Source: an optimization exercise on an open RTL-to-GDS flow (aim: small area, a short achievable clock period and few clock cycles). Production flows keep margins and buffers that such runs may drop. Function was checked by simulation only, so behaviour that the tests miss may differ from the original. Some runs may be left out. An edit can pass the tests and still lose a function that they never use.

Figure 1. Wiring by layer (run 1).
Scale bar: 200 um. Only two layers are drawn.
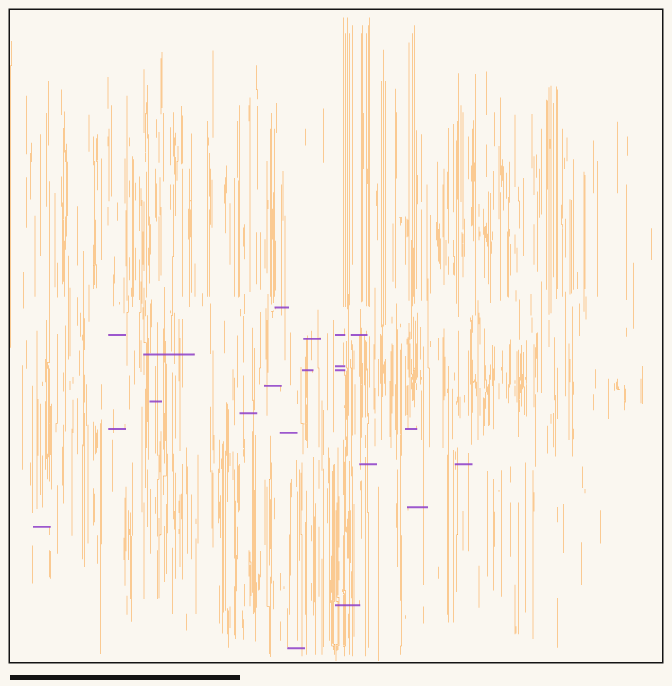
Figure 2. Routed clock nets over the placement (run 1).
Scale bar: 200 um.
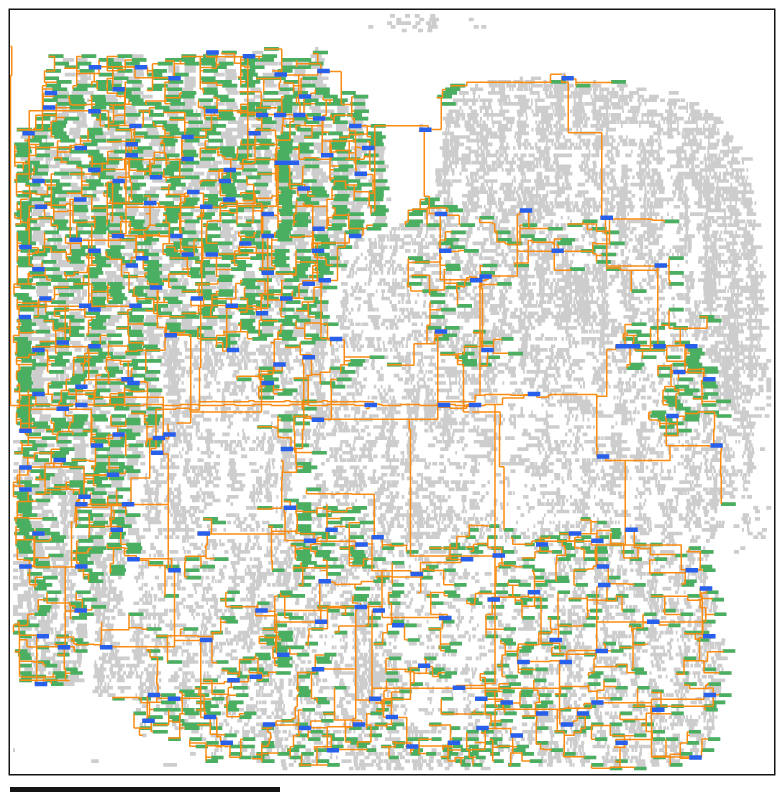
Figure 3. Sequential cells coloured by netlist name (run 1).
Other sequential cells in the stronger grey, the rest of the logic in the fainter grey.
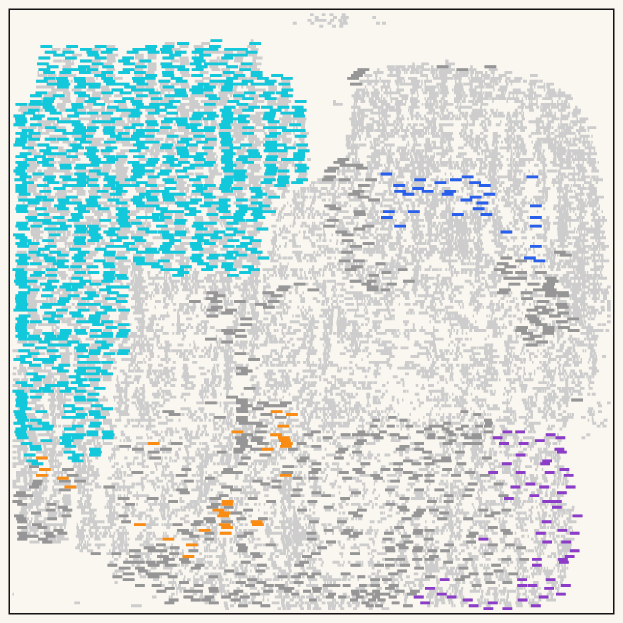
--- flow/run.sh ---
#!/bin/bash
# synth_recipe.tcl (not shown) runs the flow's synth.tcl, then flattens the netlist and writes it again
# the make line also repeats each setting of config.mk as NAME=value (left out here)
make -C /OpenROAD-flow-scripts/flow DESIGN_CONFIG=/design/flow/config.mk WORK_HOME=/design/flow/orfs CLKGATE_MAP_FILE= SYNTH_SCRIPT=/design/flow/synth_recipe.tcl finish
--- flow/config.mk ---
export PLATFORM = sky130hd
export DESIGN_NAME = custom_riscv_core
export DESIGN_NICKNAME = custom_riscv_core
export VERILOG_FILES = /design/flow/design.v
export SDC_FILE = /design/flow/constraint.sdc
export NUM_CORES = 4
export LEC_CHECK = 0
export ABC_CLOCK_PERIOD_IN_PS = 4000
export CAP_MARGIN = 35
export CORE_MARGIN = 2
export CORE_UTILIZATION = 40
export PLACE_DENSITY = 0.6
export SETUP_SLACK_MARGIN = 5
export SLEW_MARGIN = 35
export TNS_END_PERCENT = 100
--- flow/constraint.sdc ---
create_clock -name core_clock -period 11.0 [get_ports {clk}]
set_input_delay 2.2000 -clock core_clock [delete_from_list [all_inputs] [get_ports {clk}]]
set_output_delay 2.2000 -clock core_clock [all_outputs]
set_load 0.01 [all_outputs]
--- flow/design.v ---
module regfile (
    input  wire        clk,
    input  wire        rst_n,
    input  wire [4:0]  ra1,
    input  wire [4:0]  ra2,
    output wire [31:0] rd1,
    output wire [31:0] rd2,
    input  wire [4:0]  wa,
    input  wire [31:0] wd,
    input  wire        we       
);
    reg [31:0] r [1:31];
    reg [31:0] v;
    always @(posedge clk) begin
        if (we) r[wa] <= wd;
    end
    always @(posedge clk or negedge rst_n) begin
        if (!rst_n) v <= 32'd0;
        else if (we) v[wa] <= 1'b1;
    end
    wire [31:0] q1 = r[ra1];
    wire [31:0] q2 = r[ra2];
    assign rd1 = (v[ra1] && ra1 != 5'd0) ? q1 : 32'd0;
    assign rd2 = (v[ra2] && ra2 != 5'd0) ? q2 : 32'd0;
endmodule
module mdu (
    input  wire        clk,
    input  wire        rst_n,
    input  wire        start,      
    input  wire [2:0]  f3,
    input  wire [31:0] a,
    input  wire [31:0] b,
    input  wire [4:0]  rd,
    output wire        idle,
    output wire        busy,       
    output reg  [4:0]  mrd,
    output reg         rdy,        
    input  wire        wr,         
    output wire [31:0] res
);
    localparam S_IDLE = 2'd0, S_MUL = 2'd1, S_DIV = 2'd3;
    reg [1:0]  st;
    reg [4:0]  cnt;
    reg [32:0] hi;
    reg [31:0] lo;
    reg [31:0] dB;
    reg [32:0] mA;
    reg [2:0]  mf3;
    reg        selhi, negres, ismul;
    reg [1:0]  mk;
    assign idle = (st == S_IDLE) && !rdy;
    assign busy = !idle;
    wire        b_sgn  = (mf3[1:0] == 2'b01);                         
    wire [7:0]  bbyte  = dB[7:0];
    wire        ctop   = b_sgn && (mk == 2'd3) && bbyte[7];
    wire        mlast  = (mk == 2'd3) || (dB[31:8] == 24'd0);
    wire signed [8:0]  c9  = {ctop, bbyte};
    wire signed [41:0] mp  = $signed(mA) * c9;
    wire signed [41:0] msum = mp + $signed(hi);
    wire        d_sgn = ~f3[0];                  
    wire        sa = d_sgn & a[31];
    wire        sb = d_sgn & b[31];
    wire [31:0] absa = sa ? (~a + 32'd1) : a;
    wire [31:0] absb = sb ? (~b + 32'd1) : b;
    function [5:0] nbits;
        input [31:0] x;
        integer k;
        begin
            nbits = 6'd0;
            for (k = 0; k < 32; k = k + 1)
                if (x[k]) nbits = k + 1;
        end
    endfunction
    wire [5:0]  nA = nbits(absa);
    wire [5:0]  nB = nbits(absb);
    wire [6:0]  jd = {1'b0, nA} - {1'b0, nB};    
    wire [4:0]  jo = jd[4:0] | 5'd1;               
    wire [4:0]  ksh = 5'd31 - jo;
    wire [63:0] nsh = {32'd0, absa} << ksh;
    wire        dzero = (absb == 32'd0);
    wire        dsmall = jd[6];                    
    wire [33:0] r2 = {hi[31:0], lo[31:30]};
    wire [34:0] t1 = {1'b0, r2} - {3'b0, dB};
    wire [34:0] t2 = {1'b0, r2} - {2'b0, dB, 1'b0};
    wire [34:0] t3 = {1'b0, r2} - {3'b0, dB} - {2'b0, dB, 1'b0};
    wire [1:0]  qd = !t3[34] ? 2'd3 : !t2[34] ? 2'd2 : !t1[34] ? 2'd1 : 2'd0;
    wire [31:0] rn = !t3[34] ? t3[31:0] : !t2[34] ? t2[31:0] : !t1[34] ? t1[31:0] : r2[31:0];
    wire [31:0] rx = selhi ? hi[31:0] : lo;
    wire [31:0] dres = negres ? (~rx + 32'd1) : rx;
    wire        hs = hi[32];
    wire [31:0] mlo = (mk == 2'd3) ? lo : (mk == 2'd2) ? {hi[7:0], lo[31:8]} :
                      (mk == 2'd1) ? {hi[15:0], lo[31:16]} : {hi[23:0], lo[31:24]};
    wire [31:0] mhi = (mk == 2'd3) ? hi[31:0] : (mk == 2'd2) ? {{8{hs}}, hi[31:8]} :
                      (mk == 2'd1) ? {{16{hs}}, hi[31:16]} : {{24{hs}}, hi[31:24]};
    assign res = !ismul ? dres : selhi ? mhi : mlo;
    always @(posedge clk or negedge rst_n) begin
        if (!rst_n) begin
            st <= S_IDLE;
            cnt <= 5'd0;
            rdy <= 1'b0;
        end else begin
            if (wr) rdy <= 1'b0;
            case (st)
                S_IDLE: begin
                    if (start) begin
                        if (!f3[2]) st <= S_MUL;
                        else if (dzero || dsmall) rdy <= 1'b1;
                        else begin
                            st <= S_DIV;
                            cnt <= {1'b0, jo[4:1]};
                        end
                    end
                end
                S_MUL: begin
                    if (mlast) begin
                        st <= S_IDLE;
                        rdy <= 1'b1;
                    end
                end
                S_DIV: begin
                    cnt <= cnt - 5'd1;
                    if (cnt == 5'd0) begin
                        st <= S_IDLE;
                        rdy <= 1'b1;
                    end
                end
            endcase
        end
    end
    always @(posedge clk) begin
        case (st)
            S_IDLE: begin
                if (start) begin
                    mrd <= rd;
                    mf3 <= f3;
                    selhi <= f3[2] ? f3[1] : (f3[1:0] != 2'b00);
                    ismul <= !f3[2];
                    if (!f3[2]) begin
                        mA <= {((f3[1:0] == 2'b01) || (f3[1:0] == 2'b10)) & a[31], a};
                        dB <= b;
                        hi <= 33'd0;
                        mk <= 2'd0;
                        negres <= 1'b0;
                    end else begin
                        dB <= absb;
                        if (dzero) begin
                            hi <= {1'b0, absa};
                            lo <= 32'hFFFFFFFF;
                            negres <= f3[1] & sa;
                        end else if (dsmall) begin
                            hi <= {1'b0, absa};
                            lo <= 32'd0;
                            negres <= f3[1] ? sa : (sa ^ sb);
                        end else begin
                            hi <= {1'b0, nsh[63:32]};
                            lo <= nsh[31:0];
                            negres <= f3[1] ? sa : (sa ^ sb);
                        end
                    end
                end
            end
            S_MUL: begin
                hi <= msum[40:8];
                lo <= {msum[7:0], lo[31:8]};
                dB <= {8'd0, dB[31:8]};
                if (!mlast) mk <= mk + 2'd1;
            end
            S_DIV: begin
                hi <= {1'b0, rn};
                lo <= {lo[29:0], qd};
            end
            default: ;
        endcase
    end
endmodule
module csr_unit (
    input  wire        clk,
    input  wire        rst_n,
    input  wire [11:0] addr,
    input  wire [31:0] wsrc,       
    input  wire [1:0]  op,         
    output reg  [31:0] wnext,      
    input  wire [31:0] wv,         
    input  wire        wen,        
    output reg  [31:0] rdata,
    input  wire        trap,       
    input  wire        irq,        
    input  wire [31:0] trap_pc,
    input  wire [3:0]  exc_code,
    input  wire [31:0] exc_val,
    input  wire        mret,
    input  wire        retire,
    input  wire [31:0] interrupts,
    output wire        irq_pend,
    output wire [31:0] trap_vec,
    output wire [31:0] mepc_o
);
    reg        st_mie, st_mpie;
    reg [1:0]  st_mpp;
    reg [31:0] mie, mtvec, mscratch, mcause, mtval;
    reg [31:1] mepc;
    reg [31:0] mip;
    reg [63:0] mcycle, minstret;
    wire [31:0] mstatus = {19'd0, st_mpp, 3'd0, st_mpie, 3'd0, st_mie, 3'd0};
    wire [31:0] pe = mip & mie;
    assign irq_pend = st_mie && (pe != 32'd0);
    reg [4:0] irq_id;
    integer i;
    always @(*) begin
        irq_id = 5'd0;
        for (i = 31; i >= 0; i = i - 1)
            if (pe[i]) irq_id = i;
    end
    wire [31:0] tbase = {mtvec[31:2], 2'b00};
    assign trap_vec = (irq && mtvec[1:0] != 2'b00) ? tbase + {25'd0, irq_id, 2'b00} : tbase;
    assign mepc_o = {mepc, 1'b0};
    always @(*) begin
        case (addr)
            12'h300:   rdata = mstatus;
            12'h301:      rdata = 32'h40000100;
            12'h304:       rdata = mie;
            12'h305:     rdata = mtvec;
            12'h340:  rdata = mscratch;
            12'h341:      rdata = {mepc, 1'b0};
            12'h342:    rdata = mcause;
            12'h343:     rdata = mtval;
            12'h344:       rdata = mip;
            12'hB00, 12'hC00:       rdata = mcycle[31:0];
            12'hB80, 12'hC80:     rdata = mcycle[63:32];
            12'hB02, 12'hC02:   rdata = minstret[31:0];
            12'hB82, 12'hC82: rdata = minstret[63:32];
            12'hF13:    rdata = 32'd1;
            default:        rdata = 32'd0;
        endcase
    end
    always @(*) begin
        case (op)
            2'b01:   wnext = wsrc;
            2'b10:   wnext = rdata | wsrc;
            default: wnext = rdata & ~wsrc;
        endcase
    end
    wire w_mcyc   = wen && addr == 12'hB00;
    wire w_mcych  = wen && addr == 12'hB80;
    wire w_minst  = wen && addr == 12'hB02;
    wire w_minsth = wen && addr == 12'hB82;
    always @(posedge clk) mip <= interrupts;
    always @(posedge clk or negedge rst_n) begin
        if (!rst_n) begin
            st_mie <= 1'b0; st_mpie <= 1'b0; st_mpp <= 2'b00;
            mie <= 32'd0; mtvec <= 32'd0; mscratch <= 32'd0;
            mepc <= 31'd0; mcause <= 32'd0; mtval <= 32'd0;
            mcycle <= 64'd0; minstret <= 64'd0;
        end else begin
            mcycle <= (w_mcyc ? {mcycle[63:32], wv} : w_mcych ? {wv, mcycle[31:0]} : mcycle) + 64'd1;
            if (retire || w_minst || w_minsth)
                minstret <= (w_minst ? {minstret[63:32], wv} : w_minsth ? {wv, minstret[31:0]} : minstret)
                            + {63'd0, retire};
            if (trap) begin
                mepc   <= trap_pc[31:1];
                mcause <= irq ? {27'h4000000, irq_id} : {28'd0, exc_code};
                mtval  <= exc_val;
                st_mpie <= st_mie;
                st_mie  <= 1'b0;
                st_mpp  <= 2'b11;
            end else if (mret) begin
                st_mie  <= st_mpie;
                st_mpie <= 1'b1;
                st_mpp  <= 2'b11;
            end else if (wen) begin
                case (addr)
                    12'h300: begin
                        st_mie <= wv[3]; st_mpie <= wv[7]; st_mpp <= wv[12:11];
                    end
                    12'h304:      mie <= wv;
                    12'h305:    mtvec <= wv;
                    12'h340: mscratch <= wv;
                    12'h341:     mepc <= wv[31:1];
                    12'h342:   mcause <= wv;
                    12'h343:    mtval <= wv;
                    default: ;
                endcase
            end
        end
    end
endmodule
module custom_riscv_core #(
    parameter RESET_VECTOR = 32'h00000000
)(
    input  wire        clk,
    input  wire        rst_n,
    output wire [31:0] iwb_adr_o,
    input  wire [31:0] iwb_dat_i,
    output wire        iwb_cyc_o,
    output wire        iwb_stb_o,
    input  wire        iwb_ack_i,
    output wire [31:0] dwb_adr_o,
    output wire [31:0] dwb_dat_o,
    input  wire [31:0] dwb_dat_i,
    output wire        dwb_we_o,
    output wire [3:0]  dwb_sel_o,
    output wire        dwb_cyc_o,
    output wire        dwb_stb_o,
    input  wire        dwb_ack_i,
    input  wire        dwb_err_i,
    input  wire [31:0] interrupts
);
    reg         run;         
    reg         ev;          
    reg         stl;         
    reg  [31:0] fa;          
    reg  [31:0] ir;          
    reg  [31:0] pc;          
    reg  [31:0] opa;         
    reg  [31:0] opb;         
    reg         mis;         
    reg         c_sub;       
    reg  [2:0]  c_f3;        
    reg         c_ld, c_st, c_wr, c_m, c_csr;
    wire [6:0] op = ir[6:0];
    wire [2:0] f3 = ir[14:12];
    wire [4:0] rd = ir[11:7];
    wire e_sys    = (op == 7'b1110011);
    wire e_priv   = e_sys && (f3 == 3'b000);
    wire e_ecall  = e_priv && (ir[31:20] == 12'h000);
    wire e_ebreak = e_priv && (ir[31:20] == 12'h001);
    wire e_mret   = e_priv && (ir[31:20] == 12'h302);
    wire e_wfi    = e_priv && (ir[31:20] == 12'h105);
    wire e_known  = (op == 7'b0000011) || (op == 7'b0100011) || (op == 7'b0010011) ||
                    (op == 7'b0110011) || (op == 7'b0110111) || (op == 7'b0010111) ||
                    (op == 7'b1101111) || (op == 7'b1100111) || (op == 7'b1100011) ||
                    (op == 7'b0001111) || e_sys;
    wire e_illegal = !e_known || (e_sys && f3 == 3'b100) ||
                     (e_priv && !(e_ecall | e_ebreak | e_mret | e_wfi));
    wire [32:0] sum33 = {1'b0, opa} + {1'b0, c_sub ? ~opb : opb} + {32'd0, c_sub};
    wire [31:0] sum   = sum33[31:0];
    wire        lt_u  = ~sum33[32];
    wire        lt_s  = (opa[31] ^ opb[31]) ? opa[31] : sum[31];
    wire [4:0]  sh    = opb[4:0];
    wire [31:0] shl   = opa << sh;
    wire [31:0] shr   = $signed({ir[30] & opa[31], opa}) >>> sh;
    reg [31:0] alu_res;
    always @(*) begin
        case (c_f3)
            3'b000:  alu_res = sum;
            3'b001:  alu_res = shl;
            3'b010:  alu_res = {31'd0, lt_s};
            3'b011:  alu_res = {31'd0, lt_u};
            3'b100:  alu_res = opa ^ opb;
            3'b101:  alu_res = shr;
            3'b110:  alu_res = opa | opb;
            default: alu_res = opa & opb;
        endcase
    end
    wire        irq_pend;
    wire        irq_take = ev && irq_pend && !stl;
    wire        exc      = ev && !irq_take &&
                           (e_illegal || e_ecall || e_ebreak || ((c_ld || c_st) && mis));
    wire        trap     = irq_take || exc;
    wire        go       = ev && !irq_take && !exc;    
    wire        mret     = go && e_mret;
    wire [1:0]  ao = opb[1:0];
    assign dwb_cyc_o = go && (c_ld || c_st);
    assign dwb_stb_o = dwb_cyc_o;
    assign dwb_we_o  = c_st;
    assign dwb_adr_o = opb;
    assign dwb_sel_o = c_st ? (f3[1] ? 4'b1111 : f3[0] ? (ao[1] ? 4'b1100 : 4'b0011) :
                               (4'b0001 << ao)) : 4'b1111;
    assign dwb_dat_o = f3[1] ? opa : f3[0] ? {2{opa[15:0]}} : {4{opa[7:0]}};
    wire [15:0] ld_h = ao[1] ? dwb_dat_i[31:16] : dwb_dat_i[15:0];
    wire [7:0]  ld_b = ao[0] ? ld_h[15:8] : ld_h[7:0];
    wire [31:0] ld_v = (f3[1:0] == 2'b00) ? {{24{~f3[2] & ld_b[7]}}, ld_b} :
                       (f3[1:0] == 2'b01) ? {{16{~f3[2] & ld_h[15]}}, ld_h} : dwb_dat_i;
    wire        mdu_idle, mdu_busy, mdu_rdy;
    wire [4:0]  mdu_rd;
    wire [31:0] mdu_res;
    wire        mdu_wr;
    mdu mdu_inst (
        .clk(clk), .rst_n(rst_n),
        .start(go && c_m && mdu_idle), .f3(f3), .a(opa), .b(opb), .rd(rd),
        .idle(mdu_idle), .busy(mdu_busy), .mrd(mdu_rd),
        .rdy(mdu_rdy), .wr(mdu_wr), .res(mdu_res)
    );
    wire [31:0] csr_rdata, trap_vec, mepc, csr_wnext;
    reg  [31:0] csr_wv;
    always @(posedge clk) csr_wv <= csr_wnext;
    wire [3:0]  exc_code = e_illegal ? 4'd2 : e_ebreak ? 4'd3 : e_ecall ? 4'd11 :
                           c_st ? 4'd6 : 4'd4;
    wire [31:0] exc_val  = irq_take ? 32'd0 : e_illegal ? ir : e_ebreak ? pc :
                           e_ecall ? 32'd0 : opb;
    wire ld_fin = go && c_ld && dwb_ack_i;
    assign mdu_wr = mdu_rdy && !ld_fin;
    wire stall = go && (((c_ld || c_st) && !dwb_ack_i) || (c_m && !mdu_idle) || (c_csr && !stl) ||
                        (mdu_wr && c_wr && !c_m));
    wire fire  = ev && !stall;              
    wire redir = trap || mret;              
    wire wen_e = go && !stall && c_wr && !c_m;
    wire [31:0] wdata_e = c_ld ? ld_v :
                          c_csr ? csr_rdata : alu_res;
    wire wen   = mdu_wr ? (mdu_rd != 5'd0) : wen_e;
    wire [4:0]  wa    = mdu_wr ? mdu_rd : rd;
    wire [31:0] wdata = mdu_wr ? mdu_res : wdata_e;
    csr_unit csr_inst (
        .clk(clk), .rst_n(rst_n),
        .addr(ir[31:20]),
        .wsrc(f3[2] ? {27'd0, ir[19:15]} : opa),
        .op(f3[1:0]),
        .wnext(csr_wnext),
        .wv(csr_wv),
        .wen(go && c_csr && !stall),
        .rdata(csr_rdata),
        .trap(trap), .irq(irq_take), .trap_pc(pc),
        .exc_code(exc_code), .exc_val(exc_val),
        .mret(mret),
        .retire(go && !stall && !e_mret),
        .interrupts(interrupts),
        .irq_pend(irq_pend),
        .trap_vec(trap_vec),
        .mepc_o(mepc)
    );
    assign iwb_adr_o = fa;
    assign iwb_cyc_o = run;
    assign iwb_stb_o = run;
    wire hz;      
    wire take = iwb_ack_i && run && (!ev || (fire && !redir)) && !hz;
    wire [31:0] fi  = iwb_dat_i;
    wire [6:0]  fop = fi[6:0];
    wire [2:0]  ff3 = fi[14:12];
    wire [4:0]  rs1 = fi[19:15];
    wire [4:0]  rs2 = fi[24:20];
    wire [4:0]  frd = fi[11:7];
    assign hz = (mdu_busy && !mdu_wr && mdu_rd != 5'd0 &&
                 (rs1 == mdu_rd || rs2 == mdu_rd || frd == mdu_rd)) ||
                (ev && c_m && rd != 5'd0 && (rs1 == rd || rs2 == rd || frd == rd));
    wire [31:0] rf1, rf2;
    regfile regfile_inst (
        .clk(clk), .rst_n(rst_n),
        .ra1(rs1), .ra2(rs2), .rd1(rf1), .rd2(rf2),
        .wa(wa), .wd(wdata), .we(wen)
    );
    wire        bm1 = mdu_wr && mdu_rd != 5'd0 && mdu_rd == rs1;
    wire        bm2 = mdu_wr && mdu_rd != 5'd0 && mdu_rd == rs2;
    wire        be1 = wen_e && rd == rs1;
    wire        be2 = wen_e && rd == rs2;
    wire [31:0] rv1 = be1 ? wdata_e : bm1 ? mdu_res : rf1;
    wire [31:0] rv2 = be2 ? wdata_e : bm2 ? mdu_res : rf2;
    wire f_load  = (fop == 7'b0000011);
    wire f_store = (fop == 7'b0100011);
    wire f_opimm = (fop == 7'b0010011);
    wire f_op    = (fop == 7'b0110011);
    wire f_lui   = (fop == 7'b0110111);
    wire f_auipc = (fop == 7'b0010111);
    wire f_jal   = (fop == 7'b1101111);
    wire f_jalr  = (fop == 7'b1100111);
    wire f_br    = (fop == 7'b1100011);
    wire f_csr   = (fop == 7'b1110011) && (ff3[1:0] != 2'b00);
    wire f_m     = f_op && (fi[31:25] == 7'b0000001);
    wire [31:0] imm_i = {{20{fi[31]}}, fi[31:20]};
    wire [31:0] imm_s = {{20{fi[31]}}, fi[31:25], fi[11:7]};
    wire [31:0] imm_u = {fi[31:12], 12'd0};
    wire [31:0] imm_t = f_jal   ? {{12{fi[31]}}, fi[19:12], fi[20], fi[30:21], 1'b0} :
                        f_auipc ? imm_u :
                                  {{20{fi[31]}}, fi[7], fi[30:25], fi[11:8], 1'b0};
    wire [31:0] agen = rv1 + (f_store ? imm_s : imm_i);
    wire        f_eq  = (rv1 == rv2);
    wire        f_ltu = (rv1 < rv2);
    wire        f_lts = ($signed(rv1) < $signed(rv2));
    wire        bcond = ff3[2] ? ((ff3[1] ? f_ltu : f_lts) ^ ff3[0]) : (!ff3[1] && (f_eq ^ ff3[0]));
    wire [31:0] tgt  = fa + imm_t;
    wire [31:0] pc4  = fa + 32'd4;
    wire [31:0] npc  = (f_jal || (f_br && bcond)) ? tgt : f_jalr ? {agen[31:1], 1'b0} : pc4;
    wire [31:0] opa_n = (f_lui || f_auipc || f_jal || f_jalr) ? 32'd0 : f_store ? rv2 : rv1;
    wire [31:0] opb_n = (f_load || f_store) ? agen :
                        (f_jal || f_jalr) ? pc4 :
                        f_auipc ? tgt :
                        f_lui ? imm_u :
                        f_opimm ? imm_i : rv2;
    wire        mis_n = ff3[1] ? (agen[1:0] != 2'b00) : (ff3[0] & agen[0]);
    always @(posedge clk or negedge rst_n) begin
        if (!rst_n) begin
            run <= 1'b0;
            ev  <= 1'b0;
            stl <= 1'b0;
            fa  <= RESET_VECTOR;
        end else begin
            run <= 1'b1;
            stl <= ev && !fire;
            if (!ev || fire) begin
                ev <= take;
                if (trap) fa <= trap_vec;
                else if (mret) fa <= mepc;
                else if (take) fa <= npc;
            end
        end
    end
    always @(posedge clk) begin
        if (take) begin
            ir    <= fi;
            pc    <= fa;
            opa   <= opa_n;
            opb   <= opb_n;
            mis   <= mis_n;
            c_sub <= f_br || ((f_op || f_opimm) && (ff3 == 3'b010 || ff3 == 3'b011)) ||
                     (f_op && ff3 == 3'b000 && fi[30]);
            c_f3  <= (f_op || f_opimm) ? ff3 : 3'b000;
            c_ld  <= f_load;
            c_st  <= f_store;
            c_m   <= f_m;
            c_csr <= f_csr;
            c_wr  <= (f_load || f_op || f_opimm || f_lui || f_auipc || f_jal || f_jalr || f_csr) &&
                     (fi[11:7] != 5'd0);
        end
    end
endmodule
==> metrics.md, run 1 <==
| Metric | Value |
|---|---|
| Initial drt markers | `17,100` |
| Buf/Inv on CP | `3` |
| Commonest cells after routing, fill and taps aside | `1,271 x edfxtp_1, 1,080 x nand2_1, 895 x nor2_1` |
| Worst Min Path Start | `regfile_inst.v[23]` |
| Met1 Wirelength | `~230 mm` |
| Area share of the largest cell type after synthesis | `around 30%` |
| Outcome | `complete, no violations` |
| Starting density of the core | `between 40% and 50%` |
| Area Overhead vs Synth | `22.1%` |
| Die area | `between 300,000 and 400,000 um^2` |
| FP Rows | `206` |
| CTS clk-pin slew, worst paths | `roughly 0.060 ns` |
| Busiest grt layer | `met2` |
| Synth unique cells | `110` |
| Largest net degree at the start of global routing | `133` |
| Clock Sinks | `between 1,500 and 2,000` |
| Vias in the first global route | `roughly 110k` |
| Postcts setup bufs | `roughly 340` |
| Storage element area | `about 49,000 um^2` |
| Worst setup path start | `mdu_inst.mk[1]` |
| Most common cell after layout, fill and taps aside | `edfxtp_1` |
| Post-route DRC violation count | `0` |
| Via density | `roughly 6.8` |
| Most flops, register | `regfile_inst.r` |
| IO Pins | `roughly 200` |
| Setup Viol. Count Final | `0` |
| Data buffer area share | `8.13%` |
| Setup CP Type | `reg -> reg` |
Testbench counts for the RTL of run 1, summed over its fixed seeds: cycles 115,177.
## Picture notes: Figure 1
[orange] met4 | wire length: 42.2 mm
[purple] met5 | wire length: 291 um
DR vias: 113,000
aggregate global-route resource usage: 36.7%
total wire length: 612 mm
routed len/inst: 36.4 um

## Picture notes: Figure 2
[green] flip-flops | count: 1,731
[blue] cells driving clock nets | count: 203
[orange] clock wires | length: 25.7 mm
routed clock nets: 204
flops lie: widely spread

## Picture notes: Figure 3
[orange] ir | flops: 32
[purple] csr_inst.minstret | flops: 64 | where: bottom right
[blue] mdu_inst.hi | flops: 33
[cyan] regfile_inst.r | flops: 992
not coloured: 610

==> run 1 -> run 2 <==
--- a/flow/design.v
+++ b/flow/design.v
@@ -32,5 +32,5 @@
     input  wire [31:0] b,
     input  wire [4:0]  rd,
-    output wire        idle,
+    output wire        idle,       
     output wire        busy,       
     output reg  [4:0]  mrd,
@@ -49,9 +49,10 @@
     reg        selhi, negres, ismul;
     reg [1:0]  mk;
-    assign idle = (st == S_IDLE) && !rdy;
-    assign busy = !idle;
+    assign idle = (st == S_IDLE) && (!rdy || wr);    
+    assign busy = (st != S_IDLE) || rdy;
     wire        b_sgn  = (mf3[1:0] == 2'b01);                         
     wire [7:0]  bbyte  = dB[7:0];
-    wire        ctop   = b_sgn && (mk == 2'd3) && bbyte[7];
+    reg         mtop;                                              
+    wire        ctop   = mtop && bbyte[7];
     wire        mlast  = (mk == 2'd3) || (dB[31:8] == 24'd0);
     wire signed [8:0]  c9  = {ctop, bbyte};
@@ -141,4 +142,5 @@
                         hi <= 33'd0;
                         mk <= 2'd0;
+                        mtop <= 1'b0;
                         negres <= 1'b0;
                     end else begin
@@ -165,4 +167,5 @@
                 dB <= {8'd0, dB[31:8]};
                 if (!mlast) mk <= mk + 2'd1;
+                mtop <= b_sgn && (mk == 2'd2);
             end
             S_DIV: begin
@@ -389,11 +392,11 @@
     wire [31:0] exc_val  = irq_take ? 32'd0 : e_illegal ? ir : e_ebreak ? pc :
                            e_ecall ? 32'd0 : opb;
-    wire ld_fin = go && c_ld && dwb_ack_i;
-    assign mdu_wr = mdu_rdy && !ld_fin;
-    wire stall = go && (((c_ld || c_st) && !dwb_ack_i) || (c_m && !mdu_idle) || (c_csr && !stl) ||
-                        (mdu_wr && c_wr && !c_m));
+    wire stall_nm = go && (((c_ld || c_st) && !dwb_ack_i) || (c_csr && !stl));
+    wire e_wr  = go && c_wr && !c_m && !stall_nm;
+    assign mdu_wr = mdu_rdy && !e_wr;
+    wire stall = stall_nm || (go && c_m && !mdu_idle);
     wire fire  = ev && !stall;              
     wire redir = trap || mret;              
-    wire wen_e = go && !stall && c_wr && !c_m;
+    wire wen_e = e_wr;
     wire [31:0] wdata_e = c_ld ? ld_v :
                           c_csr ? csr_rdata : alu_res;
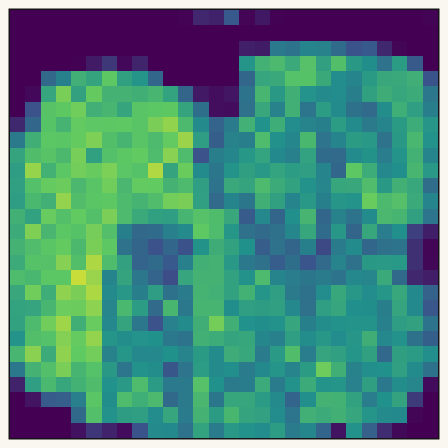
Figure 4: run 2, cell density map.
28 x 28 tiles, from dark purple (low) to yellow (high), 0 to 100% covered.
nearly empty tiles: 14%
densest ninth of the die: left middle
mean over tiles: 46%
fullest tile: 92%
core area: 309,000 um^2
Finished Core Util: 48.2%
starting density of the core: 40.2%

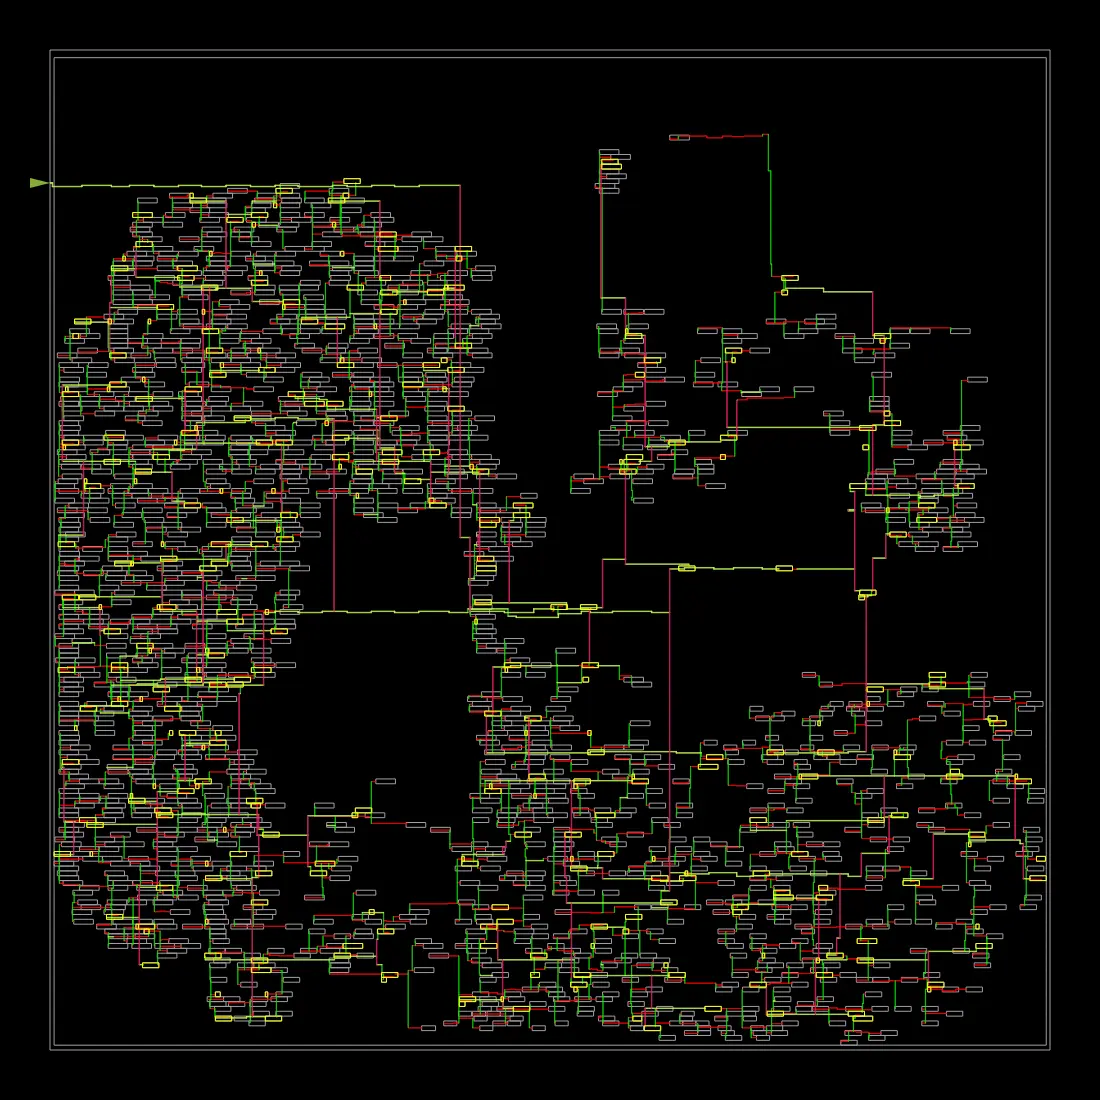
Figure 5: run 2, the clock network.
Clock Sinks: 1,732
CTS Buf Count: 197

==> run 2 against run 1 <==
Net effect: worst setup slack better by 0.10 ns; wire length fell by 5.2%; synthesized area is 1.4% lower; critical endpoint is now fa[5]; sequential cell count up 1; cell count is 2.7% lower; critical path type unchanged; via count is 3.7% lower; maximum frequency rose by 1.4%; die area shrank 1.4%; sequential share of layout area is 1.1 points higher; highest routed layer unchanged.
==> metrics.md, run 2 <==
| Metric | Value |
|---|---|
| Minimum clock period | `approximately 7 ns` |
| Via density | `~6.7` |
| CLK BUF | `roughly 250` |
| Met1 Use GR | `45.4%` |
| Commonest cells after routing, fill and taps aside | `1,272 x edfxtp_1, 1,009 x nand2_1, 874 x nor2_1` |
| Most flops, register | `regfile_inst.r` |
| Total grt overflow | `0` |
| Aggregate global-route resource usage | `35.7%` |
| Hold EP | `regfile_inst.v[24]` |
| Data buffer area share | `~7.3%` |
| CTS clk-pin slew, worst paths | `approximately 0.060 ns` |
| Routed len/inst | `~35 um` |
| Buf/Inv on CP | `8` |
| IO Pins | `between 200 and 250` |
| Area Overhead vs Synth | `19.8%` |
| FP Rows | `204` |
| Setup Viol. Count Final | `0` |
| Post-synthesis xor/xnor area fraction | `under 10%` |
| Vias in the first global route | `~100k` |
| Worst Min Path Start | `regfile_inst.v[24]` |
| Clock Tree Root | `clkbuf_16` |
| DR vias | `109,000` |
| Initial drt markers | `between 15,000 and 20,000` |
| Largest net degree at the start of global routing | `157` |
| Postcts setup bufs | `about 290` |
| Sum Neg Setup Slack | `0 ns` |
| Pre-CTS setup slack | `1.65 ns` |
| Outcome | `complete, no violations` |
| Area share of the largest cell type after synthesis | `between 30% and 40%` |
| Most common cell after layout, fill and taps aside | `edfxtp_1` |
| Ranking of synthesized cells by area | `edfxtp_1 31%, mux4_2 12%, dfrtp_1 8.0%, fa_1 4.5%, ha_1 4.1%` |
| Critical Path Source Type | `register` |
| Total wire length | `between 500 and 600 mm` |
| Worst setup path start | `c_sub` |
| Met1 Wirelength | `roughly 210 mm` |
| Synth unique cells | `102` |
| Fillcell total | `approximately 28,000` |
| Setup CP Type | `reg -> reg` |
| Hold path depth | `1` |
| Mean Syn Cell Area | `between 10 and 15 um^2` |
| Storage element area | `between 40,000 and 50,000 um^2` |
| Busiest grt layer | `met2` |
| Mux contribution to synthesized area | `16.9%` |
Testbench counts for the RTL of run 2, summed over its fixed seeds: cycles 109,426.
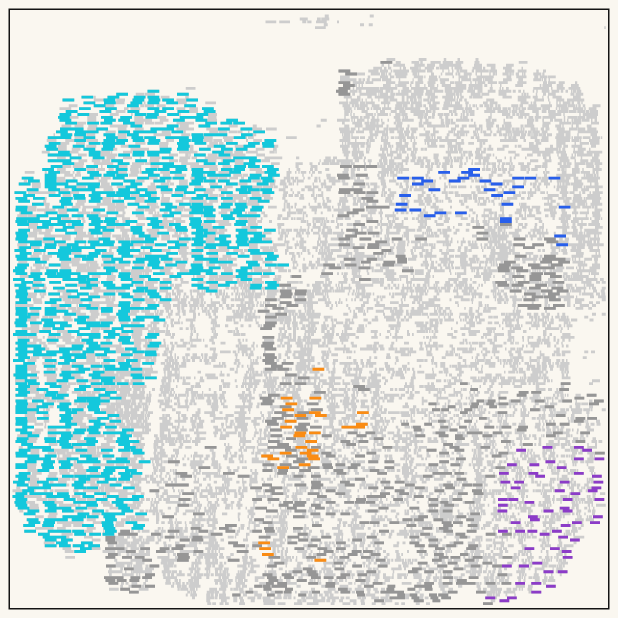
Figure 6: run 2, sequential cells coloured by netlist name.
Other sequential cells in the stronger grey, the rest of the logic in the fainter grey.
[blue] mdu_inst.hi | flops: 33
[orange] ir | flops: 32
[cyan] regfile_inst.r | flops: 992
[purple] csr_inst.minstret | flops: 64 | where: bottom right
not coloured: 611

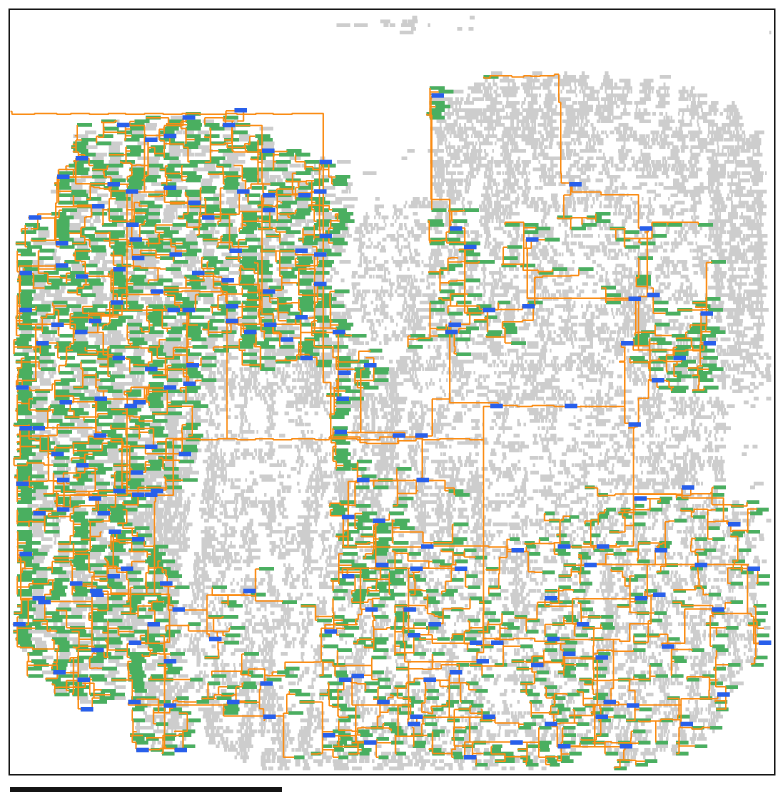
Figure 7: run 2, routed clock nets over the placement.
Scale bar: 200 um.
[blue] cells driving clock nets | count: 197
[green] flip-flops | count: 1,732
[orange] clock wires | length: 24.3 mm
routed clock nets: 198
skew final: 0.117 ns
later-pin clock latency in the skew report: 0.93 ns

==> run 2 -> run 3 <==
--- a/flow/design.v
+++ b/flow/design.v
@@ -312,5 +312,7 @@
     reg         ev;          
     reg         stl;         
-    reg  [31:0] fa;          
+    reg  [31:0] fa_t, fa_s;  
+    reg         fa_sel;      
+    wire [31:0] fa = fa_sel ? fa_t : fa_s;    
     reg  [31:0] ir;          
     reg  [31:0] pc;          
@@ -472,5 +474,6 @@
     wire [31:0] tgt  = fa + imm_t;
     wire [31:0] pc4  = fa + 32'd4;
-    wire [31:0] npc  = (f_jal || (f_br && bcond)) ? tgt : f_jalr ? {agen[31:1], 1'b0} : pc4;
+    wire        ntk  = f_jal || (f_br && bcond);
+    wire [31:0] nsq  = f_jalr ? {agen[31:1], 1'b0} : pc4;
     wire [31:0] opa_n = (f_lui || f_auipc || f_jal || f_jalr) ? 32'd0 : f_store ? rv2 : rv1;
     wire [31:0] opb_n = (f_load || f_store) ? agen :
@@ -485,5 +488,6 @@
             ev  <= 1'b0;
             stl <= 1'b0;
-            fa  <= RESET_VECTOR;
+            fa_s <= RESET_VECTOR;
+            fa_sel <= 1'b0;
         end else begin
             run <= 1'b1;
@@ -491,7 +495,7 @@
             if (!ev || fire) begin
                 ev <= take;
-                if (trap) fa <= trap_vec;
-                else if (mret) fa <= mepc;
-                else if (take) fa <= npc;
+                if (trap) begin fa_s <= trap_vec; fa_sel <= 1'b0; end
+                else if (mret) begin fa_s <= mepc; fa_sel <= 1'b0; end
+                else if (take) begin fa_s <= nsq; fa_sel <= ntk; end
             end
         end
@@ -499,4 +503,5 @@
     always @(posedge clk) begin
         if (take) begin
+            fa_t  <= tgt;
             ir    <= fi;
             pc    <= fa;
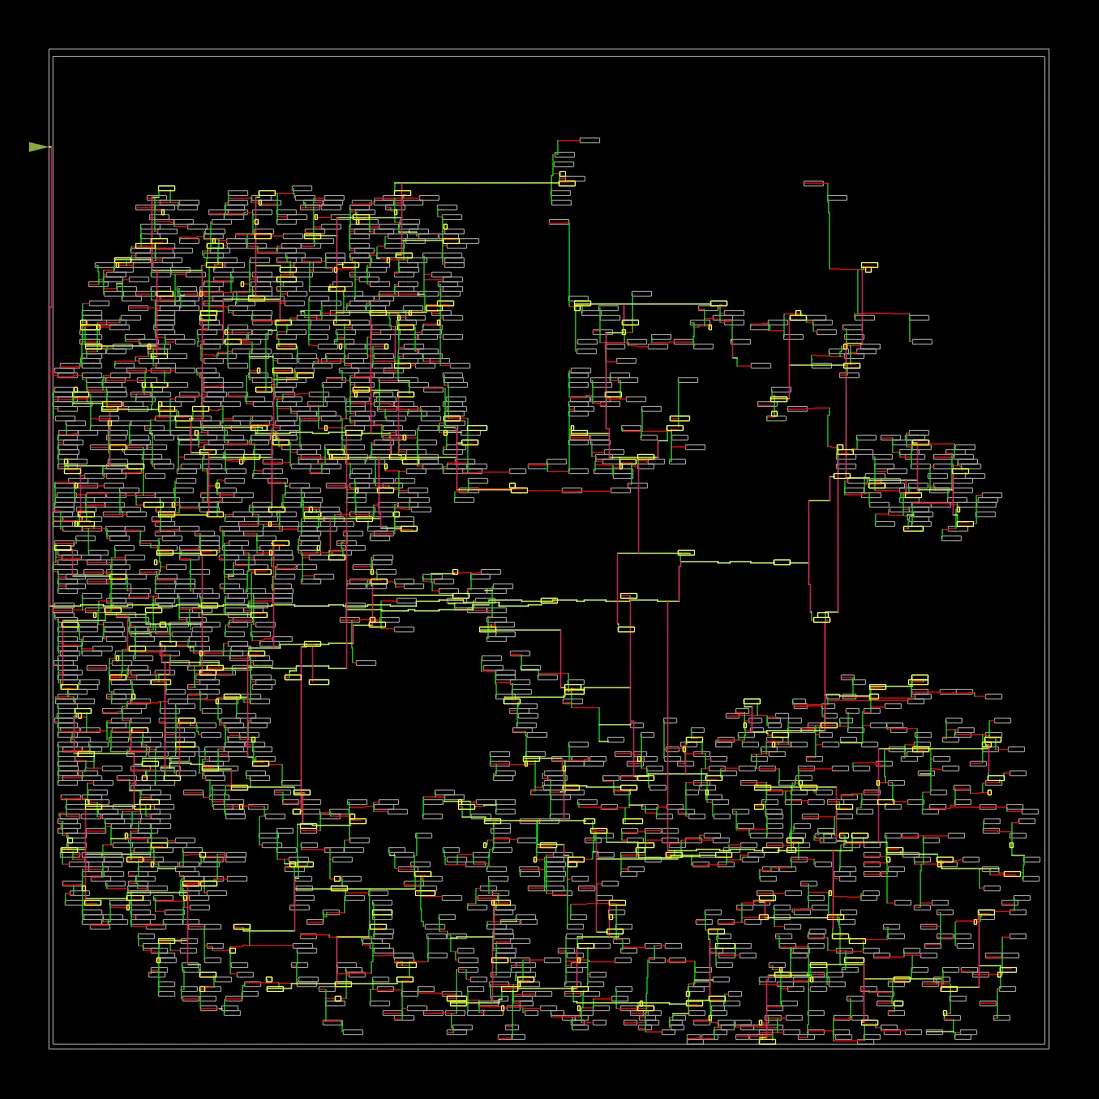
Figure 8: run 3, the clock network.
CLK BUF: 252
FFs & Latches: 1,766
CTS Buf Count: 204
skew final: 0.118 ns

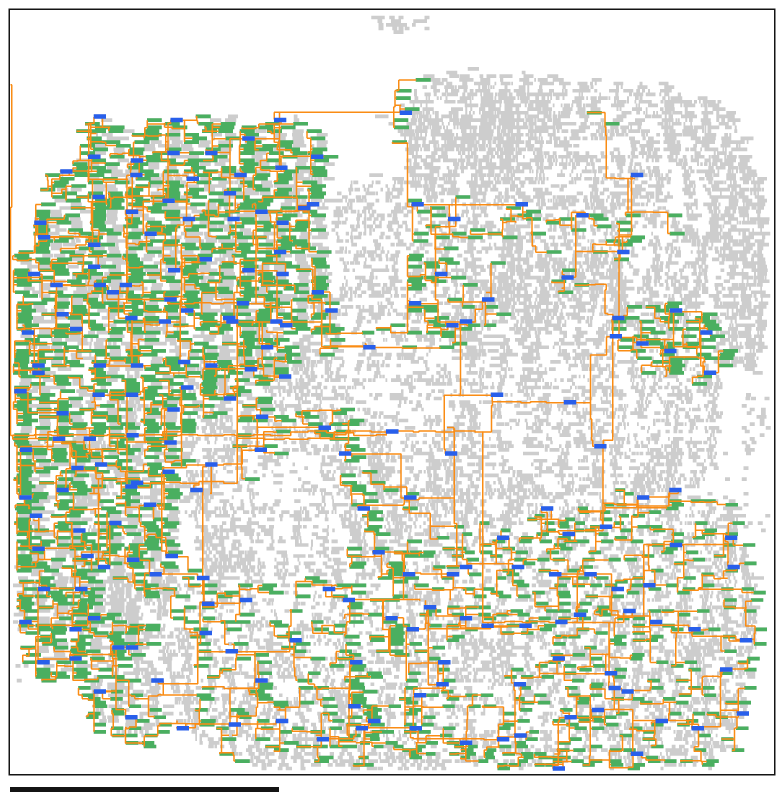
Figure 9: run 3, routed clock nets over the placement.
Scale bar: 200 um.
[green] flip-flops | count: 1,766
[blue] cells driving clock nets | count: 204
[orange] clock wires | length: 24.8 mm
routed clock nets: 205
flops lie: widely spread

==> run 3 against run 2 <==
Net effect: still clean on timing, DRC and antenna; final area rose by 3.8%; clock skew rose by 0.0016 ns; via count rose by 4.0%; critical path type unchanged; largest cell class unchanged.
==> metrics.md, run 3 <==
| Metric | Value |
|---|---|
| Post-synthesis xor/xnor area fraction | `under 10%` |
| Critical Path Source Type | `register` |
| Vias in the first global route | `roughly 110k` |
| IO Pins | `206` |
| Postcts setup bufs | `around 270` |
| Biggest regs | `regfile_inst.r (992), csr_inst.mcycle (64), csr_inst.minstret (64)` |
| Minimum clock period | `roughly 6.7 ns` |
| Sum Neg Setup Slack | `0 ns` |
| Post-route DRC violation count | `0` |
| Stages on worst setup path | `30` |
| Setup Viol. Count Final | `0` |
| Buf/Inv on CP | `3` |
| Crit path to | `opb[30]` |
| Mean Syn Cell Area | `10.6 um^2` |
| M3 GR Usage | `roughly a tenth` |
| Busiest grt layer | `met2` |
| Pre-CTS setup slack | `between 2 and 2.5 ns` |
| Hold path depth | `2` |
| Met1 Wirelength | `about 230 mm` |
| Hold EP | `csr_inst.mscratch[25]` |
| Later-pin clock latency in the skew report | `roughly 0.93 ns` |
| Clock Tree Root | `clkbuf_16` |
| Largest net degree at the start of global routing | `171` |
| Simple-Gate Fraction of Synth Area | `roughly an eighth` |
| Worst Min Path Start | `csr_inst.mscratch[25]` |
| Total grt overflow | `0` |
| Mux contribution to synthesized area | `between 10% and 20%` |
| Most common cell after layout, fill and taps aside | `edfxtp_1` |
| CTS clk-pin slew, worst paths | `around 0.060 ns` |
| Area Overhead vs Synth | `21.9%` |
| Die area | `322,000 um^2` |
| Ranking of synthesized cells by area | `edfxtp_1 31%, mux4_2 12%, dfrtp_1 7.8%, fa_1 4.4%, ha_1 4.0%` |
| Initial drt markers | `around 18,000` |
| Finished Core Util | `about half` |
| Seq/total area | `32.6%` |
| Outcome | `complete, no violations` |
| Starting density of the core | `approximately two fifths` |
| Slew HR | `a little under a third` |
| Data buffer area share | `roughly 8.2%` |
| Fillcell total | `roughly 28,000` |
| Clock Sinks | `approximately 1,800` |
| Met1 Use GR | `47.5%` |
| Commonest cells after routing, fill and taps aside | `1,304 x edfxtp_1, 1,142 x nand2_1, 879 x nor2_1` |
| Setup CP Type | `reg -> reg` |
| Via density | `roughly 6.8` |
| Area share of the largest cell type after synthesis | `30.9%` |
| Synth unique cells | `between 100 and 150` |
| Unrepaired setup endpoints after global routing | `yes` |
| FP Rows | `between 200 and 250` |
| Most flops, register | `regfile_inst.r` |
| Storage element area | `between 50,000 and 60,000 um^2` |
Testbench counts for the RTL of run 3, summed over its fixed seeds: cycles 109,426.
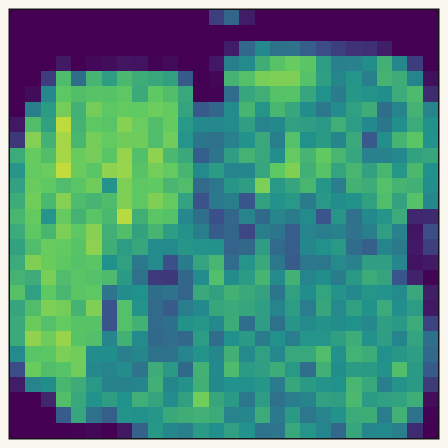
Figure 10: run 3, cell density map.
28 x 28 tiles, from dark purple (low) to yellow (high), 0 to 100% covered.
densest ninth of the die: left middle
mean over tiles: 47%
nearly empty tiles: 13%

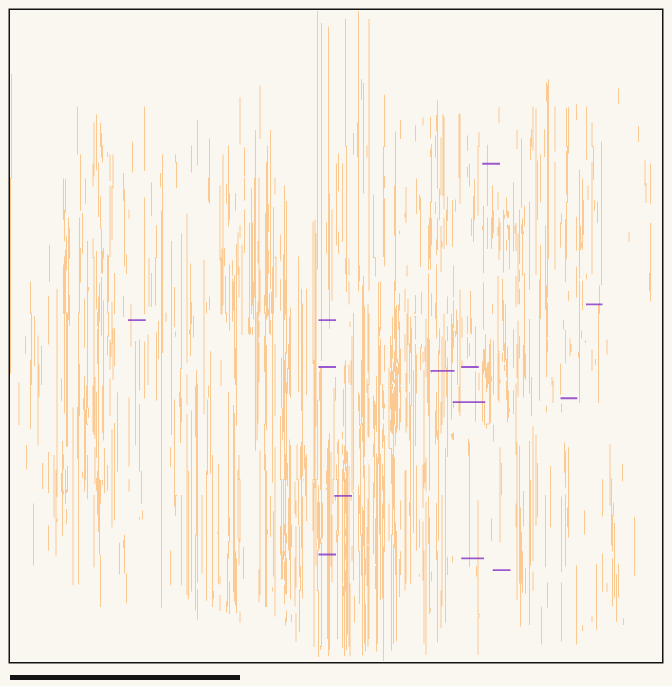
Figure 11: run 3, wiring by layer.
Scale bar: 200 um. Only two layers are drawn.
[orange] met4 | wire length: 42.8 mm
[purple] met5 | wire length: 201 um
DR vias: 113,000
routed len/inst: 36.2 um
total wire length: 606 mm
aggregate global-route resource usage: 36.2%

==> run 3 -> run 4 <==
--- a/flow/config.mk
+++ b/flow/config.mk
@@ -9,6 +9,7 @@
 export CAP_MARGIN = 35
 export CORE_MARGIN = 2
-export CORE_UTILIZATION = 40
-export PLACE_DENSITY = 0.6
+export CORE_UTILIZATION = 50
+export CTS_BUF_LIST = sky130_fd_sc_hd__clkbuf_8
+export PLACE_DENSITY = 0.65
 export SETUP_SLACK_MARGIN = 5
 export SLEW_MARGIN = 35
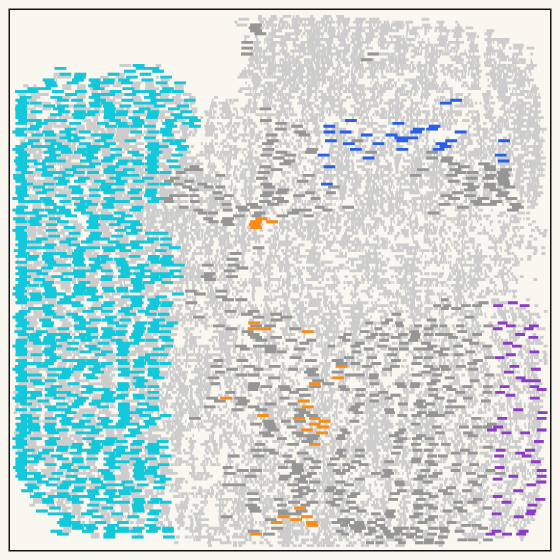
Figure 12: run 4, sequential cells coloured by netlist name.
Other sequential cells in the stronger grey, the rest of the logic in the fainter grey.
[orange] ir | flops: 32
[blue] mdu_inst.hi | flops: 33 | where: top right
[purple] csr_inst.minstret | flops: 64 | where: bottom right
[cyan] regfile_inst.r | flops: 992 | where: a column on the left
not coloured: 645

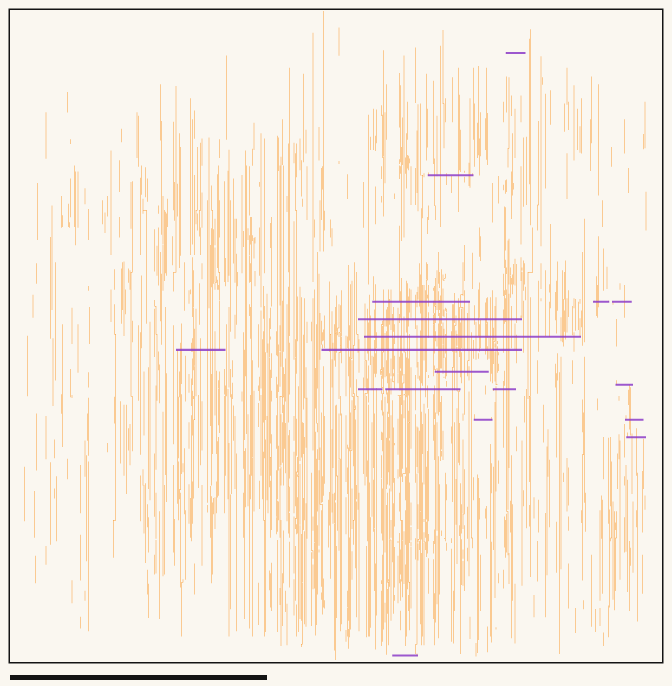
Figure 13: run 4, wiring by layer.
Scale bar: 200 um. Only two layers are drawn.
[orange] met4 | wire length: 51.5 mm
[purple] met5 | wire length: 834 um

==> run 4 against run 3 <==
Net effect: wire length down 5.7%; die area down 20%; still clean; synthesized cell count did not move; highest routed layer unchanged; hold slack worse by 0.0012 ns.
==> metrics.md, run 4 <==
| Metric | Value |
|---|---|
| M3 GR Usage | `between 10% and 20%` |
| Most flops, register | `regfile_inst.r` |
| Post-synthesis xor/xnor area fraction | `between 3 and 4%` |
| Critical Path Source Type | `input port` |
| Vias in the first global route | `108,000` |
| Post-route DRC violation count | `0` |
| Minimum clock period | `6.55 ns` |
| Mux contribution to synthesized area | `around 17%` |
| Total wire length | `~570 mm` |
| Routed len/inst | `about 36 um` |
| Setup Viol. Count Final | `0` |
| Total grt overflow | `0` |
| Synth unique cells | `103` |
| CTS Buf Count | `roughly 310` |
| Slew HR | `29.7%` |
| FFs & Latches | `about 1,800` |
| Via density | `7.16` |
| Postcts setup bufs | `between 200 and 300` |
| Worst setup path start | `dwb_dat_i[24]` |
| Clock Tree Root | `clkbuf_8` |
| Data buffer area share | `7.79%` |
| Hold EP | `csr_inst.mtval[12]` |
| Sum Neg Setup Slack | `0 ns` |
| Pre-CTS setup slack | `between 2 and 2.5 ns` |
| Outcome | `complete, no violations` |
| IO Pins | `between 200 and 250` |
| Biggest regs | `regfile_inst.r (992), csr_inst.mcycle (64), csr_inst.minstret (64)` |
| Most common cell after layout, fill and taps aside | `edfxtp_1` |
| Area Overhead vs Synth | `19.4%` |
| Ranking of synthesized cells by area | `edfxtp_1 31%, mux4_2 12%, dfrtp_1 7.8%, fa_1 4.4%, ha_1 4.0%` |
| CLK BUF | `between 300 and 400` |
| Largest net degree at the start of global routing | `~140` |
| DR vias | `between 100k and 150k` |
| Met1 Use GR | `a little over half` |
| Hold Fails Final Rpt | `0` |
| Skew final | `0.117 ns` |
| Busiest grt layer | `met2` |
| FP Rows | `approximately 180` |
| Placement Cell Area | `between 100,000 and 150,000 um^2` |
| CTS clk-pin slew, worst paths | `0.06 ns` |
| Met1 Wirelength | `between 150 and 200 mm` |
| Simple-Gate Fraction of Synth Area | `between 10% and 20%` |
| Hold path depth | `1` |
| Clock Sinks | `1,766` |
| Area share of the largest cell type after synthesis | `a little under a third` |
| Seq/total area | `between 30% and 40%` |
| Setup CP Type | `in -> reg` |
| Stages on worst setup path | `23` |
| Worst Min Path Start | `csr_inst.mtval[12]` |
| Fillcell total | `between 20,000 and 25,000` |
| Aggregate global-route resource usage | `a little over two fifths` |
| Unrepaired setup endpoints after global routing | `yes` |
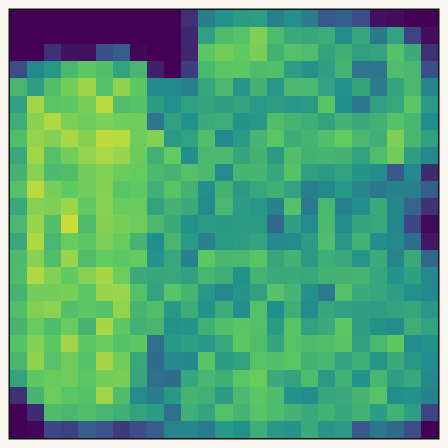
Figure 14: run 4, cell density map.
25 x 25 tiles, from dark purple (low) to yellow (high), 0 to 100% covered.
mean over tiles: 57%
fullest tile: 92%
tiles over 75% full: 15%
nearly empty tiles: 5.1%
densest ninth of the die: left middle
core area: 252,000 um^2
Finished Core Util: 60.1%
starting density of the core: 50.4%

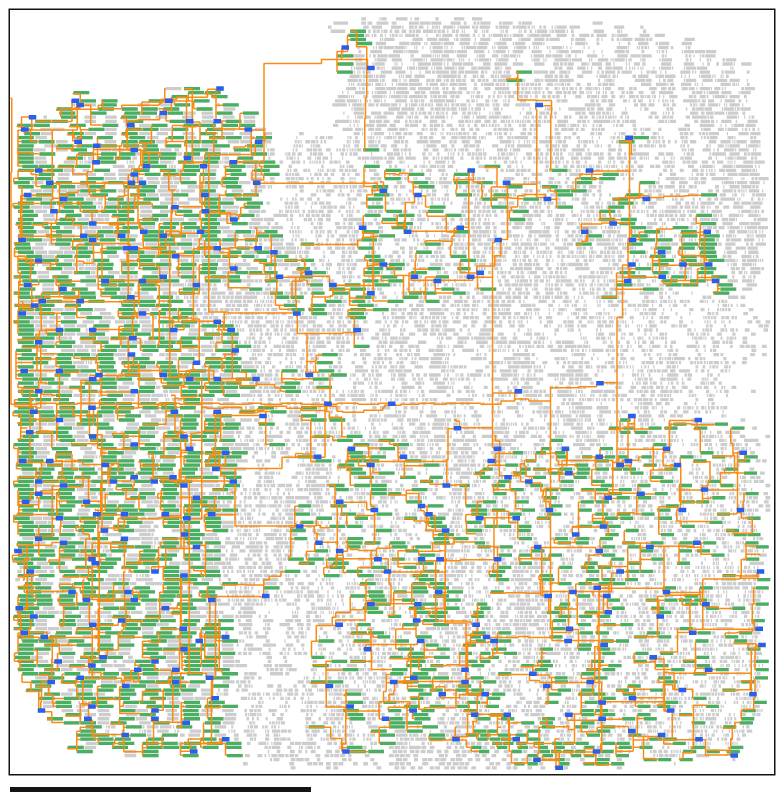
Figure 15: run 4, routed clock nets over the placement.
Scale bar: 200 um.
[blue] cells driving clock nets | count: 314
[green] flip-flops | count: 1,766
[orange] clock wires | length: 25.4 mm
flops lie: widely spread
routed clock nets: 315
later-pin clock latency in the skew report: 1.07 ns

==> run 4 -> run 5 <==
--- a/flow/config.mk
+++ b/flow/config.mk
@@ -9,7 +9,7 @@
 export CAP_MARGIN = 35
 export CORE_MARGIN = 2
-export CORE_UTILIZATION = 50
+export CORE_UTILIZATION = 45
 export CTS_BUF_LIST = sky130_fd_sc_hd__clkbuf_8
-export PLACE_DENSITY = 0.65
+export PLACE_DENSITY = 0.62
 export SETUP_SLACK_MARGIN = 5
 export SLEW_MARGIN = 35
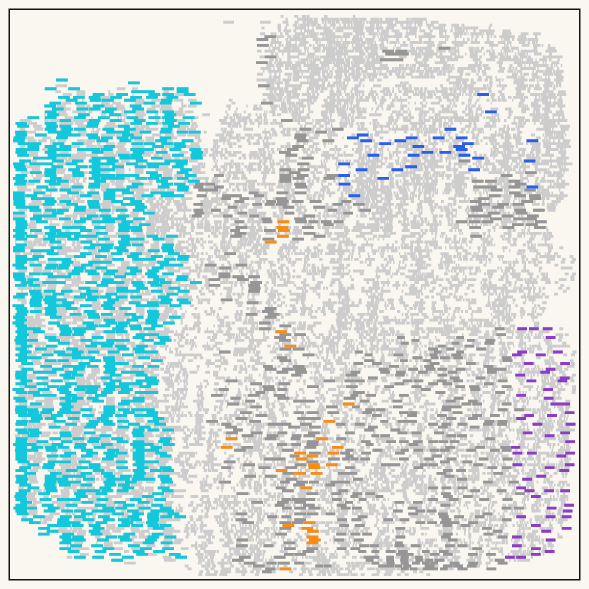
Figure 16: run 5, sequential cells coloured by netlist name.
Other sequential cells in the stronger grey, the rest of the logic in the fainter grey.
[blue] mdu_inst.hi | flops: 33 | where: top right
[cyan] regfile_inst.r | flops: 992 | where: a column on the left
[orange] ir | flops: 32
[purple] csr_inst.minstret | flops: 64 | where: bottom right

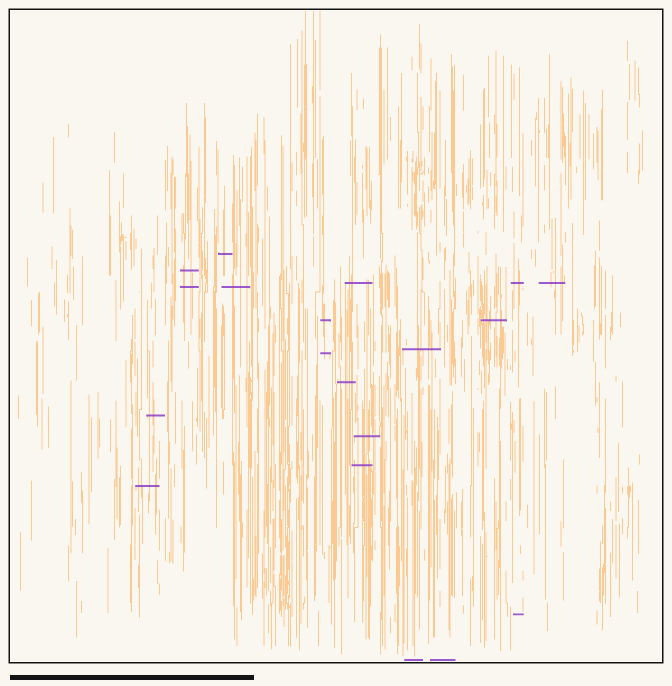
Figure 17: run 5, wiring by layer.
Scale bar: 200 um. Only two layers are drawn.
[purple] met5 | wire length: 298 um
[orange] met4 | wire length: 47.1 mm

==> run 5 against run 4 <==
Net effect: non-clock buffer count fell by 71; worst setup slack worse by 0.12 ns; synthesized area stayed put; register-to-register slack worse by 0.13 ns; count of clock-buffer cells in the layout rose by 1; highest routed layer unchanged.
==> metrics.md, run 5 <==
| Metric | Value |
|---|---|
| Worst setup path start | `opb[0]` |
| IO Pins | `206` |
| Biggest regs | `regfile_inst.r (992), csr_inst.mcycle (64), csr_inst.minstret (64)` |
| Setup CP Type | `reg -> reg` |
| Most flops, register | `regfile_inst.r` |
| Pre-CTS setup slack | `between 2 and 2.5 ns` |
| Later-pin clock latency in the skew report | `~1 ns` |
| Routed len/inst | `35.4 um` |
| Skew final | `roughly 0.11 ns` |
| Seq/total area | `33.4%` |
| Minimum clock period | `~6.7 ns` |
| Post-synthesis xor/xnor area fraction | `between 3 and 4%` |
| Via density | `6.87` |
| CTS Buf Count | `316` |
| Data buffer area share | `under 10%` |
| Critical Path Source Type | `register` |
| Placement Cell Area | `around 130,000 um^2` |
| Area share of the largest cell type after synthesis | `between 30% and 40%` |
| Slew HR | `20.0%` |
| Most common cell after layout, fill and taps aside | `edfxtp_1` |
| CTS clk-pin slew, worst paths | `0.07 ns` |
| Outcome | `complete, no violations` |
| Commonest cells after routing, fill and taps aside | `1,304 x edfxtp_1, 1,148 x nand2_1, 895 x nor2_1` |
| Total grt overflow | `0` |
| FFs & Latches | `~1,800` |
| DR vias | `between 100k and 150k` |
| Largest net degree at the start of global routing | `between 150 and 200` |
| Area Overhead vs Synth | `18.8%` |
| Met1 Wirelength | `between 200 and 250 mm` |
| Simple-Gate Fraction of Synth Area | `12.3%` |
| Postcts setup bufs | `slightly below 200` |
| Ranking of synthesized cells by area | `edfxtp_1 31%, mux4_2 12%, dfrtp_1 7.8%, fa_1 4.4%, ha_1 4.0%` |
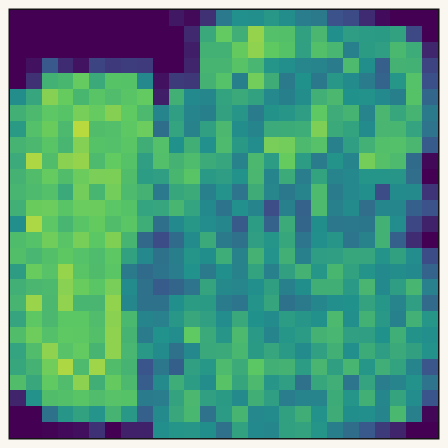
Figure 18: run 5, cell density map.
27 x 27 tiles, from dark purple (low) to yellow (high), 0 to 100% covered.
densest ninth of the die: left middle
mean over tiles: 51%
nearly empty tiles: 7.0%
tiles over 75% full: 8.8%
fullest tile: 89%
core area: 280,000 um^2
starting density of the core: 45.3%
Finished Core Util: 53.9%

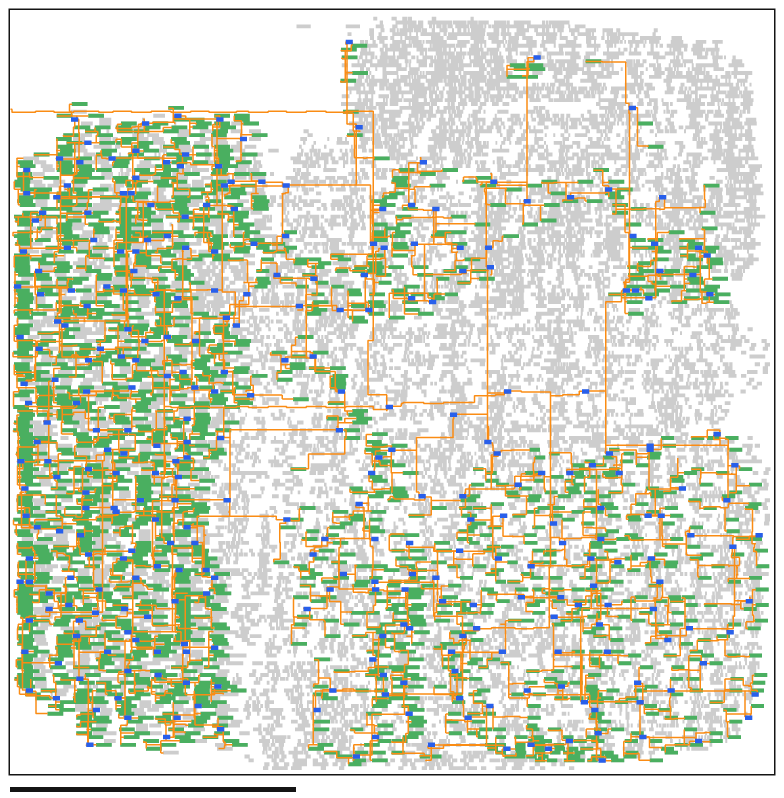
Figure 19: run 5, routed clock nets over the placement.
Scale bar: 200 um.
[orange] clock wires | length: 26.2 mm
[blue] cells driving clock nets | count: 316
[green] flip-flops | count: 1,766
routed clock nets: 317
flops lie: widely spread

[afterwards: timing with drivers on the ports]
The flow's constraints put no driver on any port. The routed layouts listed below were extracted and timed again, unchanged, in two steps. Step 1, drivers: a clkbuf_16 drives clk and a buf_2 each remaining input, both assumed. Step 2 also shifts input and output timing later by t, the mid clock arrival at the registers, as if the neighbouring blocks saw the same clock. Slacks: ideal ports / drivers / drivers and shift; pairs: ideal ports / drivers.
run | t (ns) | slack for setup (ns) | worst register clock-pin slew, ns
run 1 | 1.003 | 3.893 / 3.770 / 2.767 | 0.07 / 0.07
run 2 | 0.976 | 3.992 / 3.771 / 2.794 | 0.08 / 0.08
run 3 | 0.976 | 4.323 / 4.222 / 3.246 | 0.07 / 0.07
run 4 | 1.096 | 4.446 / 4.334 / 3.238 | 0.07 / 0.07
run 5 | 1.060 | 4.330 / 4.244 / 3.184 | 0.07 / 0.07
After both steps every run listed still meets setup and hold. The setup slack of run 4, which loses most, moves by -0.112 ns with the drivers and by -1.208 ns with both steps.
